Source: an optimization exercise on an open RTL-to-GDS flow (aim: small area, a short achievable clock period and few clock cycles per item). Production flows keep margins and buffers that such runs may drop.
At most, simulation tests tie the RTL to the original design; equivalence was not proved.
The series may have gaps, and a smaller design here may also do less where the tests do not look.
For runs 1 and 2, only the layout was checked, not whether the RTL still works.
Power is estimated from default activity; no workload was simulated.

==> run_1/clk_routes.png <==
Drawn at 1.5 px/micron.
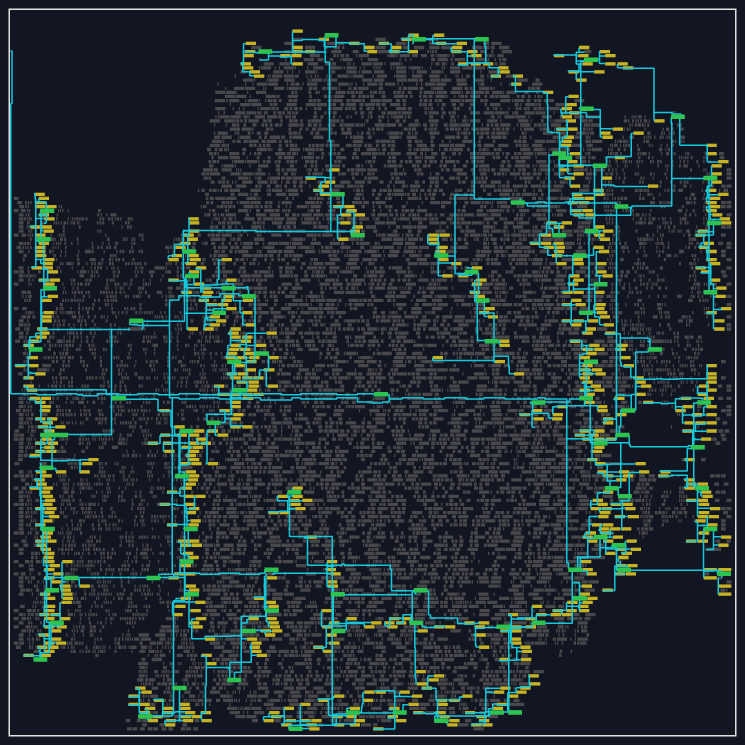
==> run_1/cell_density.png <==
The die is cut into 24 by 24 equal tiles; dark blue is low, red is high, 0 to 100% covered.
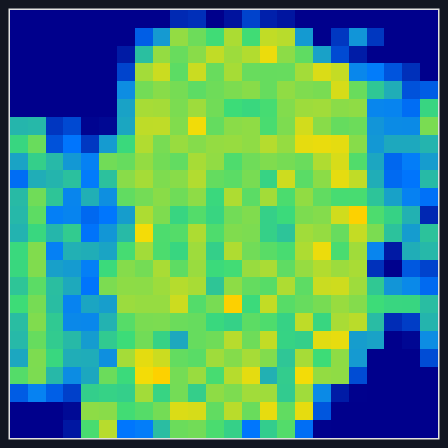
==> run_1/detail.png <==
Region (337, 96) to (387, 146) microns. Cells in gray, sequential cells in the stronger gray; small squares are vias.
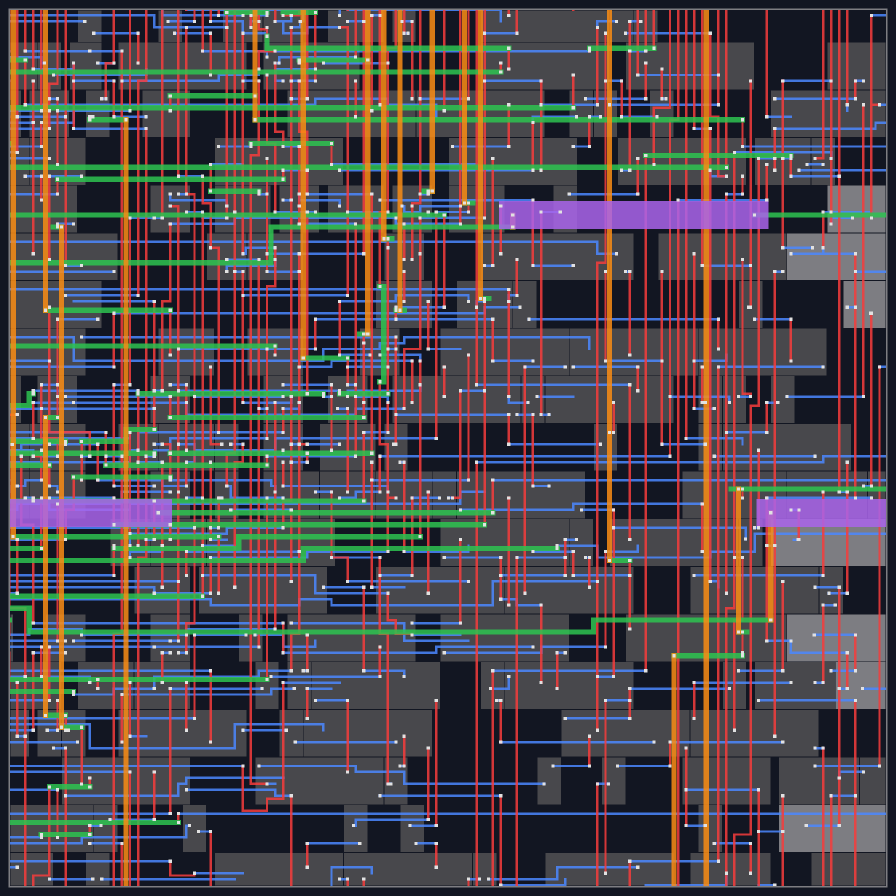
--- flow/design.v: outline only ---
// module fpmul: 5663 lines
// module fpmul64: 21 lines
module fpmul64 (
    input         clk,
    input         rst,
    input         valid,
    input  [63:0] a,
    input  [63:0] b,
    output [63:0] result,
    output [2:0]  fex,
    output        done
);
  // ...
==> flow/run.sh <==
#!/bin/bash
# synth_recipe.tcl (not shown) runs the flow's synth.tcl, then flattens the netlist and writes it again
# the make line also repeats each setting of config.mk as NAME=value (left out here)
make -C /OpenROAD-flow-scripts/flow DESIGN_CONFIG=/design/flow/config.mk WORK_HOME=/design/flow/orfs CLKGATE_MAP_FILE= SYNTH_SCRIPT=/design/flow/synth_recipe.tcl finish
==> flow/config.mk <==
export PLATFORM = sky130hd
export DESIGN_NAME = fpmul64
export DESIGN_NICKNAME = fpmul64
export VERILOG_FILES = /design/flow/design.v
export SDC_FILE = /design/flow/constraint.sdc
export NUM_CORES = 8
export LEC_CHECK = 0
export ABC_AREA = 1
export CAP_MARGIN = 20
export CORE_MARGIN = 2
export CORE_UTILIZATION = 40
export SLEW_MARGIN = 20
==> flow/constraint.sdc <==
create_clock -name core_clock -period 16.0 [get_ports {clk}]
set_input_delay 3.2000 -clock core_clock [delete_from_list [all_inputs] [get_ports {clk}]]
set_output_delay 3.2000 -clock core_clock [all_outputs]
set_load 0.01 [all_outputs]
==> flow_summary.json, run 1 <==
{
  "antenna_found_initial": 33,
  "setup_viol": 0,
  "slew_violations": 0,
  "ant_nets": 0,
  "place_area_sq_um": 95590,
  "start_kind": "flop",
  "crit_arrival_ns": 6.62,
  "cts_max_path_buffers": 3,
  "multi_input_area_sq_um": 66730,
  "cts_buffers": 94,
  "status": "no timing/DRC/antenna violations",
  "cts_tree": "done",
  "wl_met2_microns": 165400,
  "grt_pass1_wl_microns": 595900,
  "fin_setup_tns_ns": 0,
  "slew-limit-headroom": 0.08550,
  "place_hpwl_microns": 269300,
  "synth-async-reset-ratio": 0.006579,
  "cts_setup_buffers": 0,
  "largest_reg_flops": 311,
  "rsz0062_at_grt": "false",
  "wl_microns": 414500,
  "synth.avg_cell_area_sq_um": 8.422,
  "max_freq_mhz": 167.1,
  "overflow": 0,
  "yosysWarnings": 1,
  "routedWlPerCell_microns": 30.44,
  "path_class": "reg2reg",
  "fp.dieH_microns": 483.3,
  "grt_usage": 0.3445,
  "met1_length_microns": 147200,
  "dieWidth_microns": 483.3,
  "die_area_sq_um": 233600,
  "ys_types": 65,
  "reg2reg_depth": 11,
  "viasPerCell": 6.328,
  "syn-num-nets": 12640,
  "place_congestion": 1.010,
  "drc_errors": 0,
  "cp_max_fo": 31,
  "powerDensity_nw_per_um2": 251.8,
  "cts.sinks": 760,
  "syn2layout_area_growth_pct": 7.808,
  "end_kind": "flop",
  "nNetsFinal": 12230,
  "portBuffers": 198,
  "synth-seq-cells": 760,
  "synthCells": 10910,
  "netlist_area_sq_um": 91900
}
About clk_routes.png:
[clock wires] cyan | length: 11800 microns
[clock drivers] green | count: 94
[flip-flops] yellow | count: 760
routed clock nets	95
Power Clock: 0.00233 W
clock share of power: 0.093
Post-Route Skew: 0.05932 ns
Clock Latency Late Sink: 0.81 ns

About cell_density.png:
fullest tile	76%
emptiest ninth of the die	upper left
nearly empty tiles	16%
tiles over 75% full	0.50%
mean over tiles	41%
Initial Util: 0.4032
final core utilization: 0.4346
area of the core: 227900 sq um

About detail.png:
layer	color
metal 4	orange
metal 5	purple
metal 2	red
metal 3	green
metal 1	blue
sequential cells in the window	4
most frequent	inv_1 (46), fa_1 (45), xor2_1 (22)
cells with their middle in the window	149

## run 1: report_power, final
part | internal (W) | leakage [nW] | switching (W)
clock network | 0.00138 | 1.64 | 0.000943
logic | 0.00734 | 37.6 | 0.0119
registers | 0.00295 | 6.40 | 0.000432
## run 1: synthesized netlist by cell type (96+ instances only)
cell / number
xor2_1: 1436
fa_1: 1358
ha_1: 242
a21oi_1: 141
nor2_1: 257
nand2_1: 1166
nand4_1: 113
dfxtp_1: 755
buf_1: 106
inv_1: 1528
o22ai_1: 1397
o21ai_0: 301
clkbuf_1: 689
inv_2: 96
nand3_1: 754
## run 1: kinds of logic after synthesis
family,synth area share
AOI/OAI and AO/OA,0.1346
xor gates and xnor gates,0.1404
adders and majority gates,0.3288
buffers and inverters,0.1089
DFF,0.1658
muxes,0.002941
and+or+nand+nor,0.1185
## run 1: critical path, stage by stage (launching register included)
cell      delay, ns
dfxtp_1        0.43
clkinv_1       0.92
buf_4          0.72
o22ai_1        0.29
xor2_1         0.22
fa_1           0.56
fa_1           0.66
fa_1           0.47
fa_1           0.48
fa_1           0.53
inv_1          0.06
fa_1           0.43
## run 1: stage by stage
stage / instances / hold slack, ns / setup WS (ns) / total power [W]
2_1_floorplan: 10910 / 0.3096 / 11.25 / 0.01483
3_3_place_gp: 13410 / 0.3137 / 10.17 / 0.02182
3_5_place_dp: 13410 / 0.3128 / 10.21 / 0.02215
4_1_cts: 13590 / 0.3260 / 10.25 / 0.02458
5_1_grt: 13590 / 0.3298 / 9.930 / 0.02716
6_report: 13610 / 0.3248 / 10.02 / 0.02495
## run 1: routing by layer
metal	track usage	vias to the layer above
met4	0.2223	65
met2	0.4903	7509
li1	-	34610
met5	0.04123	-
met1	0.4105	41370
met3	0.1639	2594
## run 1: area by class of cell
type                    instances  share of cell area
repair buffers                398             0.03524
clock buffers                 122             0.02612
multi-input cells            7563              0.6735
well taps                    3009             0.03800
clock inverters                53            0.008057
flip-flops and latches        760              0.1540
diodes                         25           0.0006315
inverters                    1684             0.06450
## Run 2: large edit since run 1, in outline
flow/design.v: 5684 -> 5780 lines; modules unchanged: 1
  fpmul: edited, 5663 -> 5759 lines
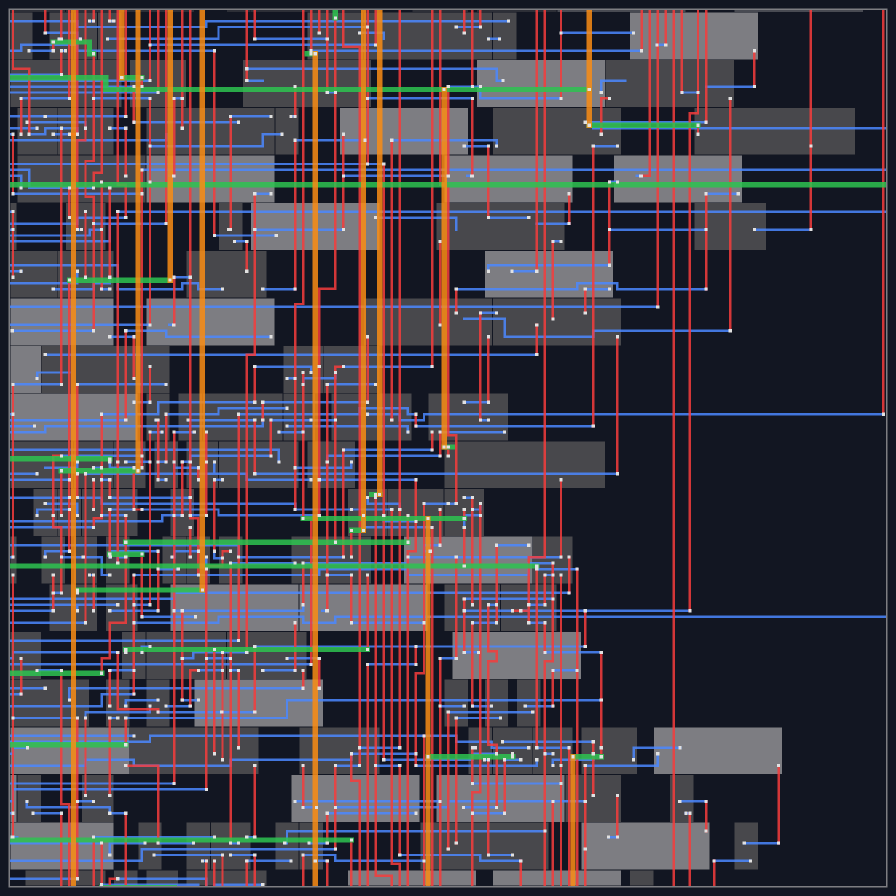
(run_2/detail.png)
Region (340, 97) to (390, 147) microns. Cells in gray, sequential cells in the stronger gray; small squares are vias.
layer	color
metal 3	green
metal 2	red
metal 1	blue
metal 4	orange
sequential cells in the window	22
most frequent	dfxtp_1 (22), inv_1 (20)
cells with their middle in the window	109

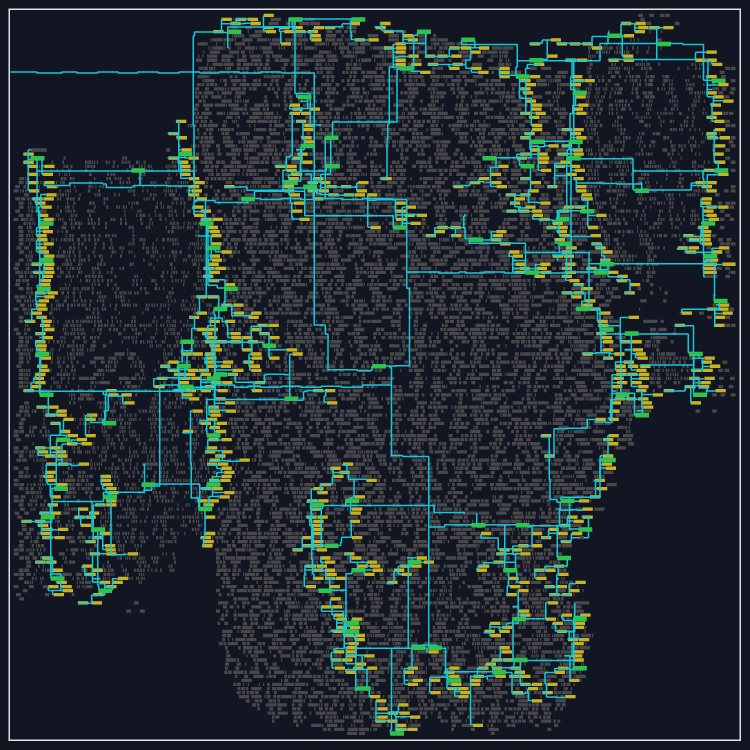
(run_2/clk_routes.png)
Drawn at 1.5 px/micron.
[clock wires] cyan | length: 12600 microns
[clock drivers] green | count: 101
[flip-flops] yellow | count: 856
routed clock nets	102
clock share of power: 0.095
Power Clock: 0.00249 W

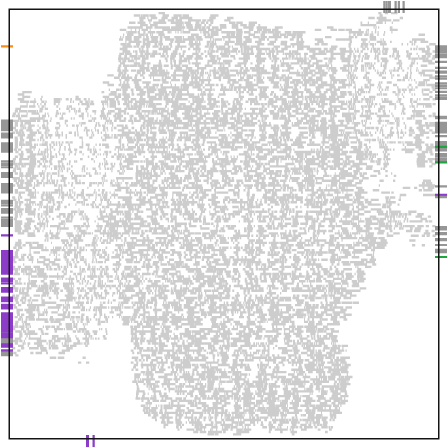
(run_2/io_placement.png)
Pins as bars across the die edge, other pins in gray.
port	color	pins	direction	edge
fex	green	3	output	right
a	purple	64	input	60 left, 3 bottom, 1 right
clk	orange	1	input	left
all pins by edge	124 left, 65 right, 7 top, 3 bottom
Die Wd: 486.4 microns
port buffer count: 198
Die H: 486.4 microns

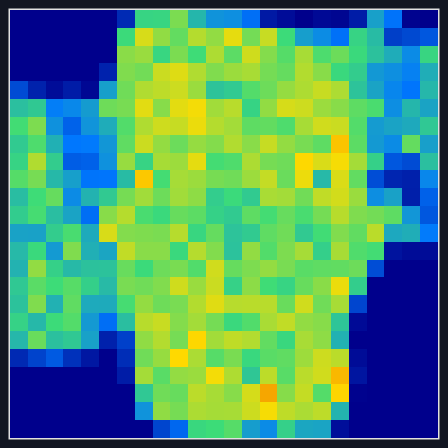
(run_2/cell_density.png)
The die is cut into 24 by 24 equal tiles; dark blue is low, red is high, 0 to 100% covered.
fullest tile	81%
mean over tiles	41%
tiles over 75% full	1.4%
nearly empty tiles	18%
final core utilization: 0.4348
Initial Util: 0.4014
area of the core: 231900 sq um

==> flow_summary.json, run 2 <==
{
  "status": "no timing/DRC/antenna violations",
  "reg2reg_depth": 22,
  "multi_input_area_sq_um": 66130,
  "nNetsFinal": 12270,
  "rsz0062_at_grt": "false",
  "cts_setup_buffers": 0,
  "start_kind": "flop",
  "cts.sinks": 856,
  "worst_slack_ns": 9.183,
  "largest_reg_flops": 407,
  "fin_setup_tns_ns": 0,
  "cts_max_path_buffers": 3,
  "pwr-share-comb": 0.765,
  "cp_max_fo": 6,
  "wl_microns": 424700,
  "yosysMostFrequentCell": "inv_1",
  "routedWlPerCell_microns": 30.96,
  "place_ws_ns": 9.351,
  "synth-seq-cells": 856,
  "seq_power_share": 0.141,
  "antenna_found_initial": 38,
  "netlist_area_sq_um": 93070,
  "synthCells": 10930,
  "place_congestion": 1.008,
  "syn-num-nets": 12660,
  "synth-async-reset-ratio": 0.005841,
  "drc_errors": 0,
  "p_sw_w": 0.01411,
  "max_freq_mhz": 146.7,
  "yosysWarnings": 1,
  "ys_types": 59,
  "sw_frac_of_total": 0.5360,
  "die_area_sq_um": 236600,
  "end_kind": "flop",
  "slew-limit-headroom": 0.09512,
  "cts_buffers": 101,
  "powerDensity_nw_per_um2": 261.0,
  "synth_commonest_cells": "inv_1, xor2_1, o22ai_1",
  "finClkSkew_ns": 0.05509,
  "slew_violations": 0,
  "crit_arrival_ns": 7.42,
  "viasPerCell": 6.344,
  "syn2layout_area_growth_pct": 8.324,
  "place_hpwl_microns": 268400,
  "grt_pass1_wl_microns": 607100,
  "grt_usage": 0.3510,
  "synth.avg_cell_area_sq_um": 8.517,
  "ant_nets": 0,
  "setup_viol": 0,
  "intPower_w": 0.01221
}
==> run 2: cell count changes in the layout (fill, tap and decap cells not counted), sizes merged, moves of 18 or more <==
cell,delta
nand3,-33
mux2i,+21
inv,+39
dfxtp,+96
o21ai,-68
diode,+27
nor2,-29
nand2,+18
a21oi,+20
==> run 2: stage by stage <==
step / total power [W] / instance area (sq um) / hold slack [ns] / instances
after floorplan: 0.01556 / 93070 / 0.3096 / 10930
after global placement: 0.02286 / 97050 / 0.3143 / 13480
after detailed placement: 0.02315 / 97050 / 0.3121 / 13480
after CTS: 0.02575 / 100700 / 0.3272 / 13670
after global routing: 0.02839 / 100800 / 0.3345 / 13710
final: 0.02632 / 100800 / 0.3269 / 13720
==> run 2: cells by family (layout without fill, tap and decap cells) <==
logic type	Yosys count	count (layout)	synth area share
XOR/XNOR	1472	1472	0.1385
AND/OR/NAND/NOR	2386	2386	0.1123
flip-flops	856	856	0.1844
adder cells (fa/ha/maj)	1600	1600	0.3246
buffers and inverters	2601	2297	0.1062
multiplexers	48	48	0.005162
other	0	52	0
AO/OA/AOI/OAI	1965	1965	0.1288
==> run 2: routing by layer <==
metal,track usage,up-vias,share of wire
met3,0.1725,2695,0.16
li1,-,34610,-
met2,0.4979,7928,0.40
met1,0.4179,41740,0.35
met5,0.04634,-,0.0034
met4,0.2212,58,0.084
==> run 2: final cells by class <==
| class | instances | share of cell area |
|---|---|---|
| Antenna cell | 52 | 0.001291 |
| Clock buffer | 135 | 0.02875 |
| Clock inverter | 55 | 0.007037 |
| Inverter | 1707 | 0.06402 |
| Multi-Input combinational cell | 7471 | 0.6560 |
| Sequential cell | 856 | 0.1704 |
| Tap cell | 3043 | 0.03776 |
| Timing Repair Buffer | 400 | 0.03482 |
==> run 2: worst max-delay path, stage by stage, from the launching register on <==
cell and delay, ns:
dfxtp_1 0.31, fa_1 0.56, fa_1 0.42, ha_1 0.34, a21oi_1 0.19, nor2_1 0.06
a211oi_1 0.39, nor2_1 0.08, nor2_1 0.52, nand2_1 0.22, nor2_1 0.15, nand2_1 0.54
nand2_1 0.31, nand2_1 0.28, nand2_1 0.13, nand2_1 0.13, nand2_1 0.09, nand2_1 0.11
a21oi_1 0.22, fa_1 0.22, xor2_1 0.43, mux2i_1 0.65, nand4_1 0.24
==> run 2: power by group through the flow <==
stage / registers [W] / clock network [W] / logic, W
floorplan: 0.00355 / 0 / 0.0120
global placement: 0.00368 / 0 / 0.0192
detailed placement: 0.00370 / 0 / 0.0194
CTS: 0.00366 / 0.00253 / 0.0196
global route: 0.00375 / 0.00261 / 0.0220
finish: 0.00370 / 0.00249 / 0.0201
==> run 3, diff against run 2 <==
--- a/flow/design.v
+++ b/flow/design.v
@@ -272,6 +272,10 @@
     wire [5:0] lzb_cnt = lzb_c5_0;
+    wire s0_suba = ~|a[62:52] & |a[51:0];
+    wire s0_subb = ~|b[62:52] & |b[51:0];
     reg [63:0] r0_a, r0_b;
     reg [5:0] r0_lza, r0_lzb;
+    reg r0_suba, r0_subb;
     always @(posedge clk) begin
         r0_a <= a; r0_b <= b; r0_lza <= lza_cnt; r0_lzb <= lzb_cnt;
+        r0_suba <= s0_suba; r0_subb <= s0_subb;
     end
@@ -285,3 +289,3 @@
     wire inf_a = ea_m & ma_z, inf_b = eb_m & mb_z;
-    wire sub_a = ea_z & ~ma_z, sub_b = eb_z & ~mb_z;
+    wire sub_a = r0_suba, sub_b = r0_subb;
     wire zero_a = ea_z & ma_z, zero_b = eb_z & mb_z;
@@ -5714,6 +5718,5 @@
     wire [105:0] P = ad_sum;
-    wire s3_ovf = P[105];
-    wire s3_inx = s3_ovf ? (|P[52:1]) : (|P[51:0]);
+    wire s3_lo = |P[51:1];
     reg [53:0] r3_w;
-    reg r3_inx;
+    reg r3_lo, r3_p0;
     reg [12:0] r3_e;
@@ -5721,3 +5724,3 @@
     always @(posedge clk) begin
-        r3_w <= P[105:52]; r3_inx <= s3_inx;
+        r3_w <= P[105:52]; r3_lo <= s3_lo; r3_p0 <= P[0];
         r3_e <= r2_e; r3_spec <= r2_spec; r3_nan <= r2_nan; r3_inf <= r2_inf; r3_sgn <= r2_sgn;
@@ -5725,2 +5728,3 @@
     wire ovf = r3_w[53];
+    wire r3_inx = r3_lo | (ovf ? r3_w[0] : r3_p0);
     wire signed [12:0] e = r3_e;
==> flow/flow/run.sh (new file) <==
#!/bin/bash
# Own layout flow.
#  1. the standard synthesis (standard.sh synth), unchanged.
#  2. flow/netopt.py: a polarity clean-up of the synthesised netlist. A full adder is self-dual
#     (FA(~a,~b,~c) = ~FA(a,b,c)), so the inverters Yosys's extract_fa leaves between full adders
#     can mostly be removed by letting some adders (and XOR/XNOR gates) work on complemented
#     signals. Registers are not touched.
#  3. the standard ORFS floorplan, placement, CTS and routing (standard.sh finish) on that
#     netlist, with a setup margin so that repair_timing works toward a shorter period than the
#     16 ns clock. The SDC is the design's.
# Each tool's output goes to a log of its own in this folder.
set -euo pipefail
R=orfs/results/${FLOW_PLATFORM}/fpmul64/base
bash standard.sh synth > synth.log 2>&1
cp "$R/1_2_yosys.v" 1_2_yosys.standard.v
python3 flow/netopt.py 1_2_yosys.standard.v 1_2_yosys.netopt.v > netopt.log 2>&1
cp 1_2_yosys.netopt.v "$R/1_2_yosys.v"
rm -f "$R/1_synth.odb"
bash standard.sh SETUP_SLACK_MARGIN=11 finish > pnr.log 2>&1
==> flow/flow/netopt.py (new file) <==
#!/usr/bin/env python3
"""Polarity optimisation of a flat Yosys netlist of sky130 cells.

A full adder is self-dual: FA(~a, ~b, ~c) = (~sum, ~cout). Yosys's extract_fa leaves many
inverters between full adders. This pass chooses, for every full adder and every XOR/XNOR gate,
whether it computes its function or its complement, and rebuilds the inverters so that every pin
sees the same logic value as before, with as few inverters as it can.

usage: netopt.py IN.v OUT.v
"""
import re
import sys
import random
from collections import defaultdict

PFX = "sky130_fd_sc_hd__"
OUTPINS = {"X", "Y", "Q", "Q_N", "SUM", "COUT", "HI", "LO"}


def parse(path):
    txt = open(path).read()
    m = re.search(r"^module .*?;\n", txt, re.M | re.S)
    head_end = m.end()
    body = txt[head_end:]
    decls = []
    insts = []
    assigns = []
    pos = 0
    inst_re = re.compile(r"\s*(\S+)\s+(\S+)\s*\((.*?)\);\n", re.S)
    lines = body.split("\n")
    i = 0
    while i < len(lines):
        ln = lines[i]
        s = ln.strip()
        if s.startswith("wire ") or s.startswith("input ") or s.startswith("output ") or s.startswith("reg "):
            decls.append(ln)
            i += 1
        elif s.startswith("assign "):
            assigns.append(ln)
            i += 1
        elif s.startswith(PFX):
            # instance until ");"
            buf = [ln]
            while not lines[i].rstrip().endswith(");"):
                i += 1
                buf.append(lines[i])
            i += 1
            blk = "\n".join(buf)
            mm = re.match(r"\s*(\S+)\s+(\S+)\s*\((.*)\);\s*$", blk, re.S)
            typ, name, pins = mm.group(1), mm.group(2), mm.group(3)
            pd = {}
            for pm in re.finditer(r"\.(\w+)\((.*?)\)\s*(,|$)", pins, re.S):
                pd[pm.group(1)] = pm.group(2).strip()
            insts.append([typ, name, pd])
        elif s == "endmodule" or s == "":
            i += 1
        else:
            raise SystemExit("unparsed line: %r" % ln)
    return txt[:head_end], decls, assigns, insts


def esc(n):
    return n + " " if n.startswith("\\") else n


def kind(typ):
    t = typ[len(PFX):]
    base = t.rsplit("_", 1)[0]
    return base


def main():
    src, dst = sys.argv[1], sys.argv[2]
    head, decls, assigns, insts = parse(src)
    if assigns:
        sys.stderr.write("note: %d assign statements kept as they are\n" % len(assigns))
    drv = {}
    loads = defaultdict(list)
    for idx, (typ, name, pd) in enumerate(insts):
        for p, n in pd.items():
            if p in OUTPINS:
                drv[n] = (idx, p)
            else:
                loads[n].append((idx, p))
    # nets used by assigns or ports are kept as they are (their consumers are fixed)
    fixed_nets = set()
    for a in assigns:
        for tok in re.findall(r"\\\S+ ?(?:\[\d+\])?|[A-Za-z_][\w$]*(?:\s*\[\d+\])?", a):
            fixed_nets.add(tok.strip())
    ports_out = set()
    for d in decls:
        s = d.strip()
        if s.startswith("output"):
            mm = re.match(r"output\s+(\[(\d+):(\d+)\]\s+)?(\S+);", s)
            if mm.group(1):
                for k in range(int(mm.group(3)), int(mm.group(2)) + 1):
                    ports_out.add("%s[%d]" % (mm.group(4), k))
            else:
                ports_out.add(mm.group(4))

    def is_inv(idx):
        return kind(insts[idx][0]) in ("inv", "clkinv")

    def flippable(idx):
        k = kind(insts[idx][0])
        return k in ("fa", "xor2", "xnor2")

    # trace every input pin of every non-inverter cell back through inverter chains
    pins = []  # (cell idx, pin, root net, parity)
    for idx, (typ, name, pd) in enumerate(insts):
        if is_inv(idx):
            continue
        for p, n in pd.items():
            if p in OUTPINS:
                continue
            r, par = n, 0
            seen = 0
            while r in drv and is_inv(drv[r][0]) and seen < 50:
                r = insts[drv[r][0]][2]["A"]
                par ^= 1
                seen += 1
            pins.append((idx, p, r, par))
    # roots whose inverters also feed something we do not rebuild (ports, assigns) stay as they are
    keep_inv = set()
    for n in list(ports_out) + list(fixed_nets):
        r = n
        while r in drv and is_inv(drv[r][0]):
            keep_inv.add(drv[r][0])
            r = insts[drv[r][0]][2]["A"]

    # variables: flip[idx] for flippable cells
    var = {idx: 0 for idx in range(len(insts)) if flippable(idx)}
    # pin needs inverted root iff par ^ flip(consumer if FA input) ^ flip(root driver)
    # xor2/xnor2 inputs are not flipped by flipping the gate (we complement the output instead)
    root_pins = defaultdict(list)
    for k, (idx, p, r, par) in enumerate(pins):
        root_pins[r].append(k)

    def root_flip(r):
        d = drv.get(r)
        if d is None:
            return 0
        return var.get(d[0], 0)

    def pin_flip(idx):
        if kind(insts[idx][0]) == "fa":
            return var[idx]
        return 0

    def need(k):
        idx, p, r, par = pins[k]
        return par ^ pin_flip(idx) ^ root_flip(r)

    def root_cost(r):
        # one inverter per root that some pin needs inverted
        for k in root_pins[r]:
            if need(k):
                return 1
        return 0

    # roots touched by each variable
    touch = defaultdict(set)
    for k, (idx, p, r, par) in enumerate(pins):
        if idx in var and kind(insts[idx][0]) == "fa":
            touch[idx].add(r)
        d = drv.get(r)
        if d is not None and d[0] in var:
            touch[d[0]].add(r)
    for idx in var:
        for p, n in insts[idx][2].items():
            if p in OUTPINS:
                touch[idx].add(n)

    roots = list(root_pins)
    cost = sum(root_cost(r) for r in roots)
    sys.stderr.write("inverters before: %d, rebuilt-count at start: %d\n"
                     % (sum(1 for i in range(len(insts)) if is_inv(i)), cost))
    # parity-consistent start: colour the graph of flippable cells joined by the pins between them
    adj = defaultdict(list)
    for k, (idx, p, r, par) in enumerate(pins):
        d = drv.get(r)
        if d is None or d[0] not in var:
            continue
        if idx in var and kind(insts[idx][0]) == "fa":
            adj[idx].append((d[0], par))
            adj[d[0]].append((idx, par))
    comp = {}
    comps = []
    for s0 in var:
        if s0 in comp or s0 not in adj:
            continue
        cid = len(comps)
        comps.append([s0])
        comp[s0] = cid
        var[s0] = 0
        stack = [s0]
        while stack:
            u = stack.pop()
            for w, par in adj[u]:
                if w not in comp:
                    comp[w] = cid
                    var[w] = var[u] ^ par
                    comps[cid].append(w)
                    stack.append(w)
    cost = sum(root_cost(r) for r in roots)
    sys.stderr.write("after colouring: %d (%d components)\n" % (cost, len(comps)))
    for members in comps:
        rs = set()
        for v in members:
            rs |= touch[v]
        before = sum(root_cost(r) for r in rs)
        for v in members:
            var[v] ^= 1
        after = sum(root_cost(r) for r in rs)
        if after < before:
            cost += after - before
        else:
            for v in members:
                var[v] ^= 1
    sys.stderr.write("after component flips: %d\n" % cost)
    order = list(var)
    rng = random.Random(1)
    for it in range(30):
        improved = 0
        rng.shuffle(order)
        for v in order:
            rs = touch[v]
            before = sum(root_cost(r) for r in rs)
            var[v] ^= 1
            after = sum(root_cost(r) for r in rs)
            if after < before:
                cost += after - before
                if after < before:
                    improved += 1
            else:
                var[v] ^= 1
        sys.stderr.write("pass %d: cost %d, improved %d\n" % (it, cost, improved))
        if improved == 0 and it > 5:
            break

    # rebuild
    new_insts = []
    inv_of = {}
    new_wires = []
    nid = [0]

    def inverted(r):
        if r not in inv_of:
            w = "_npol%d_" % nid[0]
            nid[0] += 1
            new_wires.append("  wire %s;" % w)
            new_insts.append([PFX + "inv_1", "_npolinv%d_" % (nid[0] - 1), {"A": r, "Y": w}])
            inv_of[r] = w
        return inv_of[r]

    for k, (idx, p, r, par) in enumerate(pins):
        insts[idx][2][p] = inverted(r) if need(k) else r
    for idx, v in var.items():
        if not v:
            continue
        typ = insts[idx][0]
        k = kind(typ)
        if k == "xor2":
            insts[idx][0] = typ.replace("xor2", "xnor2")
            pd = insts[idx][2]
            pd["Y"] = pd.pop("X")
        elif k == "xnor2":
            insts[idx][0] = typ.replace("xnor2", "xor2")
            pd = insts[idx][2]
            pd["X"] = pd.pop("Y")
        # fa: inputs already rewired; outputs now carry the complements, which need() accounted for
    # drop inverters that no longer drive anything, keeping those that feed ports/assigns
    used = set()
    for typ, name, pd in insts + new_insts:
        for p, n in pd.items():
            if p not in OUTPINS:
                used.add(n)
    used |= ports_out | fixed_nets
    # iterate: removing an inverter may free its input inverter
    alive = [True] * len(insts)
    changed = True
    while changed:
        changed = False
        used = set()
        for i2, (typ, name, pd) in enumerate(insts):
            if not alive[i2]:
                continue
            for p, n in pd.items():
                if p not in OUTPINS:
                    used.add(n)
        for typ, name, pd in new_insts:
            used.add(pd["A"])
        used |= ports_out | fixed_nets
        for i2 in range(len(insts)):
            if alive[i2] and is_inv(i2) and i2 not in keep_inv and insts[i2][2]["Y"] not in used:
                alive[i2] = False
                changed = True
    out = [head]
    out += decls
    out += new_wires
    for i2, (typ, name, pd) in enumerate(insts):
        if not alive[i2]:
            continue
        out.append("  %s %s (" % (typ, name))
        out.append(",\n".join("    .%s(%s)" % (p, esc(n)) for p, n in pd.items()))
        out.append("  );")
    for typ, name, pd in new_insts:
        out.append("  %s %s (" % (typ, name))
        out.append(",\n".join("    .%s(%s)" % (p, esc(n)) for p, n in pd.items()))
        out.append("  );")
    out += assigns
    out.append("endmodule")
    open(dst, "w").write("\n".join(out) + "\n")
    ninv = sum(1 for i2 in range(len(insts)) if alive[i2] and is_inv(i2)) + len(new_insts)
    sys.stderr.write("inverters after: %d (flipped %d cells)\n" % (ninv, sum(var.values())))


if __name__ == "__main__":
    main()
==> flow/standard.sh (new file) <==
#!/bin/bash
# synth_recipe.tcl (not shown) runs the flow's synth.tcl, then flattens the netlist and writes it again
# the make line also repeats each setting of config.mk as NAME=value (left out here)
make -C /OpenROAD-flow-scripts/flow DESIGN_CONFIG=/design/flow/config.mk WORK_HOME=/design/flow/orfs CLKGATE_MAP_FILE= SYNTH_SCRIPT=/design/flow/synth_recipe.tcl "${@:-finish}"
removed: flow/run.sh
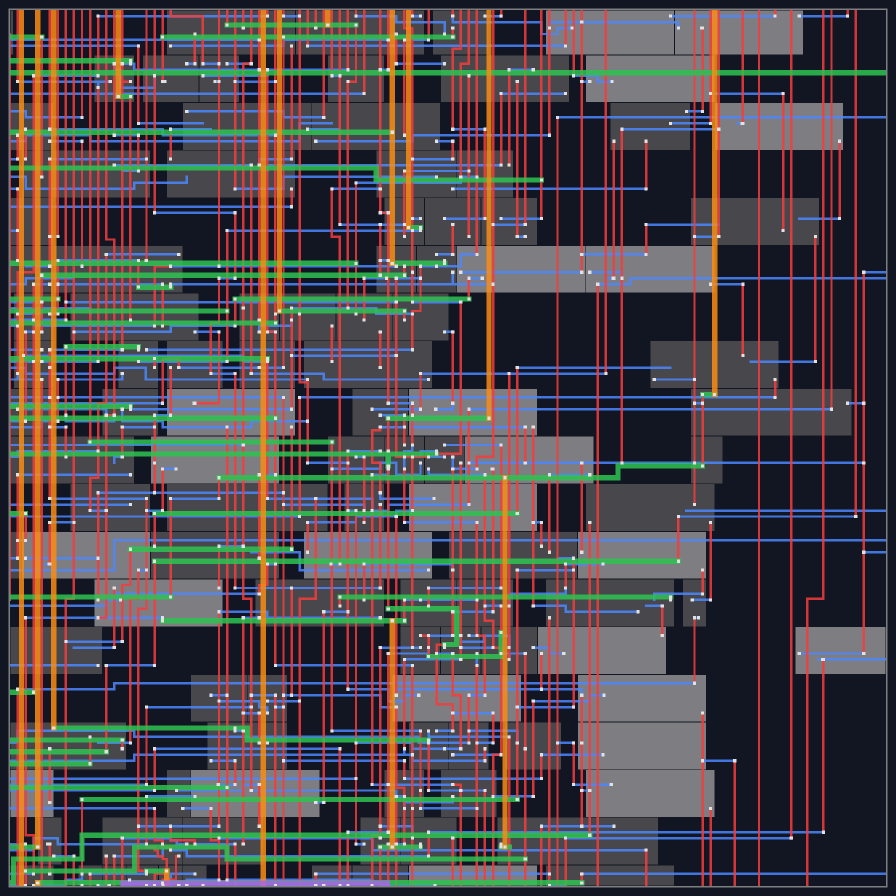
(run_3/detail.png)
Region (331, 94) to (381, 144) microns. Cells in gray, sequential cells in the stronger gray; small squares are vias.
layer	color
metal 4	orange
metal 2	red
metal 3	green
metal 5	purple
metal 1	blue
most frequent	dfxtp_1 (22), fa_1 (20), o22ai_1 (19)
cells with their middle in the window	96
sequential cells in the window	22

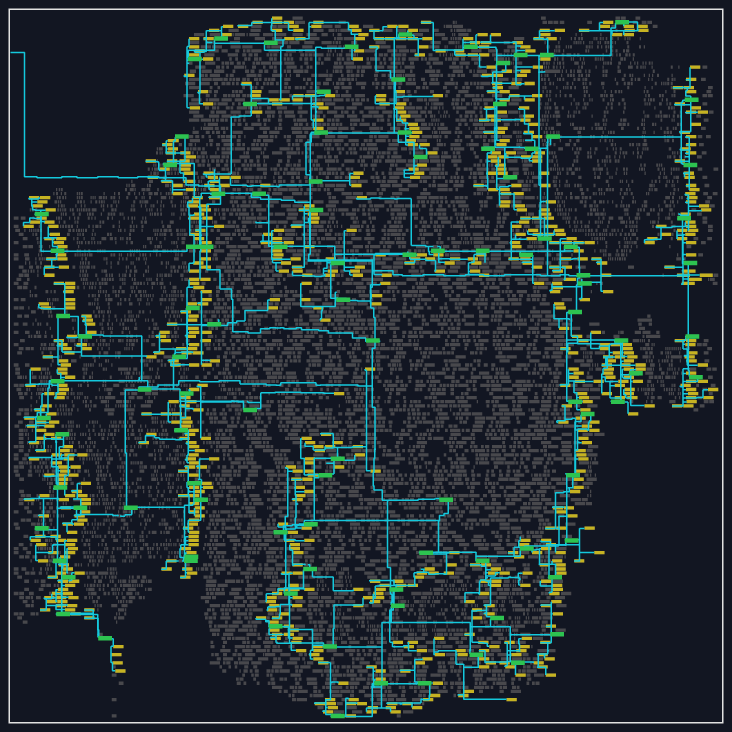
(run_3/clk_routes.png)
Drawn at 1.5 px/micron.
[flip-flops] yellow | count: 859
[clock drivers] green | count: 103
[clock wires] cyan | length: 12900 microns
routed clock nets	104
flops lie	spread over the die
Clock Latency Late Sink: 0.80 ns
Post-Route Skew: 0.05437 ns

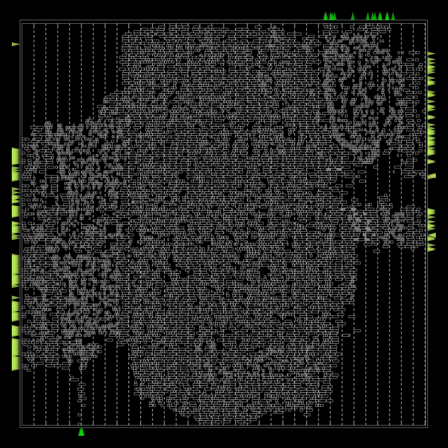
(run_3/placement.png)
num rows: 172
sequential cell count: 859

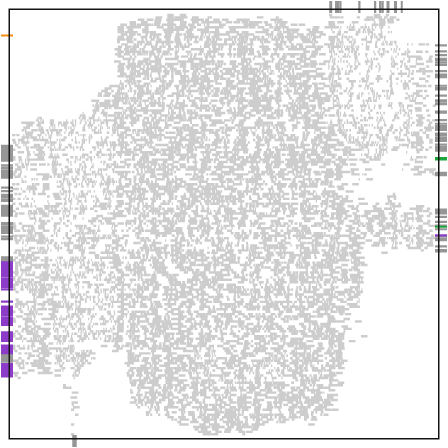
(run_3/io_placement.png)
Pins as bars across the die edge, other pins in gray.
port	color	pins	direction	edge
clk	orange	1	input	left
a	purple	64	input	63 left, 1 right
fex	green	3	output	right
all pins by edge	123 left, 58 right, 14 top, 4 bottom
Die Wd: 474.7 microns
Die H: 474.7 microns

==> flow_summary.json, run 3 <==
{
  "status": "no timing/DRC/antenna violations",
  "grt_usage": 0.3594,
  "place_ws_ns": 10.21,
  "place_hpwl_microns": 260100,
  "syn-num-nets": 11480,
  "final_area_sq_um": 96560,
  "yosysWarnings": 1,
  "setup_viol": 0,
  "crit_arrival_ns": 5.80,
  "synthCells": 9744,
  "drc_errors": 0,
  "powerDensity_nw_per_um2": 273.0,
  "routedWlPerCell_microns": 32.80,
  "slew_violations": 0,
  "whs_ns": 0.3219,
  "synth.avg_cell_area_sq_um": 9.094,
  "place_congestion": 1.027,
  "wl_microns": 411900,
  "largest_reg_flops": 407,
  "portBuffers": 198,
  "ant_nets": 0,
  "nNetsFinal": 11130,
  "path_class": "reg2reg",
  "cts_tree": "done",
  "die_area_sq_um": 225300,
  "fin_cells": 12560,
  "max_freq_mhz": 193.9,
  "initial_core_util": 0.4029,
  "cts_buffers": 103,
  "fin_setup_tns_ns": 0,
  "netlist_area_sq_um": 88610,
  "cts.sinks": 859,
  "place_area_sq_um": 92500,
  "start_kind": "flop"
}
Testbench counts for the RTL of run 3, summed over its fixed seeds: cycles 32,032, items 32,000.
[run 3: cell type report]
| cell class | count | area [sq um] |
|---|---|---|
| Antenna cell | 120 | 300.3 |
| Clock buffer | 129 | 2795 |
| Clock inverter | 57 | 614.3 |
| Fill cell | 21420 | 123400 |
| Inverter | 613 | 2412 |
| Multi-Input combinational cell | 7386 | 65680 |
| Sequential cell | 859 | 17240 |
| Tap cell | 2958 | 3701 |
| Timing Repair Buffer | 435 | 3811 |
[run 3: power by group]
group          switching [W]  leakage [nW]  internal (W)
Sequential          0.000479          7.24       0.00324
Combinational         0.0123          28.7       0.00790
Clock                0.00105          1.67       0.00136
Total                 0.0138          37.6        0.0125
[run 3: timing repair]
action | in CTS | in global routing
buffers inserted | 2 | 15
gates resized for setup | 11 | 36
setup endpoints to repair | 25 | 81
pin swaps | 1 | 2
[run 3: layer usage]
layer  track usage  routed length (microns)
met1        0.4128                   141600
met2        0.4982                   159700
met3        0.2072                    70840
met4        0.2288                    37350
met5       0.09799                     2391
[run 3: metrics by stage]
step                      total power, W  utilization
after floorplan                  0.01563            -
after global placement           0.02241       0.4206
after detailed placement         0.02284       0.4206
after CTS                        0.02543       0.4363
after global routing             0.02823       0.4388
final                            0.02636       0.4390
[run 3: worst max-delay path, cell delays in order, from the launching register on]
cell	delay, ns
dfxtp_1	0.67
clkinvlp_4	0.72
buf_4	0.63
o22ai_1	0.26
xnor2_1	0.13
fa_1	0.49
fa_1	0.44
fa_1	0.48
fa_1	0.60
fa_1	0.55
==> run 4: too many edits to list; what changed since run 3 <==
flow/design.v: 5784 -> 5898 lines; modules unchanged: 1
  fpmul: edited, 5763 -> 5877 lines
==> flow/flow/run.sh (replaced) <==
#!/bin/bash
# Own layout flow.
#  1. the standard synthesis (standard.sh synth), unchanged.
#  2. flow/netopt.py: a clean-up of the synthesised netlist's combinational cells. It removes
#     the buffers ABC inserted (placement buffers nets again where the layout needs it) and most
#     of the inverters Yosys's extract_fa leaves between full adders: a full adder is self-dual
#     (FA(~a,~b,~c) = ~FA(a,b,c)) and an XOR/XNOR gate absorbs an inversion by swapping kind, so
#     some of them can work on complemented signals. Registers are not touched.
#  3. the standard ORFS floorplan, placement, CTS and routing (standard.sh finish) on that
#     netlist, with a setup margin so that repair_timing works toward a shorter period than the
#     16 ns clock (the SDC is the design's), buf_2 cells as the port buffers, and larger
#     clock-tree sink clusters (fewer leaf buffers). flow/grt_post.tcl repairs antennas once more
#     after global routing, with a margin, so detailed routing needs fewer passes.
# Each tool's output goes to a log of its own in this folder.
set -euo pipefail
R=orfs/results/${FLOW_PLATFORM}/fpmul64/base
bash standard.sh synth > synth.log 2>&1
cp "$R/1_2_yosys.v" 1_2_yosys.standard.v
python3 flow/netopt.py 1_2_yosys.standard.v 1_2_yosys.netopt.v > netopt.log 2>&1
cp 1_2_yosys.netopt.v "$R/1_2_yosys.v"
rm -f "$R/1_synth.odb"
bash standard.sh SETUP_SLACK_MARGIN=11.5 CTS_CLUSTER_SIZE=30 CTS_CLUSTER_DIAMETER=100 \
  POST_GLOBAL_ROUTE_TCL=$PWD/flow/grt_post.tcl \
  "BUFFER_PORTS_ARGS=-buffer_cell sky130_fd_sc_hd__buf_2" \
  finish > pnr.log 2>&1
==> flow/flow/grt_post.tcl (new file) <==
repair_antennas -iterations 5 -ratio_margin 20
check_placement -verbose
==> flow/flow/netopt.py (replaced) <==
#!/usr/bin/env python3
"""Polarity clean-up of a flat Yosys netlist of sky130 cells (combinational cells only;
registers are left exactly as they are).

1. Buffers that Yosys/ABC inserted (buf_*, clkbuf_*) are removed: their loads are joined to
   their drivers. The placement flow buffers high-fanout nets again where the layout needs it.
2. A full adder is self-dual, FA(~a,~b,~c) = ~FA(a,b,c), and an XOR/XNOR gate absorbs an
   inverted input or output by swapping XOR and XNOR. The pass chooses, for every full adder
   and XOR/XNOR gate, which polarity it works in, so that as few inverters as possible remain,
   and rebuilds the inverters so that every other pin sees the same logic value as before.
3. A half adder whose two outputs are only wanted complemented becomes xnor2 + nand2.

usage: netopt2.py IN.v OUT.v
"""
import re
import sys
from collections import defaultdict

PFX = "sky130_fd_sc_hd__"
OUTPINS = {"X", "Y", "Q", "Q_N", "SUM", "COUT", "HI", "LO"}


def esc(n):
    return n + " " if n.startswith("\\") else n


def kind(typ):
    return typ[len(PFX):].rsplit("_", 1)[0]


def parse(path):
    txt = open(path).read()
    m = re.search(r"^module .*?;\n", txt, re.M | re.S)
    head = txt[:m.end()]
    lines = txt[m.end():].split("\n")
    decls, assigns, insts = [], [], []
    i = 0
    while i < len(lines):
        ln = lines[i]
        s = ln.strip()
        if s.startswith(("wire ", "input ", "output ", "reg ")):
            decls.append(ln)
            i += 1
        elif s.startswith("assign "):
            assigns.append(ln)
            i += 1
        elif s.startswith(PFX):
            buf = [ln]
            while not lines[i].rstrip().endswith(");"):
                i += 1
                buf.append(lines[i])
            i += 1
            blk = "\n".join(buf)
            mm = re.match(r"\s*(\S+)\s+(\S+)\s*\((.*)\);\s*$", blk, re.S)
            pd = {}
            for pm in re.finditer(r"\.(\w+)\((.*?)\)\s*(,|$)", mm.group(3), re.S):
                pd[pm.group(1)] = pm.group(2).strip()
            insts.append([mm.group(1), mm.group(2), pd])
        elif s in ("endmodule", ""):
            i += 1
        else:
            raise SystemExit("unparsed line: %r" % ln)
    return head, decls, assigns, insts


def main():
    src, dst = sys.argv[1], sys.argv[2]
    head, decls, assigns, insts = parse(src)
    log = sys.stderr

    fixed = set()  # nets that ports or assigns use: keep them exactly as they are
    for a in assigns:
        for tok in re.findall(r"\\\S+|[A-Za-z_][\w$]*(?:\s*\[\d+\])?", a):
            fixed.add(tok.strip())
    for d in decls:
        s = d.strip()
        if s.startswith(("output", "input")):
            mm = re.match(r"(?:output|input)\s+(\[(\d+):(\d+)\]\s+)?(\S+);", s)
            if mm.group(1):
                for k in range(int(mm.group(3)), int(mm.group(2)) + 1):
                    fixed.add("%s[%d]" % (mm.group(4), k))
            else:
                fixed.add(mm.group(4))

    # ---- 1. remove buffers
    alias = {}
    keep = []
    nbuf = 0
    for typ, name, pd in insts:
        if kind(typ) in ("buf", "clkbuf") and pd.get("X") not in fixed:
            alias[pd["X"]] = pd["A"]
            nbuf += 1
        else:
            keep.append([typ, name, pd])

    def res(n):
        seen = 0
        while n in alias and seen < 100:
            n = alias[n]
            seen += 1
        return n

    for typ, name, pd in keep:
        for p in pd:
            if p not in OUTPINS:
                pd[p] = res(pd[p])
    insts = keep
    log.write("buffers removed: %d\n" % nbuf)

    drv = {}
    for idx, (typ, name, pd) in enumerate(insts):
        for p, n in pd.items():
            if p in OUTPINS:
                drv[n] = (idx, p)

    def is_inv(idx):
        return kind(insts[idx][0]) in ("inv", "clkinv")

    def is_xor(idx):
        return kind(insts[idx][0]) in ("xor2", "xnor2")

    def is_fa(idx):
        return kind(insts[idx][0]) == "fa"

    # every input pin of every non-inverter cell, traced back through inverters to its root
    pins = []
    for idx, (typ, name, pd) in enumerate(insts):
        if is_inv(idx):
            continue
        for p, n in pd.items():
            if p in OUTPINS:
                continue
            r, par, seen = n, 0, 0
            while r in drv and is_inv(drv[r][0]) and seen < 50:
                r = insts[drv[r][0]][2]["A"]
                par ^= 1
                seen += 1
            pins.append([idx, p, r, par])
    keep_inv = set()
    for n in fixed:
        r = n
        while r in drv and is_inv(drv[r][0]):
            keep_inv.add(drv[r][0])
            r = insts[drv[r][0]][2]["A"]

    var = {}
    for idx in range(len(insts)):
        if is_fa(idx) or is_xor(idx):
            outs = [n for p, n in insts[idx][2].items() if p in OUTPINS]
            if not any(n in fixed for n in outs):
                var[idx] = 0
    root_pins = defaultdict(list)
    for k, (idx, p, r, par) in enumerate(pins):
        root_pins[r].append(k)

    def root_flip(r):
        d = drv.get(r)
        return var.get(d[0], 0) if d else 0

    def need(k):
        idx, p, r, par = pins[k]
        if idx in var and is_xor(idx):
            return 0  # absorbed by the gate type
        f = var[idx] if (idx in var and is_fa(idx)) else 0
        return par ^ f ^ root_flip(r)

    def root_cost(r):
        for k in root_pins[r]:
            if need(k):
                return 1
        return 0

    touch = defaultdict(set)
    for k, (idx, p, r, par) in enumerate(pins):
        if idx in var and is_fa(idx):
            touch[idx].add(r)
        d = drv.get(r)
        if d and d[0] in var:
            touch[d[0]].add(r)

    roots = list(root_pins)
    ninv0 = sum(1 for i in range(len(insts)) if is_inv(i))
    cost = sum(root_cost(r) for r in roots)
    log.write("inverters before: %d, rebuilt at start: %d\n" % (ninv0, cost))

    # parity-consistent start over the graph of full adders (xor gates are free)
    adj = defaultdict(list)
    for k, (idx, p, r, par) in enumerate(pins):
        d = drv.get(r)
        if d is None or d[0] not in var or not (idx in var and is_fa(idx)):
            continue
        adj[idx].append((d[0], par))
        adj[d[0]].append((idx, par))
    comp = {}
    comps = []
    for s0 in var:
        if s0 in comp or s0 not in adj:
            continue
        cid = len(comps)
        comps.append([s0])
        comp[s0] = cid
        var[s0] = 0
        stack = [s0]
        while stack:
            u = stack.pop()
            for w, par in adj[u]:
                if w not in comp:
                    comp[w] = cid
                    var[w] = var[u] ^ par
                    comps[cid].append(w)
                    stack.append(w)
    cost = sum(root_cost(r) for r in roots)
    log.write("after colouring: %d (%d components)\n" % (cost, len(comps)))
    for members in comps:
        rs = set()
        for v in members:
            rs |= touch[v]
        before = sum(root_cost(r) for r in rs)
        for v in members:
            var[v] ^= 1
        after = sum(root_cost(r) for r in rs)
        if after < before:
            cost += after - before
        else:
            for v in members:
                var[v] ^= 1
    for it in range(20):
        improved = 0
        for v in list(var):
            rs = touch[v]
            before = sum(root_cost(r) for r in rs)
            var[v] ^= 1
            after = sum(root_cost(r) for r in rs)
            if after < before:
                cost += after - before
                improved += 1
            else:
                var[v] ^= 1
        log.write("pass %d: cost %d, improved %d\n" % (it, cost, improved))
        if improved == 0:
            break

    # ---- rebuild
    new_insts = []
    new_wires = []
    inv_of = {}

    def inverted(r):
        if r not in inv_of:
            w = "_npol%d_" % len(inv_of)
            new_wires.append("  wire %s;" % w)
            new_insts.append([PFX + "inv_1", "_npolinv%d_" % len(inv_of), {"A": r, "Y": w}])
            inv_of[r] = w
        return inv_of[r]

    # half adders whose outputs every consumer wants complemented -> xnor2 + nand2
    ha_pairs = []
    for idx in range(len(insts)):
        if kind(insts[idx][0]) != "ha":
            continue
        pd = insts[idx][2]
        so, co = pd.get("SUM"), pd.get("COUT")
        ks, kc = root_pins.get(so, []), root_pins.get(co, [])
        if not ks or not kc or so in fixed or co in fixed:
            continue
        if all(need(k) for k in ks) and all(need(k) for k in kc):
            insts[idx] = [PFX + "xnor2_1", insts[idx][1], {"A": pd["A"], "B": pd["B"], "Y": so}]
            ha_pairs.append((idx, len(new_insts)))
            new_insts.append([PFX + "nand2_1", insts[idx][1] + "_nc", {"A": pd["A"], "B": pd["B"], "Y": co}])
            for k in ks + kc:
                pins[k][3] ^= 1
    log.write("half adders turned into xnor2+nand2: %d\n" % len(ha_pairs))

    # xor gates: inputs go straight to their roots; the gate type absorbs every inversion
    xor_par = defaultdict(int)
    for k, (idx, p, r, par) in enumerate(pins):
        if idx in var and is_xor(idx):
            xor_par[idx] ^= par ^ root_flip(r)
    for k, (idx, p, r, par) in enumerate(pins):
        if idx in var and is_xor(idx):
            insts[idx][2][p] = r
        else:
            insts[idx][2][p] = inverted(r) if need(k) else r
    for idx, j in ha_pairs:
        new_insts[j][2]["A"] = insts[idx][2]["A"]
        new_insts[j][2]["B"] = insts[idx][2]["B"]
    for idx, v in var.items():
        if not is_xor(idx):
            continue
        typ = insts[idx][0]
        pd = insts[idx][2]
        is_xnor = kind(typ) == "xnor2"
        want_xnor = is_xnor ^ v ^ xor_par[idx]
        out = pd.pop("X") if "X" in pd else pd.pop("Y")
        size = typ.rsplit("_", 1)[1]
        if want_xnor:
            insts[idx][0] = PFX + "xnor2_" + size
            pd["Y"] = out
        else:
            insts[idx][0] = PFX + "xor2_" + size
            pd["X"] = out

    # drop inverters that no longer drive anything
    alive = [True] * len(insts)
    changed = True
    while changed:
        changed = False
        used = set(fixed)
        for i2, (typ, name, pd) in enumerate(insts):
            if alive[i2]:
                for p, n in pd.items():
                    if p not in OUTPINS:
                        used.add(n)
        for typ, name, pd in new_insts:
            for p, n in pd.items():
                if p not in OUTPINS:
                    used.add(n)
        for i2 in range(len(insts)):
            if alive[i2] and is_inv(i2) and i2 not in keep_inv and insts[i2][2]["Y"] not in used:
                alive[i2] = False
                changed = True

    out = [head] + decls + new_wires
    for i2, (typ, name, pd) in enumerate(insts):
        if alive[i2]:
            out.append("  %s %s (" % (typ, name))
            out.append(",\n".join("    .%s(%s)" % (p, esc(n)) for p, n in pd.items()))
            out.append("  );")
    for typ, name, pd in new_insts:
        out.append("  %s %s (" % (typ, name))
        out.append(",\n".join("    .%s(%s)" % (p, esc(n)) for p, n in pd.items()))
        out.append("  );")
    out += assigns
    out.append("endmodule")
    open(dst, "w").write("\n".join(out) + "\n")
    ninv = sum(1 for i2 in range(len(insts)) if alive[i2] and is_inv(i2)) + len(inv_of)
    log.write("inverters after: %d\n" % ninv)


if __name__ == "__main__":
    main()
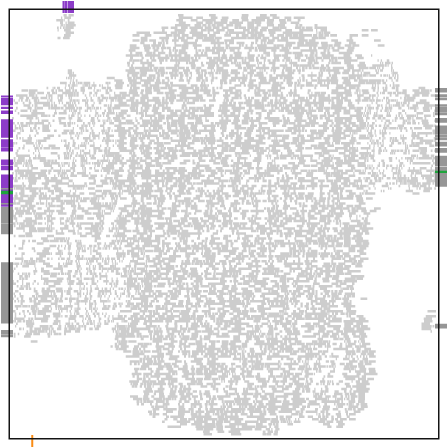
(run_4/io_placement.png)
Pins as bars across the die edge, other pins in gray.
port	color	pins	direction	edge
fex	green	3	output	2 left, 1 right
clk	orange	1	input	bottom
a	purple	64	input	57 left, 7 top
all pins by edge	135 left, 56 right, 7 top, 1 bottom
Die H: 464.1 microns
Die Wd: 464.1 microns

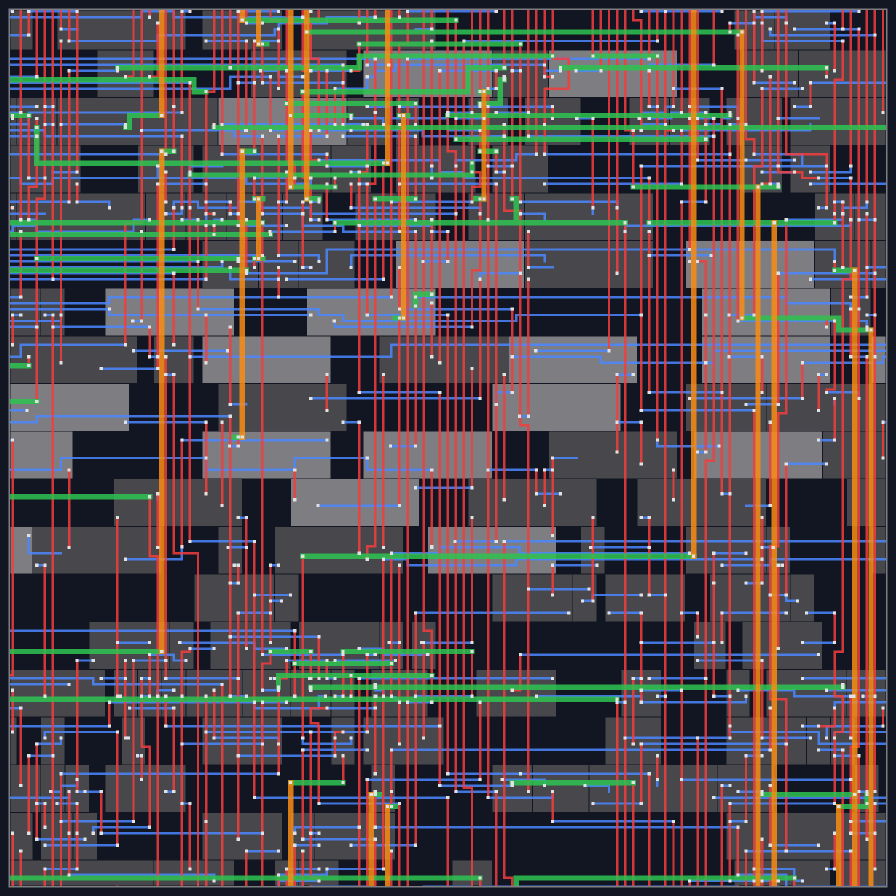
(run_4/detail.png)
Region (323, 91) to (373, 141) microns. Cells in gray, sequential cells in the stronger gray; small squares are vias.
layer	color
metal 1	blue
metal 3	green
metal 4	orange
metal 2	red
sequential cells in the window	18
cells with their middle in the window	145
most frequent	ha_1 (23), fa_1 (22)

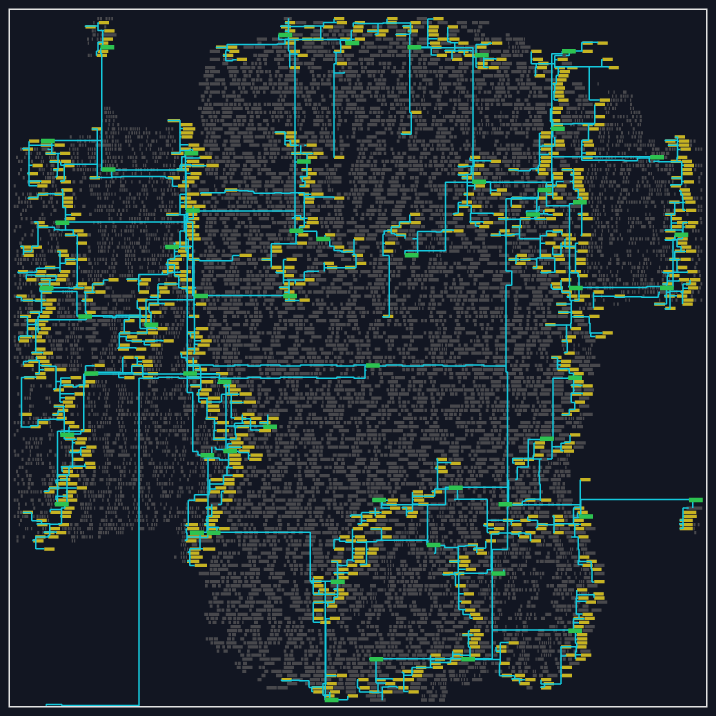
(run_4/clk_routes.png)
Drawn at 1.5 px/micron.
[clock wires] cyan | length: 11000 microns
[clock drivers] green | count: 55
[flip-flops] yellow | count: 868
flops lie	spread over the die
Power Clock: 0.00177 W
clock share of power: 0.068

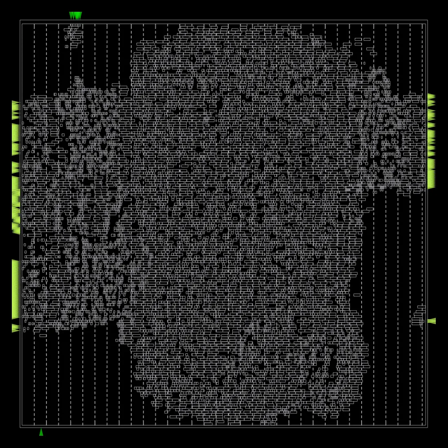
(run_4/placement.png)
sequential share of cell area: 0.1889
sequential cell count: 868

==> flow_summary.json, run 4 <==
{
  "status": "finished with violations",
  "so_faults": "capacitance limit, slew limit",
  "cts_buffers": 55,
  "place_ws_ns": 10.87,
  "place_area_sq_um": 90740,
  "ant_nets": 0,
  "end_kind": "flop",
  "rows": 168,
  "routedWlPerCell_microns": 31.53,
  "slew-limit-headroom": -0.1363,
  "start_kind": "flop",
  "totalPowerFinal_w": 0.02591,
  "critPathMaxStageDelay_ns": 0.59,
  "place_hpwl_microns": 231400,
  "grt_usage": 0.3404,
  "netlist_area_sq_um": 84670,
  "powerDensity_nw_per_um2": 275.1,
  "nNetsFinal": 10870,
  "grt_pass1_wl_microns": 545300,
  "portBuffers": 198,
  "die_area_sq_um": 215400,
  "final_core_util": 0.4486,
  "finClkSkew_ns": 0.08596,
  "drc_errors": 0,
  "cts_setup_buffers": 4,
  "cts.sinks": 868,
  "viasPerCell": 6.617,
  "syn2layout_area_growth_pct": 11.25,
  "mostFrequentLayoutCells": "xor2_1, o22ai_1, fa_1",
  "largest_reg_flops": 407,
  "cpMaxStageDelayCell": "buf_6",
  "place_congestion": 1.024,
  "overflow": 0,
  "core-area_sq_um": 210000,
  "max_freq_mhz": 218.6,
  "slew_violations": 27,
  "path_class": "reg2reg",
  "cp_common_cell": "fa_1",
  "final_area_sq_um": 94190,
  "initial_core_util": 0.4032,
  "cap_violations": 2,
  "worst_slack_ns": 11.43,
  "cts.repair.resized": 87,
  "cts_tree": "done",
  "syn-num-nets": 10440,
  "crit_arrival_ns": 5.25,
  "cp_max_fo": 42,
  "crit_chain": "buf_6 > o22ai_1 > xor2_1 > fa_1 > fa_1 > fa_1 > fa_1 > fa_1 > fa_1",
  "synth.avg_cell_area_sq_um": 9.777,
  "clock_latency_ns": 0.82,
  "setup_viol": 0,
  "synthCells": 8660
}
Testbench counts for the RTL of run 4, summed over its fixed seeds: cycles 32,032, items 32,000.
[run 4: cell types whose count changed in the layout (fill, tap and decap cells not counted), sizes merged, moves of 33 or more]
cell,before,now
o21ai,586,547
xor2,432,1421
clkdlybuf4s50,198,0
buf,237,374
xnor2,1047,67
nand2,1236,1203
a21oi,189,146
clkbuf,129,63
clkinv,84,23
diode,120,51
nand3,242,175
ha,242,314
[run 4: metrics by stage]
| step | hold slack [ns] | std cells |
|---|---|---|
| finish | 0.3252 | 12000 |
| CTS | 0.3293 | 11940 |
| detailed placement | 0.3121 | 11830 |
| global placement | 0.3103 | 11830 |
| floorplan | 0.3096 | 8660 |
[run 4: where the power goes]
part           switching [W]  internal (W)  total [W]
sequential          0.000625       0.00325    0.00388
combinational         0.0123       0.00797     0.0203
clock                0.00101      0.000751    0.00177
total                 0.0139        0.0120     0.0259
[run 4: cell type report]
type,instances,area [sq um]
sequential,868,17790
timing repair buffer,378,3098
fill,20080,115800
clock buffer,59,1391
tap,2805,3510
multi-input combinational,7257,65390
antenna,51,127.6
inverter,535,2013
clock inverter,44,862.1
timing repair inverter,1,7.507
[run 4: critical path: cells and delay by family (launching register included)]
family	cells	cell delay, ns
XOR/XNOR	1	0.21
adder cells (fa/ha/maj)	6	2.81
flip-flops	1	0.53
buffers and inverters	1	0.59
AO/OA/AOI/OAI	1	0.22
[run 4: metal layers]
metal,share of wire,track usage,vias up
met4,0.084,0.1940,37
met5,0.0025,0.03342,-
li1,-,-,31170
met3,0.17,0.1771,2650
met2,0.39,0.4779,7623
met1,0.35,0.4119,37910
==> run 5: too many edits to list; what changed since run 4 <==
flow/design.v: 5898 -> 5838 lines; modules unchanged: 1
  fpmul: edited, 5877 -> 5817 lines
==> flow/flow/run.sh (replaced) <==
#!/bin/bash
# Own layout flow.
#  1. the standard synthesis (standard.sh synth), unchanged.
#  2. flow/netopt.py: a clean-up of the synthesised netlist's combinational cells. It removes
#     the buffers ABC inserted (placement buffers nets again where the layout needs it) and most
#     of the inverters Yosys's extract_fa leaves between full adders: a full adder is self-dual
#     (FA(~a,~b,~c) = ~FA(a,b,c)) and an XOR/XNOR gate absorbs an inversion by swapping kind, so
#     some of them can work on complemented signals. Registers are not touched.
set -euo pipefail
R=orfs/results/${FLOW_PLATFORM}/fpmul64/base
bash standard.sh synth > synth.log 2>&1
cp "$R/1_2_yosys.v" 1_2_yosys.standard.v
python3 flow/netopt.py 1_2_yosys.standard.v 1_2_yosys.netopt.v > netopt.log 2>&1
cp 1_2_yosys.netopt.v "$R/1_2_yosys.v"
rm -f "$R/1_synth.odb"
bash standard.sh SETUP_SLACK_MARGIN=11.7 CTS_CLUSTER_SIZE=30 CTS_CLUSTER_DIAMETER=100 \
  POST_GLOBAL_ROUTE_TCL=$PWD/flow/grt_post.tcl \
  "BUFFER_PORTS_ARGS=-buffer_cell sky130_fd_sc_hd__buf_2" \
  finish > pnr.log 2>&1
==> flow/flow/grt_post.tcl (replaced) <==
# After global routing and its antenna repair (POST_GLOBAL_ROUTE_TCL): the diodes load their
# nets, so buffer again any net they push over its slew or capacitance limits (with a margin
# for the detailed routing to come), and route the changed nets.
repair_design -slew_margin 30 -cap_margin 30
global_route -start_incremental
detailed_placement
global_route -end_incremental
check_placement -verbose
--- a/flow/config.mk
+++ b/flow/config.mk
@@ -7,6 +7,6 @@
 export LEC_CHECK = 0
 export ABC_AREA = 1
-export CAP_MARGIN = 20
+export CAP_MARGIN = 30
 export CORE_MARGIN = 2
 export CORE_UTILIZATION = 40
-export SLEW_MARGIN = 20
+export SLEW_MARGIN = 30
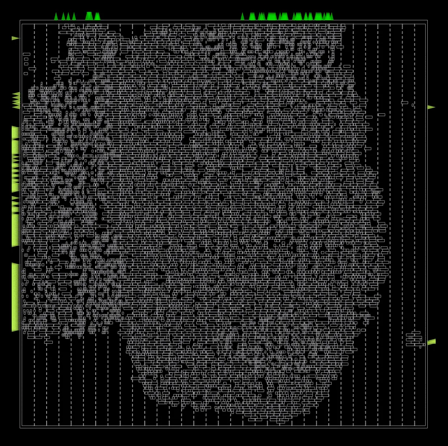
(run_5/placement.png)
fillers: 19200
post-route insts no fill: 11890
sequential share of cell area: 0.1659
final core utilization: 0.4601

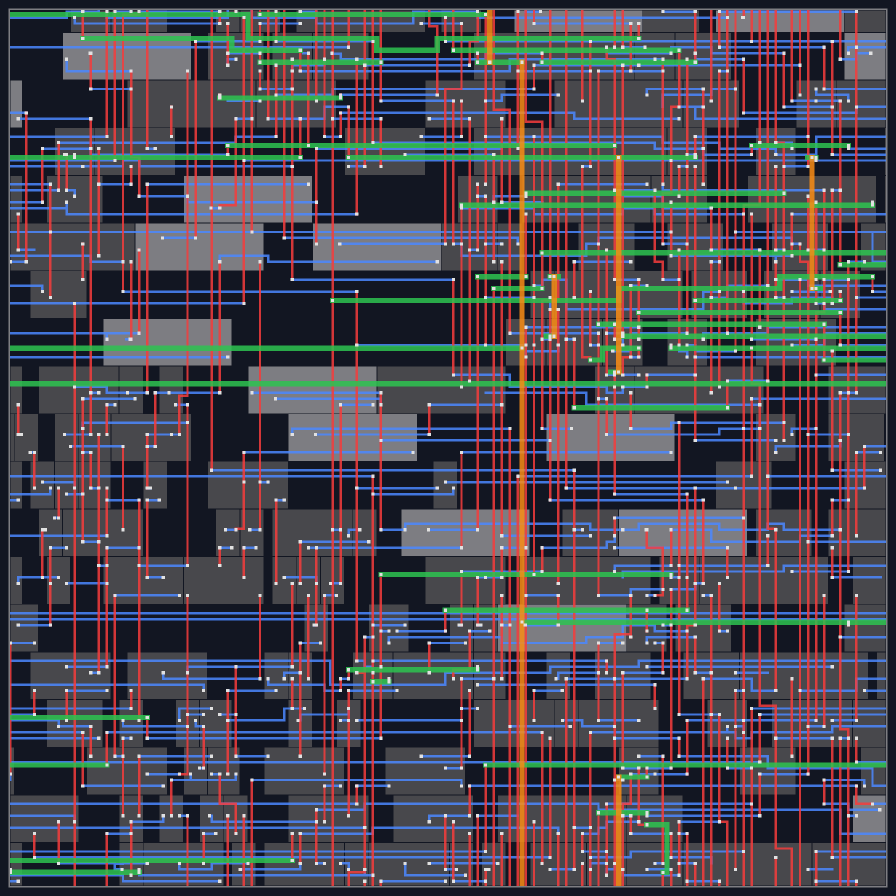
(run_5/detail.png)
Region (319, 90) to (369, 140) microns. Cells in gray, sequential cells in the stronger gray; small squares are vias.
layer	color
metal 3	green
metal 2	red
metal 1	blue
metal 4	orange
most frequent	ha_1 (29), xor2_1 (27), inv_1 (21)
cells with their middle in the window	149
sequential cells in the window	11

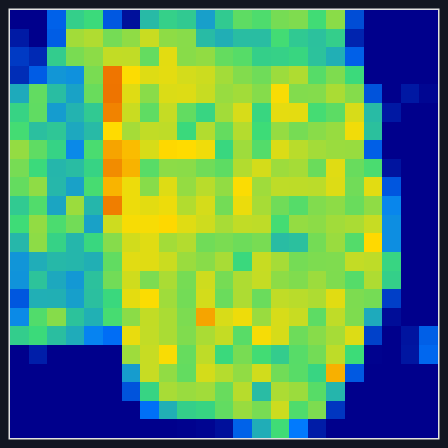
(run_5/cell_density.png)
The die is cut into 23 by 23 equal tiles; dark blue is low, red is high, 0 to 100% covered.
nearly empty tiles	20%
mean over tiles	43%
densest ninth of the die	center
emptiest ninth of the die	lower left
fullest tile	87%
Initial Util: 0.4033
area of the core: 205000 sq um

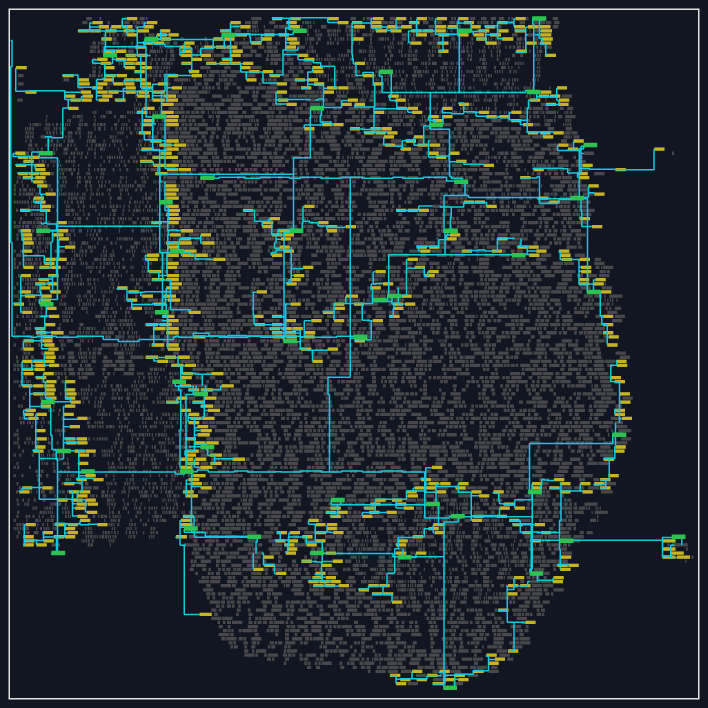
(run_5/clk_routes.png)
Drawn at 1.5 px/micron.
[clock drivers] green | count: 50
[flip-flops] yellow | count: 758
[clock wires] cyan | length: 10400 microns
flops lie	spread over the die
routed clock nets	51
clock share of power: 0.069
Post-Route Skew: 0.1137 ns
Power Clock: 0.00160 W

==> flow_summary.json, run 5 <==
{
  "syn2layout_area_growth_pct": 14.08,
  "fp.dieH_microns": 458.6,
  "overflow": 0,
  "nNetsFinal": 10950,
  "use_met3": 0.1628,
  "cpMaxStageDelayCell": "dfxtp_2",
  "cts_tree": "done",
  "end_kind": "primary output",
  "powerDensity_nw_per_um2": 244.3,
  "cp_max_fo": 1,
  "slew-limit-headroom": 0.3746,
  "ant_nets": 0,
  "grt_use_met2": 0.4894,
  "viasPerCell": 6.693,
  "cp.depth": 1,
  "setup_viol": 0,
  "drc_errors": 0,
  "cap_violations": 0,
  "final_area_sq_um": 94310,
  "place_hpwl_microns": 228100,
  "grt_usage": 0.3485,
  "cts.repair.resized": 254,
  "slew_violations": 0,
  "busiest_layer": "met2",
  "place_area_sq_um": 88670,
  "routedWlPerCell_microns": 32.07,
  "reg2reg_depth": 9,
  "syn-num-nets": 10420,
  "path_delay_family": "flip-flops",
  "crit_chain": "buf_6",
  "grt_pass1_wl_microns": 543200,
  "critPathMaxStageDelay_ns": 0.36,
  "start_kind": "flop",
  "cts_setup_buffers": 33,
  "yosysWarnings": 1,
  "portBuffers": 198,
  "largest_reg_flops": 297,
  "status": "no timing/DRC/antenna violations",
  "use_met1": 0.4252,
  "mostFrequentLayoutCells": "xor2_1, o22ai_1, fa_1",
  "cts_max_path_buffers": 3,
  "multi_input_area_sq_um": 65770,
  "crit_arrival_ns": 1.27,
  "fin_setup_tns_ns": 0,
  "synth.avg_cell_area_sq_um": 9.593,
  "wl_microns": 381400,
  "antenna_found_initial": 11,
  "crit_required_ns": 12.80,
  "netlist_area_sq_um": 82670,
  "cts_buffers": 50,
  "path_class": "reg2out",
  "max_freq_mhz": 223.8,
  "seq_area_sq_um": 15640,
  "dieWidth_microns": 458.6
}
Testbench counts for the RTL of run 5, summed over its fixed seeds: cycles 32,032, items 32,000.
run 5: cell types whose count changed in the layout (fill, tap and decap cells not counted), sizes merged, moves of 19 or more:
cell / change
dfxtp: -110
buf: +90
diode: -35
inv: +35
o21ai: +24
ha: +21
o22ai: -19
run 5: through the flow:
step                instances  hold slack [ns]  total power (W)  worst slack, ns
floorplan                8618           0.3096          0.01432            11.48
global placement        11660           0.3107          0.01994            10.85
detailed placement      11660           0.3143          0.02030            10.81
CTS                     11790           0.3370          0.02224            11.48
finish                  11890           0.3305          0.02304            11.53
run 5: metal layers:
| metal | up-vias | wire [microns] |
|---|---|---|
| met5 | - | 311 |
| met2 | 7614 | 148600 |
| met1 | 38280 | 133200 |
| li1 | 31150 | - |
| met4 | 15 | 35980 |
| met3 | 2539 | 63370 |
run 5: power breakdown:
part	switching, W	internal [W]	leakage (nW)
Combinational	0.0105	0.00745	32.5
Sequential	0.000529	0.00294	6.43
Clock	0.000924	0.000673	0.944
run 5: final cells by class:
| type | instances | area share |
|---|---|---|
| Clock buffer | 56 | 0.01361 |
| Timing Repair Buffer | 477 | 0.05649 |
| Tap cell | 2688 | 0.03566 |
| Antenna cell | 16 | 0.0004245 |
| Multi-Input combinational cell | 7289 | 0.6973 |
| Inverter | 571 | 0.02285 |
| Clock inverter | 37 | 0.007695 |
| Timing Repair inverter | 1 | 0.00005307 |
| Sequential cell | 758 | 0.1659 |
==> run 6, diff against run 5 <==
--- a/flow/flow/run.sh
+++ b/flow/flow/run.sh
@@ -15,3 +15,4 @@
 rm -f "$R/1_synth.odb"
-bash standard.sh SETUP_SLACK_MARGIN=11.7 CTS_CLUSTER_SIZE=30 CTS_CLUSTER_DIAMETER=100 \
+bash standard.sh SETUP_SLACK_MARGIN=11.7 \
+  "CTS_ARGS=-sink_clustering_enable -repair_clock_nets -sink_clustering_size 30 -sink_clustering_max_diameter 100 -dont_use_dummy_load" \
   POST_GLOBAL_ROUTE_TCL=$PWD/flow/grt_post.tcl \
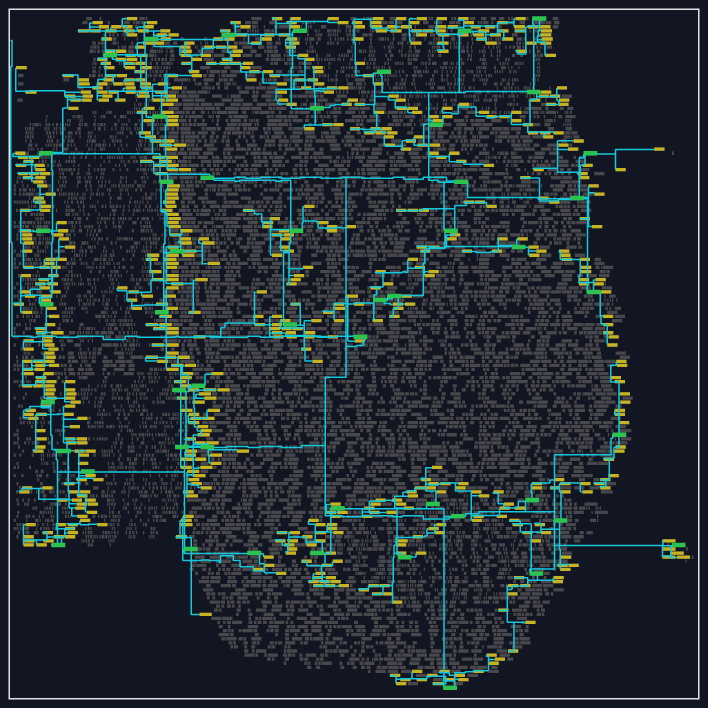
(run_6/clk_routes.png)
Drawn at 1.5 px/micron.
[flip-flops] yellow | count: 758
[clock drivers] green | count: 50
[clock wires] cyan | length: 10300 microns
flops lie	spread over the die
clock share of power: 0.055
Post-Route Skew: 0.1758 ns
Power Clock: 0.00124 W

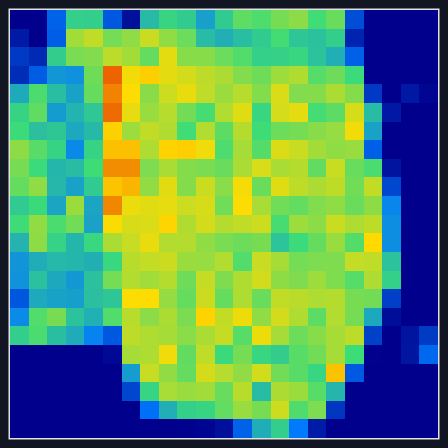
(run_6/cell_density.png)
The die is cut into 23 by 23 equal tiles; dark blue is low, red is high, 0 to 100% covered.
nearly empty tiles	20%
densest ninth of the die	center
fullest tile	89%
final core utilization: 0.4579

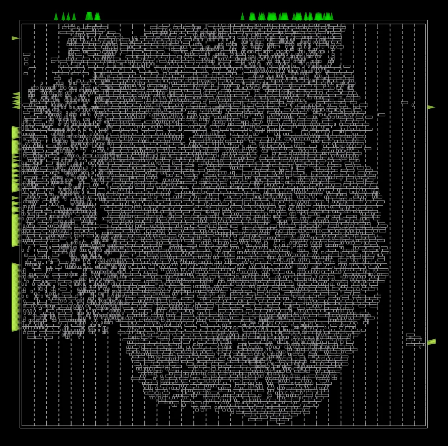
(run_6/placement.png)
sequential share of cell area: 0.1667
fillers: 19260
num rows: 166

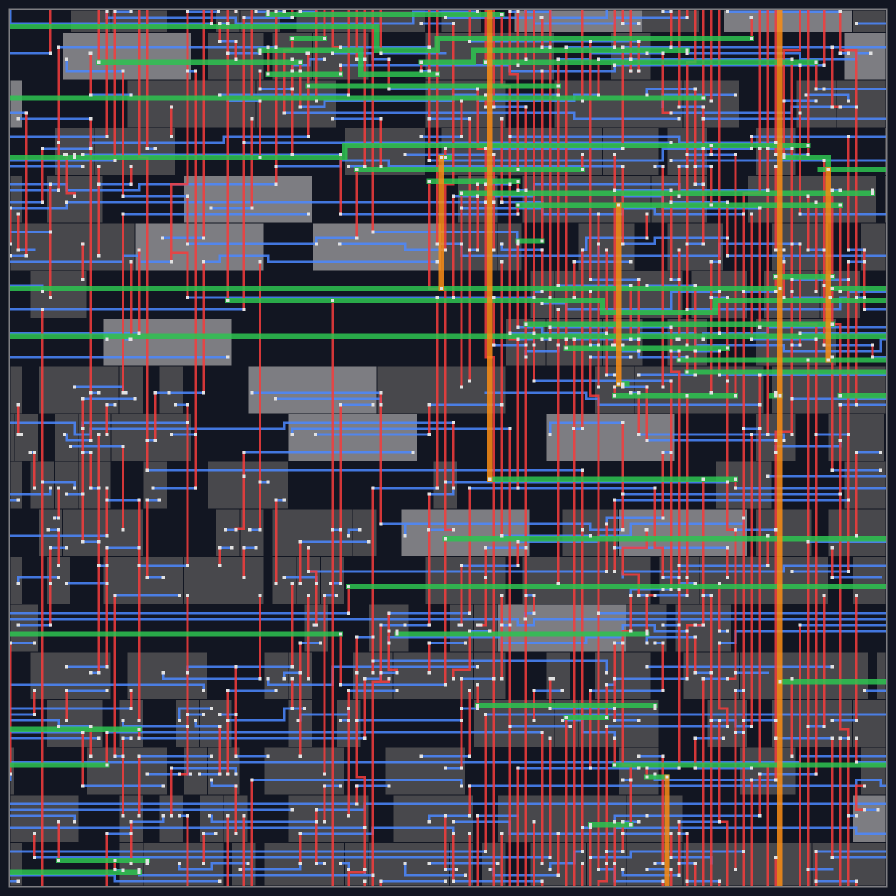
(run_6/detail.png)
Region (319, 90) to (369, 140) microns. Cells in gray, sequential cells in the stronger gray; small squares are vias.
layer	color
metal 4	orange
metal 2	red
metal 3	green
metal 1	blue
cells with their middle in the window	149
sequential cells in the window	11
most frequent	ha_1 (29), xor2_1 (27), inv_1 (21)

==> flow_summary.json, run 6 <==
{
  "max_freq_mhz": 224.3,
  "viasPerCell": 6.715,
  "largest_reg_flops": 297,
  "cpMaxStageDelayCell": "dfxtp_2",
  "cts_max_path_buffers": 3,
  "min_path_cells": 0,
  "initial_core_util": 0.4033,
  "path_class": "reg2out",
  "routedWlPerCell_microns": 32.38,
  "cp_max_fo": 1,
  "crit_chain": "buf_6",
  "setup_viol": 0,
  "totalPowerFinal_w": 0.02264,
  "fin_setup_tns_ns": 0,
  "crit_arrival_ns": 1.26,
  "nNetsFinal": 10990,
  "mostFrequentLayoutCells": "xor2_1, o22ai_1, fa_1",
  "reg2reg_depth": 9,
  "core-area_sq_um": 205000,
  "synthCells": 8618,
  "critPathMaxStageDelay_ns": 0.36,
  "status": "no timing/DRC/antenna violations",
  "syn2layout_area_growth_pct": 13.55,
  "slew_violations": 0,
  "cts.sinks": 758,
  "end_kind": "primary output",
  "cts_buffers": 50,
  "cts.repair.resized": 255,
  "whs_ns": 0.3210,
  "grt_usage": 0.3499,
  "wl_microns": 384700,
  "path_delay_family": "flip-flops",
  "place_hpwl_microns": 228100,
  "place_congestion": 0.9669,
  "grt_pass1_wl_microns": 544100,
  "die_area_sq_um": 210300,
  "netlist_area_sq_um": 82670,
  "vdd_drop_max_mv": 0.2035,
  "antenna_found_initial": 11,
  "portBuffers": 198,
  "drc_errors": 0,
  "powerDensity_nw_per_um2": 241.1,
  "dieWidth_microns": 458.6,
  "start_kind": "flop",
  "cts_setup_buffers": 45,
  "cp.depth": 1,
  "cts_tree": "done",
  "place_area_sq_um": 88670,
  "cp_num_buf_inv": 1,
  "slew-limit-headroom": 0.3087,
  "overflow": 0
}
-- run 6: layout make-up --
cell class,instances,area [sq um]
Antenna cell,8,20.02
Fill cell,19260,111100
Inverter,571,2162
Tap cell,2688,3363
Timing Repair Buffer,513,5700
Multi-Input combinational cell,7289,65720
Sequential cell,758,15650
Clock buffer,50,1251
Timing Repair inverter,3,15.01
-- run 6: routing by layer --
layer	track usage	wire, microns
met5	0.01630	771
met1	0.4269	134000
met3	0.1657	64080
met2	0.4912	149500
met4	0.2220	36420
-- run 6: metrics by stage --
stage	worst slack, ns	utilization	std cells
2_1_floorplan	11.48	-	8618
3_3_place_gp	10.85	0.4323	11660
3_5_place_dp	10.81	0.4325	11660
4_1_cts	11.50	0.4469	11760
6_report	11.54	0.4579	11880
-- run 6: power by group --
group          total [W]  internal (W)  leakage (nW)  switching (W)
clock            0.00124      0.000549         0.616       0.000693
combinational     0.0179       0.00741          32.7         0.0105
sequential       0.00346       0.00294          6.43       0.000517
total             0.0226        0.0109          39.7         0.0117
==> run 7, diff against run 6 <==
--- a/flow/config.mk
+++ b/flow/config.mk
@@ -10,3 +10,4 @@
 export CORE_MARGIN = 2
-export CORE_UTILIZATION = 40
+export CORE_UTILIZATION = 55
+export PLACE_DENSITY = 0.65
 export SLEW_MARGIN = 30
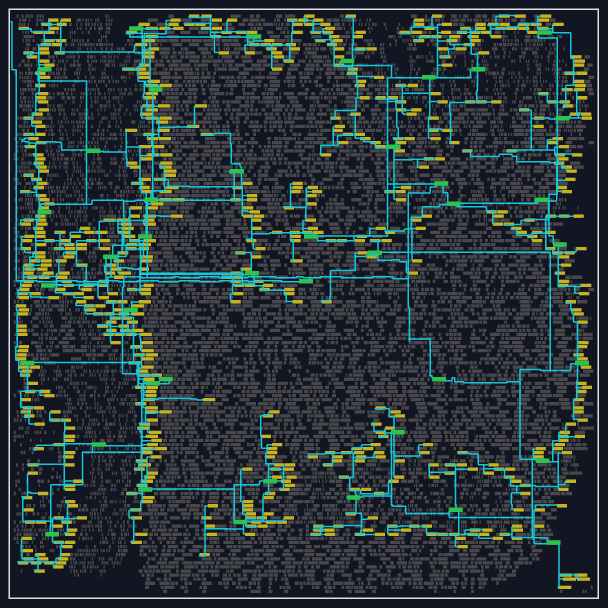
(run_7/clk_routes.png)
Drawn at 1.5 px/micron.
[clock wires] cyan | length: 9950 microns
[flip-flops] yellow | count: 758
[clock drivers] green | count: 41
flops lie	spread over the die
routed clock nets	42
Clock Latency Late Sink: 0.75 ns
clock share of power: 0.050
Post-Route Skew: 0.1122 ns
Power Clock: 0.00114 W

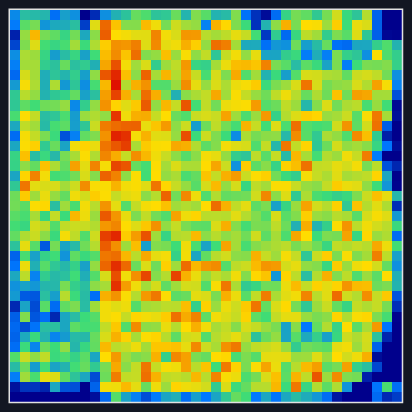
(run_7/cell_density.png)
Drawn at 1 px/micron. The die is cut into 39 by 39 equal tiles; dark blue is low, red is high, 0 to 100% covered.
tiles over 75% full	19%
mean over tiles	59%
nearly empty tiles	2.6%
final core utilization: 0.6185
area of the core: 149600 sq um
Initial Util: 0.5526

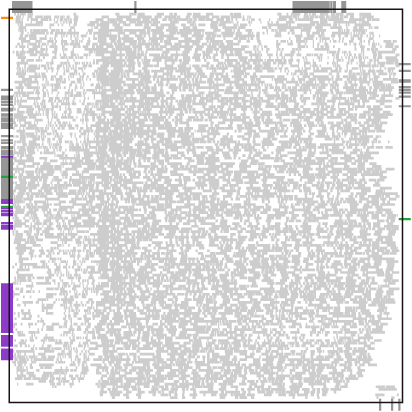
(run_7/io_placement.png)
Drawn at 1 px/micron. Pins as bars across the die edge, other pins in gray.
port	color	pins	direction	edge
clk	orange	1	input	left
fex	green	3	output	2 left, 1 right
a	purple	64	input	left
Die Wd: 391.7 microns
Die H: 391.7 microns

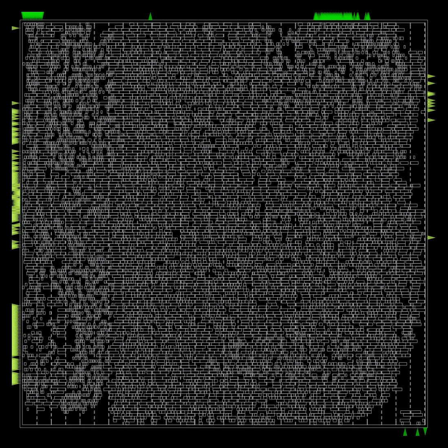
(run_7/placement.png)
sequential share of cell area: 0.1691
fillers: 13000
Tapcell Cnt: 2016
post-route insts no fill: 11180

==> flow_summary.json, run 7 <==
{
  "largest_reg_flops": 297,
  "overflow": 0,
  "cpMaxStageDelayCell": "dfxtp_4",
  "syn2layout_area_growth_pct": 11.92,
  "cp_max_fo": 28,
  "slew_violations": 0,
  "crit_arrival_ns": 5.12,
  "pwr-share-comb": 0.798,
  "p_sw_w": 0.01178,
  "mostFrequentLayoutCells": "xor2_1, o22ai_1, fa_1",
  "place_congestion": 1.005,
  "intPower_w": 0.01083,
  "nNetsFinal": 10950,
  "grt_pass1_wl_microns": 536700,
  "cp_num_buf_inv": 1,
  "start_kind": "flop",
  "reg2reg_depth": 7,
  "netlist_area_sq_um": 82670,
  "cts_setup_buffers": 27,
  "max_freq_mhz": 220.6,
  "end_kind": "flop",
  "cts.sinks": 758,
  "fin_setup_tns_ns": 0,
  "slew-limit-headroom": 0.3676,
  "rows": 142,
  "powerDensity_nw_per_um2": 244.3,
  "place_hpwl_microns": 221900,
  "cp.depth": 7,
  "cts_tree": "done",
  "setup_viol": 0,
  "yosysWarnings": 1,
  "status": "no timing/DRC/antenna violations",
  "vdd_drop_max_mv": 0.2050,
  "cts_buffers": 41,
  "path_class": "reg2reg",
  "die_area_sq_um": 153400,
  "antenna_found_initial": 14,
  "sw_frac_of_total": 0.5210
}
run 7: area by class of cell:
type / count / area (sq um) / share of cell area
inverters: 571 / 2158 / 0.02333
flip-flops and latches: 758 / 15650 / 0.1691
multi-input cells: 7289 / 65720 / 0.7103
diodes: 23 / 57.56 / 0.0006221
repair inverters: 1 / 5.005 / 0.00005409
well taps: 2016 / 2522 / 0.02726
repair buffers: 485 / 5386 / 0.05822
clock buffers: 41 / 1026 / 0.01109
run 7: through the flow:
stage / instances / power, W / cell area, sq um / hold WS [ns] / setup slack (ns)
after floorplan: 8618 / 0.01432 / 82850 / 0.3096 / 11.48
after global placement: 10990 / 0.01992 / 87810 / 0.3117 / 10.96
after detailed placement: 10990 / 0.02029 / 87840 / 0.3121 / 11.09
after CTS: 11060 / 0.02167 / 90380 / 0.2716 / 11.58
final: 11180 / 0.02261 / 92530 / 0.2732 / 11.47
run 7: layer usage:
metal | vias up | part of all wire | track usage
li1 | 31110 | - | -
met1 | 38350 | 0.34 | 0.5754
met2 | 8359 | 0.38 | 0.6556
met3 | 2979 | 0.18 | 0.2708
met4 | 47 | 0.10 | 0.3010
met5 | - | 0.0044 | 0.05391
run 7: power groups by stage:
stage	logic, W	registers (W)	clock network (W)
after detailed placement	0.0168	0.00348	0
after floorplan	0.0109	0.00347	0
after global placement	0.0165	0.00347	0
after CTS	0.0171	0.00343	0.00114
final	0.0180	0.00343	0.00114
==> run 8, diff against run 7 <==
--- a/flow/flow/run.sh
+++ b/flow/flow/run.sh
@@ -15,3 +15,3 @@
 rm -f "$R/1_synth.odb"
-bash standard.sh SETUP_SLACK_MARGIN=11.7 \
+bash standard.sh SETUP_SLACK_MARGIN=11.8 \
   "CTS_ARGS=-sink_clustering_enable -repair_clock_nets -sink_clustering_size 30 -sink_clustering_max_diameter 100 -dont_use_dummy_load" \
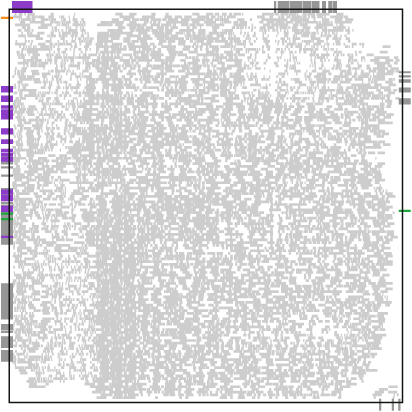
(run_8/io_placement.png)
Drawn at 1 px/micron. Pins as bars across the die edge, other pins in gray.
port	color	pins	direction	edge
a	purple	64	input	43 left, 21 top
fex	green	3	output	2 left, 1 right
clk	orange	1	input	left

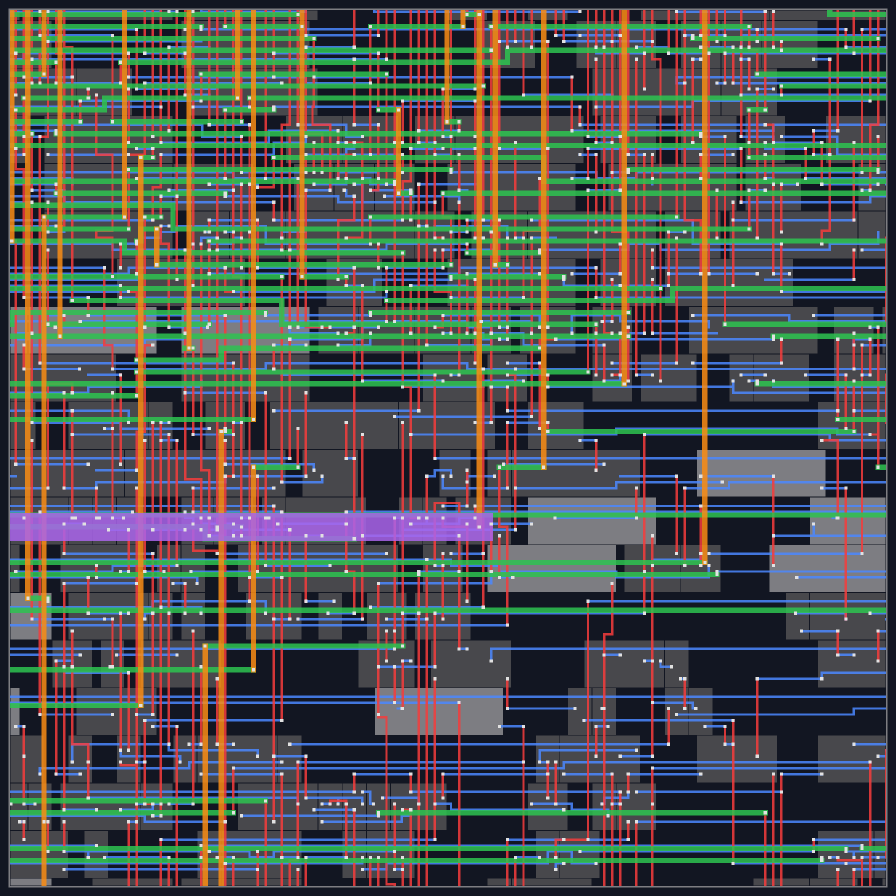
(run_8/detail.png)
Region (269, 73) to (319, 123) microns. Cells in gray, sequential cells in the stronger gray; small squares are vias.
layer	color
metal 3	green
metal 2	red
metal 5	purple
metal 4	orange
metal 1	blue
cells with their middle in the window	151
sequential cells in the window	8
most frequent	xor2_1 (26), o22ai_1 (23), fa_1 (23)

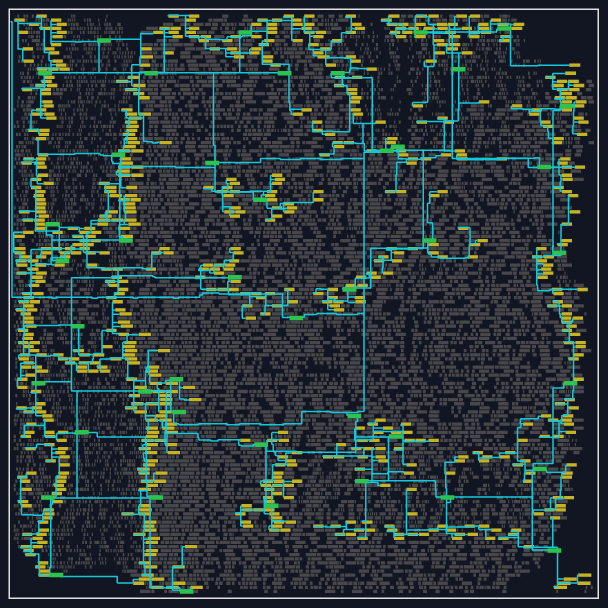
(run_8/clk_routes.png)
Drawn at 1.5 px/micron.
[clock drivers] green | count: 43
[flip-flops] yellow | count: 758
[clock wires] cyan | length: 9700 microns
flops lie	spread over the die
routed clock nets	44
Power Clock: 0.00115 W
Post-Route Skew: 0.08194 ns
Clock Latency Late Sink: 0.73 ns

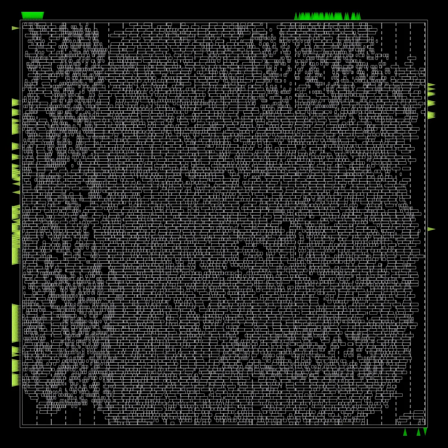
(run_8/placement.png)
post-route insts no fill: 11260
sequential share of cell area: 0.1671
sequential cell count: 758
num rows: 142

==> flow_summary.json, run 8 <==
{
  "cts.sinks": 758,
  "powerDensity_nw_per_um2": 244.5,
  "cts_tree": "done",
  "crit_required_ns": 12.80,
  "cp_max_fo": 1,
  "drc_errors": 0,
  "reg2reg_depth": 9,
  "synth.avg_cell_area_sq_um": 9.593,
  "cts_buffers": 43,
  "initial_core_util": 0.5526,
  "setup_viol": 0,
  "cp_num_buf_inv": 1,
  "min_path_cells": 0,
  "start_kind": "flop",
  "routedWlPerCell_microns": 34.94,
  "path_class": "reg2out",
  "cap_violations": 0,
  "core-area_sq_um": 149600,
  "fp.dieH_microns": 391.7,
  "overflow": 0,
  "crit_arrival_ns": 1.18,
  "place_hpwl_microns": 223600,
  "vdd_drop_max_mv": 0.2339,
  "portBuffers": 198,
  "fin_setup_tns_ns": 0,
  "worst_slack_ns": 11.62,
  "viasPerCell": 7.321,
  "dieWidth_microns": 391.7,
  "end_kind": "primary output",
  "cpMaxStageDelayCell": "dfxtp_2",
  "cts_max_path_buffers": 3,
  "syn-num-nets": 10420,
  "nNetsFinal": 11020,
  "status": "no timing/DRC/antenna violations",
  "cts_setup_buffers": 62
}
[run 8: final cells by class]
type | count | share of cell area
Inverter | 571 | 0.02299
Sequential cell | 758 | 0.1671
Tap cell | 2016 | 0.02683
Clock buffer | 43 | 0.01144
Timing Repair inverter | 2 | 0.0001331
Timing Repair Buffer | 557 | 0.06985
Multi-Input combinational cell | 7289 | 0.7010
Antenna cell | 28 | 0.0007452
[run 8: per-stage QoR]
| stage | util | std cells | power, W | hold WS, ns | instance area [sq um] |
|---|---|---|---|---|---|
| 2_1_floorplan | - | 8618 | 0.01434 | 0.3096 | 83020 |
| 3_3_place_gp | 0.5873 | 10990 | 0.01987 | 0.3100 | 87850 |
| 3_5_place_dp | 0.5874 | 10990 | 0.02029 | 0.3121 | 87870 |
| 4_1_cts | 0.6109 | 11090 | 0.02183 | 0.3236 | 91400 |
| 6_report | 0.6285 | 11260 | 0.02299 | 0.3190 | 94030 |
[run 8: routing by layer]
metal	up-vias	global-route usage	wire length (microns)
li1	31300	-	-
met4	74	0.3220	42330
met1	39040	0.5792	129300
met3	3288	0.2892	73380
met2	8757	0.6568	146500
met5	-	0.08357	2071
[run 8: power breakdown]
group          switching [W]  internal, W
Sequential          0.000512      0.00294
Combinational         0.0108      0.00756
Clock               0.000676     0.000477
Total                 0.0120       0.0110
==> run 9, diff against run 8 <==
--- a/flow/config.mk
+++ b/flow/config.mk
@@ -10,4 +10,3 @@
 export CORE_MARGIN = 2
-export CORE_UTILIZATION = 55
-export PLACE_DENSITY = 0.65
+export CORE_UTILIZATION = 40
 export SLEW_MARGIN = 30
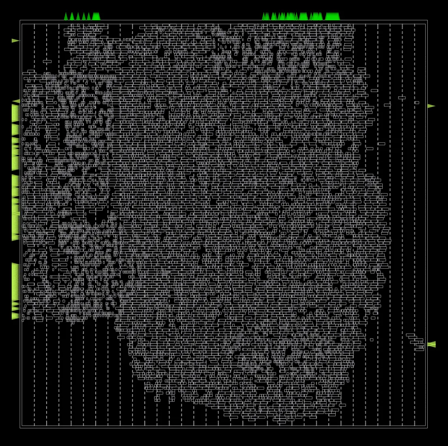
(run_9/placement.png)
area of the core: 205000 sq um
final core utilization: 0.4643

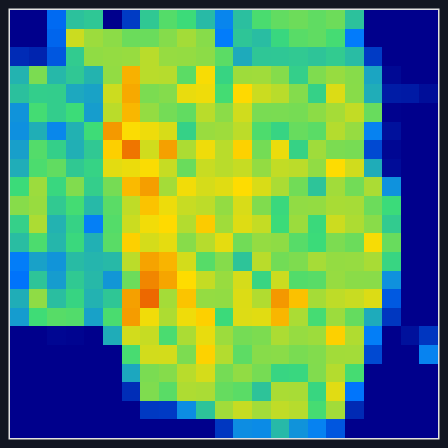
(run_9/cell_density.png)
The die is cut into 23 by 23 equal tiles; dark blue is low, red is high, 0 to 100% covered.
emptiest ninth of the die	lower left
nearly empty tiles	20%
fullest tile	88%
densest ninth of the die	center
Initial Util: 0.4033

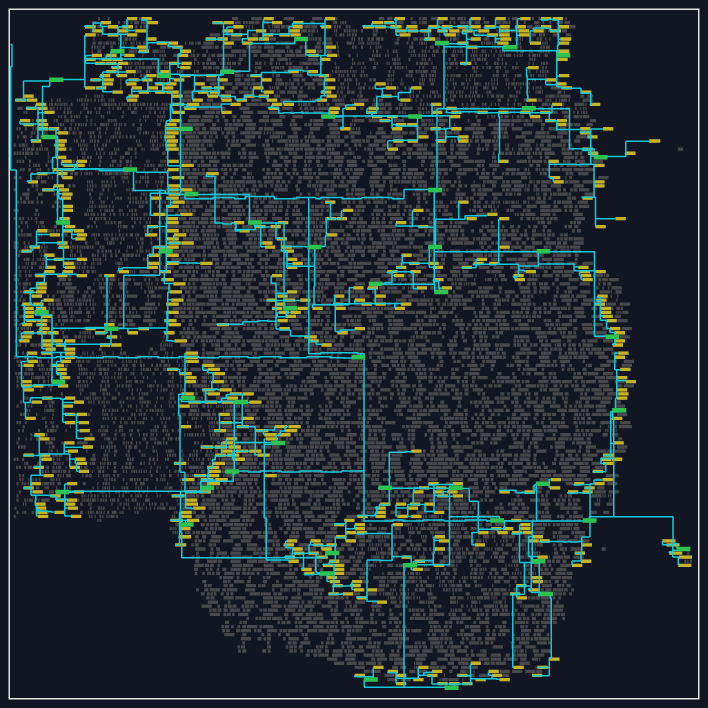
(run_9/clk_routes.png)
Drawn at 1.5 px/micron.
[clock drivers] green | count: 52
[clock wires] cyan | length: 10700 microns
[flip-flops] yellow | count: 758
routed clock nets	53
flops lie	spread over the die
Power Clock: 0.00128 W
Post-Route Skew: 0.2006 ns
clock share of power: 0.056

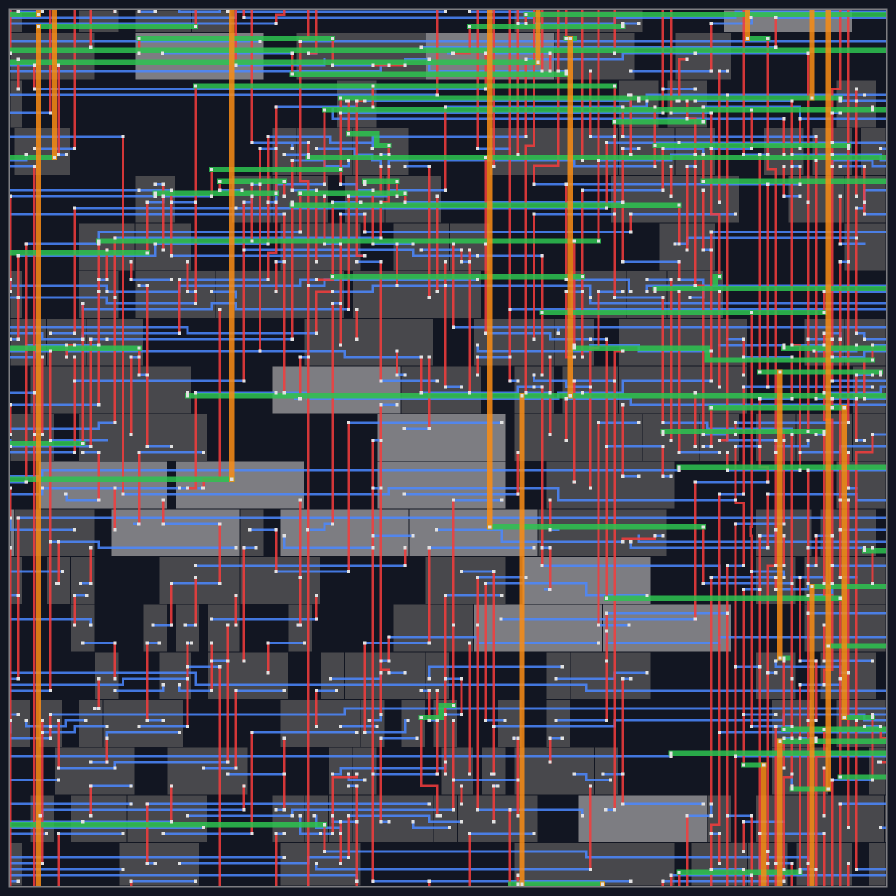
(run_9/detail.png)
Region (319, 90) to (369, 140) microns. Cells in gray, sequential cells in the stronger gray; small squares are vias.
layer	color
metal 3	green
metal 4	orange
metal 1	blue
metal 2	red
sequential cells in the window	14
most frequent	xor2_1 (30), o22ai_1 (24), ha_1 (24)
cells with their middle in the window	143

==> flow_summary.json, run 9 <==
{
  "multi_input_area_sq_um": 65930,
  "reg2reg_depth": 9,
  "whs_ns": 0.2607,
  "critPathMaxStageDelay_ns": 0.33,
  "status": "no timing/DRC/antenna violations",
  "max_freq_mhz": 223.9,
  "vdd_drop_max_mv": 0.2553,
  "path_class": "reg2out",
  "cp.depth": 1,
  "end_kind": "primary output",
  "crit_arrival_ns": 1.27,
  "cp_num_buf_inv": 1,
  "yosysWarnings": 1,
  "synthCells": 8618,
  "antenna_found_initial": 17,
  "fp.dieH_microns": 458.6,
  "slew-limit-headroom": 0.4185,
  "cts_max_path_buffers": 3,
  "cpMaxStageDelayCell": "dfxtp_1",
  "portBuffers": 198,
  "setup_viol": 0,
  "fin_setup_tns_ns": 0,
  "worst_slack_ns": 11.53,
  "dieWidth_microns": 458.6,
  "syn-num-nets": 10420,
  "start_kind": "flop",
  "seq_area_sq_um": 15670,
  "pwr-share-comb": 0.794,
  "cp_max_fo": 1,
  "netlist_area_sq_um": 82670,
  "place_hpwl_microns": 226100,
  "place_congestion": 0.9891,
  "p_sw_w": 0.01192,
  "cap_violations": 0,
  "powerDensity_nw_per_um2": 241.5,
  "path_delay_family": "flip-flops",
  "n_fill_cell": 19150,
  "ant_nets": 0,
  "slew_violations": 0,
  "sw_frac_of_total": 0.5185,
  "viasPerCell": 6.751,
  "min_path_cells": 0,
  "cts_setup_buffers": 53,
  "nNetsFinal": 11040,
  "clock_latency_ns": 0.83,
  "wl_microns": 392900
}
## run 9: cell type report
type | instances | area share
antenna | 25 | 0.0006573
multi-input combinational | 7289 | 0.6927
inverter | 571 | 0.02268
timing repair inverter | 2 | 0.0001577
timing repair buffer | 564 | 0.07023
clock buffer | 52 | 0.01367
tap | 2688 | 0.03533
sequential | 758 | 0.1646
## run 9: layer usage
metal,share of wire,GRT usage,up-vias
met2,0.38,0.4852,7912
met1,0.35,0.4370,38580
met4,0.098,0.2097,40
met5,0.0036,0.01837,-
met3,0.17,0.1693,2801
li1,-,-,31340
## run 9: power groups by stage
stage	Clock, W	Sequential [W]	Combinational, W
after detailed placement	0	0.00352	0.0169
after floorplan	0	0.00347	0.0109
after global placement	0	0.00351	0.0166
after CTS	0.00130	0.00345	0.0174
final	0.00128	0.00345	0.0183
## run 9: per-stage QoR
stage | instances | util
after floorplan | 8618 | -
after global placement | 11670 | 0.4328
after detailed placement | 11670 | 0.4329
after CTS | 11780 | 0.4506
final | 11950 | 0.4643
==> run 10, diff against run 9 <==
--- a/flow/flow/run.sh
+++ b/flow/flow/run.sh
@@ -15,4 +15,3 @@
 rm -f "$R/1_synth.odb"
-bash standard.sh SETUP_SLACK_MARGIN=11.8 \
-  "CTS_ARGS=-sink_clustering_enable -repair_clock_nets -sink_clustering_size 30 -sink_clustering_max_diameter 100 -dont_use_dummy_load" \
+bash standard.sh SETUP_SLACK_MARGIN=11.5 CTS_CLUSTER_SIZE=30 CTS_CLUSTER_DIAMETER=100 \
   POST_GLOBAL_ROUTE_TCL=$PWD/flow/grt_post.tcl \
==> flow/flow/grt_post.tcl (replaced) <==
# After global routing (POST_GLOBAL_ROUTE_TCL):
# 2. the diodes load their nets: buffer again any net they push over its slew or capacitance
#    limits, and route the changed nets.
repair_antennas -iterations 5 -ratio_margin 20
estimate_parasitics -global_routing
global_route -start_incremental
repair_design -slew_margin 30 -cap_margin 30
detailed_placement
global_route -end_incremental
check_placement -verbose
==> flow_summary.json, run 10 <==
{
  "place_congestion": 0.9981,
  "cts_max_path_buffers": 3,
  "yosysWarnings": 1,
  "dieWidth_microns": 458.6,
  "synthCells": 8618,
  "synth.avg_cell_area_sq_um": 9.593,
  "worst_endpoint_kind": "register data pin",
  "rows": 166,
  "portBuffers": 198,
  "place_ws_ns": 11.06,
  "grt_max_degree": 109,
  "cts-root-buf": "clkbuf_16",
  "htreeDepth": 2,
  "fp.dieH_microns": 458.6,
  "ios": 199,
  "haltStage": "global routing",
  "place_hpwl_microns": 230000,
  "syn-num-nets": 10420,
  "initial_core_util": 0.4033,
  "status": "stopped before the end",
  "netlist_area_sq_um": 82670,
  "error_line": "[ERROR EST-0104] inconsistent parasitics state",
  "cts_buffers": 50
}
[run 10: repair_timing]
action	4_1_cts
buffers inserted	5
pin swaps	2
endpoints found under the setup margin	151
resized for setup	132
hold buffers	0
[run 10: power groups by stage]
stage / Combinational (W) / Sequential (W) / Clock [W]
after CTS: 0.0173 / 0.00347 / 0.00160
after detailed placement: 0.0170 / 0.00351 / 0
after global placement: 0.0168 / 0.00350 / 0
after floorplan: 0.0108 / 0.00347 / 0
[run 10: metrics by stage]
stage               instance area [sq um]  std cells    util
floorplan                           82770       8618       -
detailed placement                  88610      11670  0.4322
CTS                                 91100      11760  0.4444
global placement                    88600      11670  0.4322

==> notes/layouts.md <==
Pictures saved along the way, in no particular order.

Pin map.
Pins as bars across the die edge, other pins in gray.
Plate I
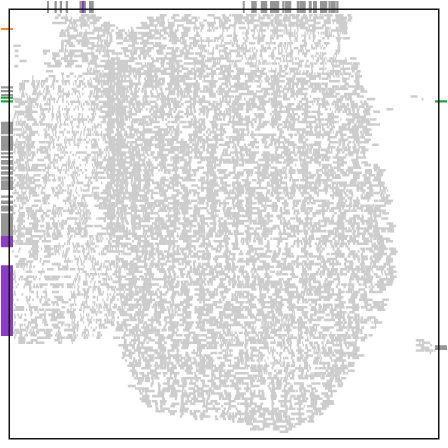
Plate II
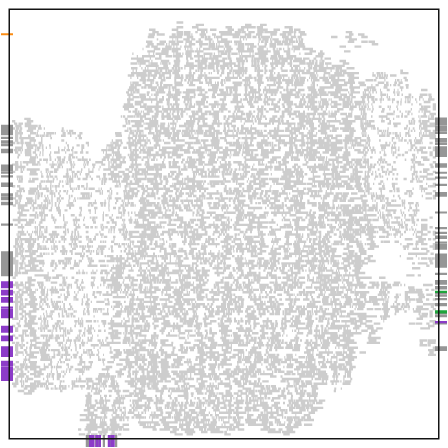
Plate III
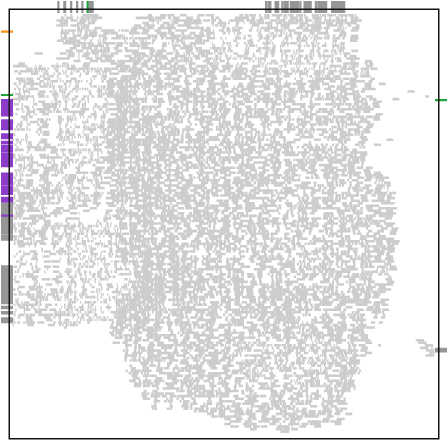
For run 9, see Plate III.
For run 1, see Plate II.
For run 6, see Plate I.

Key to Plate I:
port	color	pins	direction	edge
fex	green	3	output	2 left, 1 right
a	purple	64	input	63 left, 1 top
clk	orange	1	input	left
all pins by edge	132 left, 63 top, 4 right


==> layout pictures side by side <==
Cell density map.
image #1
Drawn at 1 px/micron. The die is cut into 39 by 39 equal tiles; dark blue is low, red is high, 0 to 100% covered.
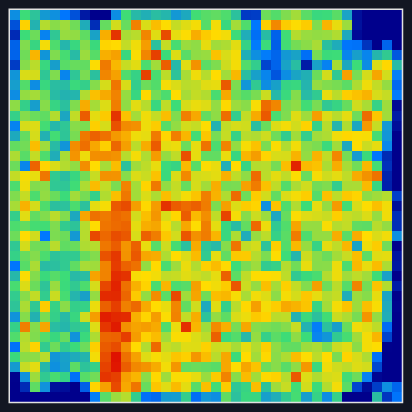
image #2
The die is cut into 24 by 24 equal tiles; dark blue is low, red is high, 0 to 100% covered.
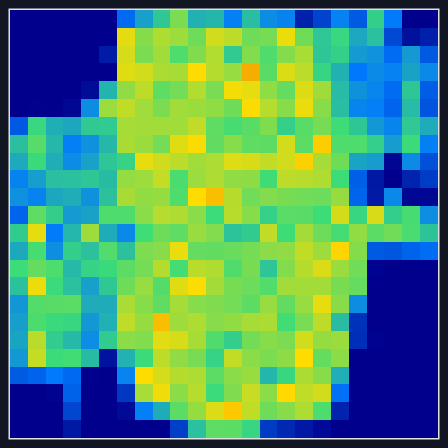
image #3
The die is cut into 23 by 23 equal tiles; dark blue is low, red is high, 0 to 100% covered.
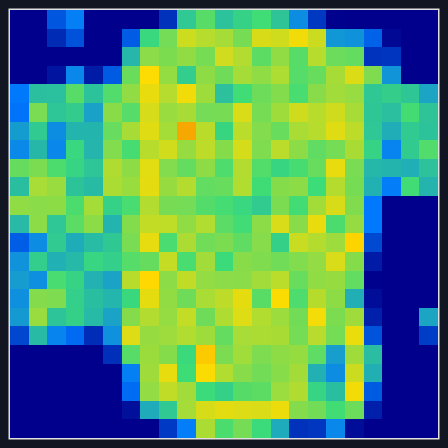
Image #3 is run 4.
Image #1 is run 8.
Image #2 is run 3.
The one with the smallest die is image #1.
The one with the highest utilization is image #1.

Key to image #1:
tiles over 75% full	24%
fullest tile	98%
mean over tiles	60%
nearly empty tiles	3.5%

[static timing again, ports no longer ideal]
How much do the figures lean on ideal ports? The routed layouts below were timed once more, with nothing changed but the port constraints. Step 1 sets driving cells, clkbuf_16 on the clock port and buf_2 on the other inputs (assumed; they add their load-dependent delay and slew). Step 2 times the ports against the registers' clock, not the clock port: input delays grow and output delays shrink by t, the midpoint of the rising clock arrivals with the driver on. Slacks: ideal ports / drivers / drivers and shift; pairs: ideal ports / drivers.
run	shift t [ns]	slack for setup (ns)	worst data-port slew with drivers (ns)
run 1	0.877	10.017 / 10.017 / 10.017	0.04
run 2	0.885	9.183 / 9.183 / 9.183	0.07
run 3	0.878	10.843 / 10.843 / 10.522	0.05
run 4	0.880	11.425 / 11.374 / 10.968	0.05
run 5	0.850	11.531 / 11.439 / 11.170	0.06
run 6	0.803	11.541 / 11.450 / 11.162	0.06
run 7	0.784	11.466 / 11.466 / 11.073	0.05
run 8	0.775	11.616 / 11.527 / 11.232	0.05
run 9	0.824	11.534 / 11.435 / 11.153	0.05
The setup slack of run 4, which loses most, moves by -0.051 ns with the drivers and by -0.457 ns with both steps.
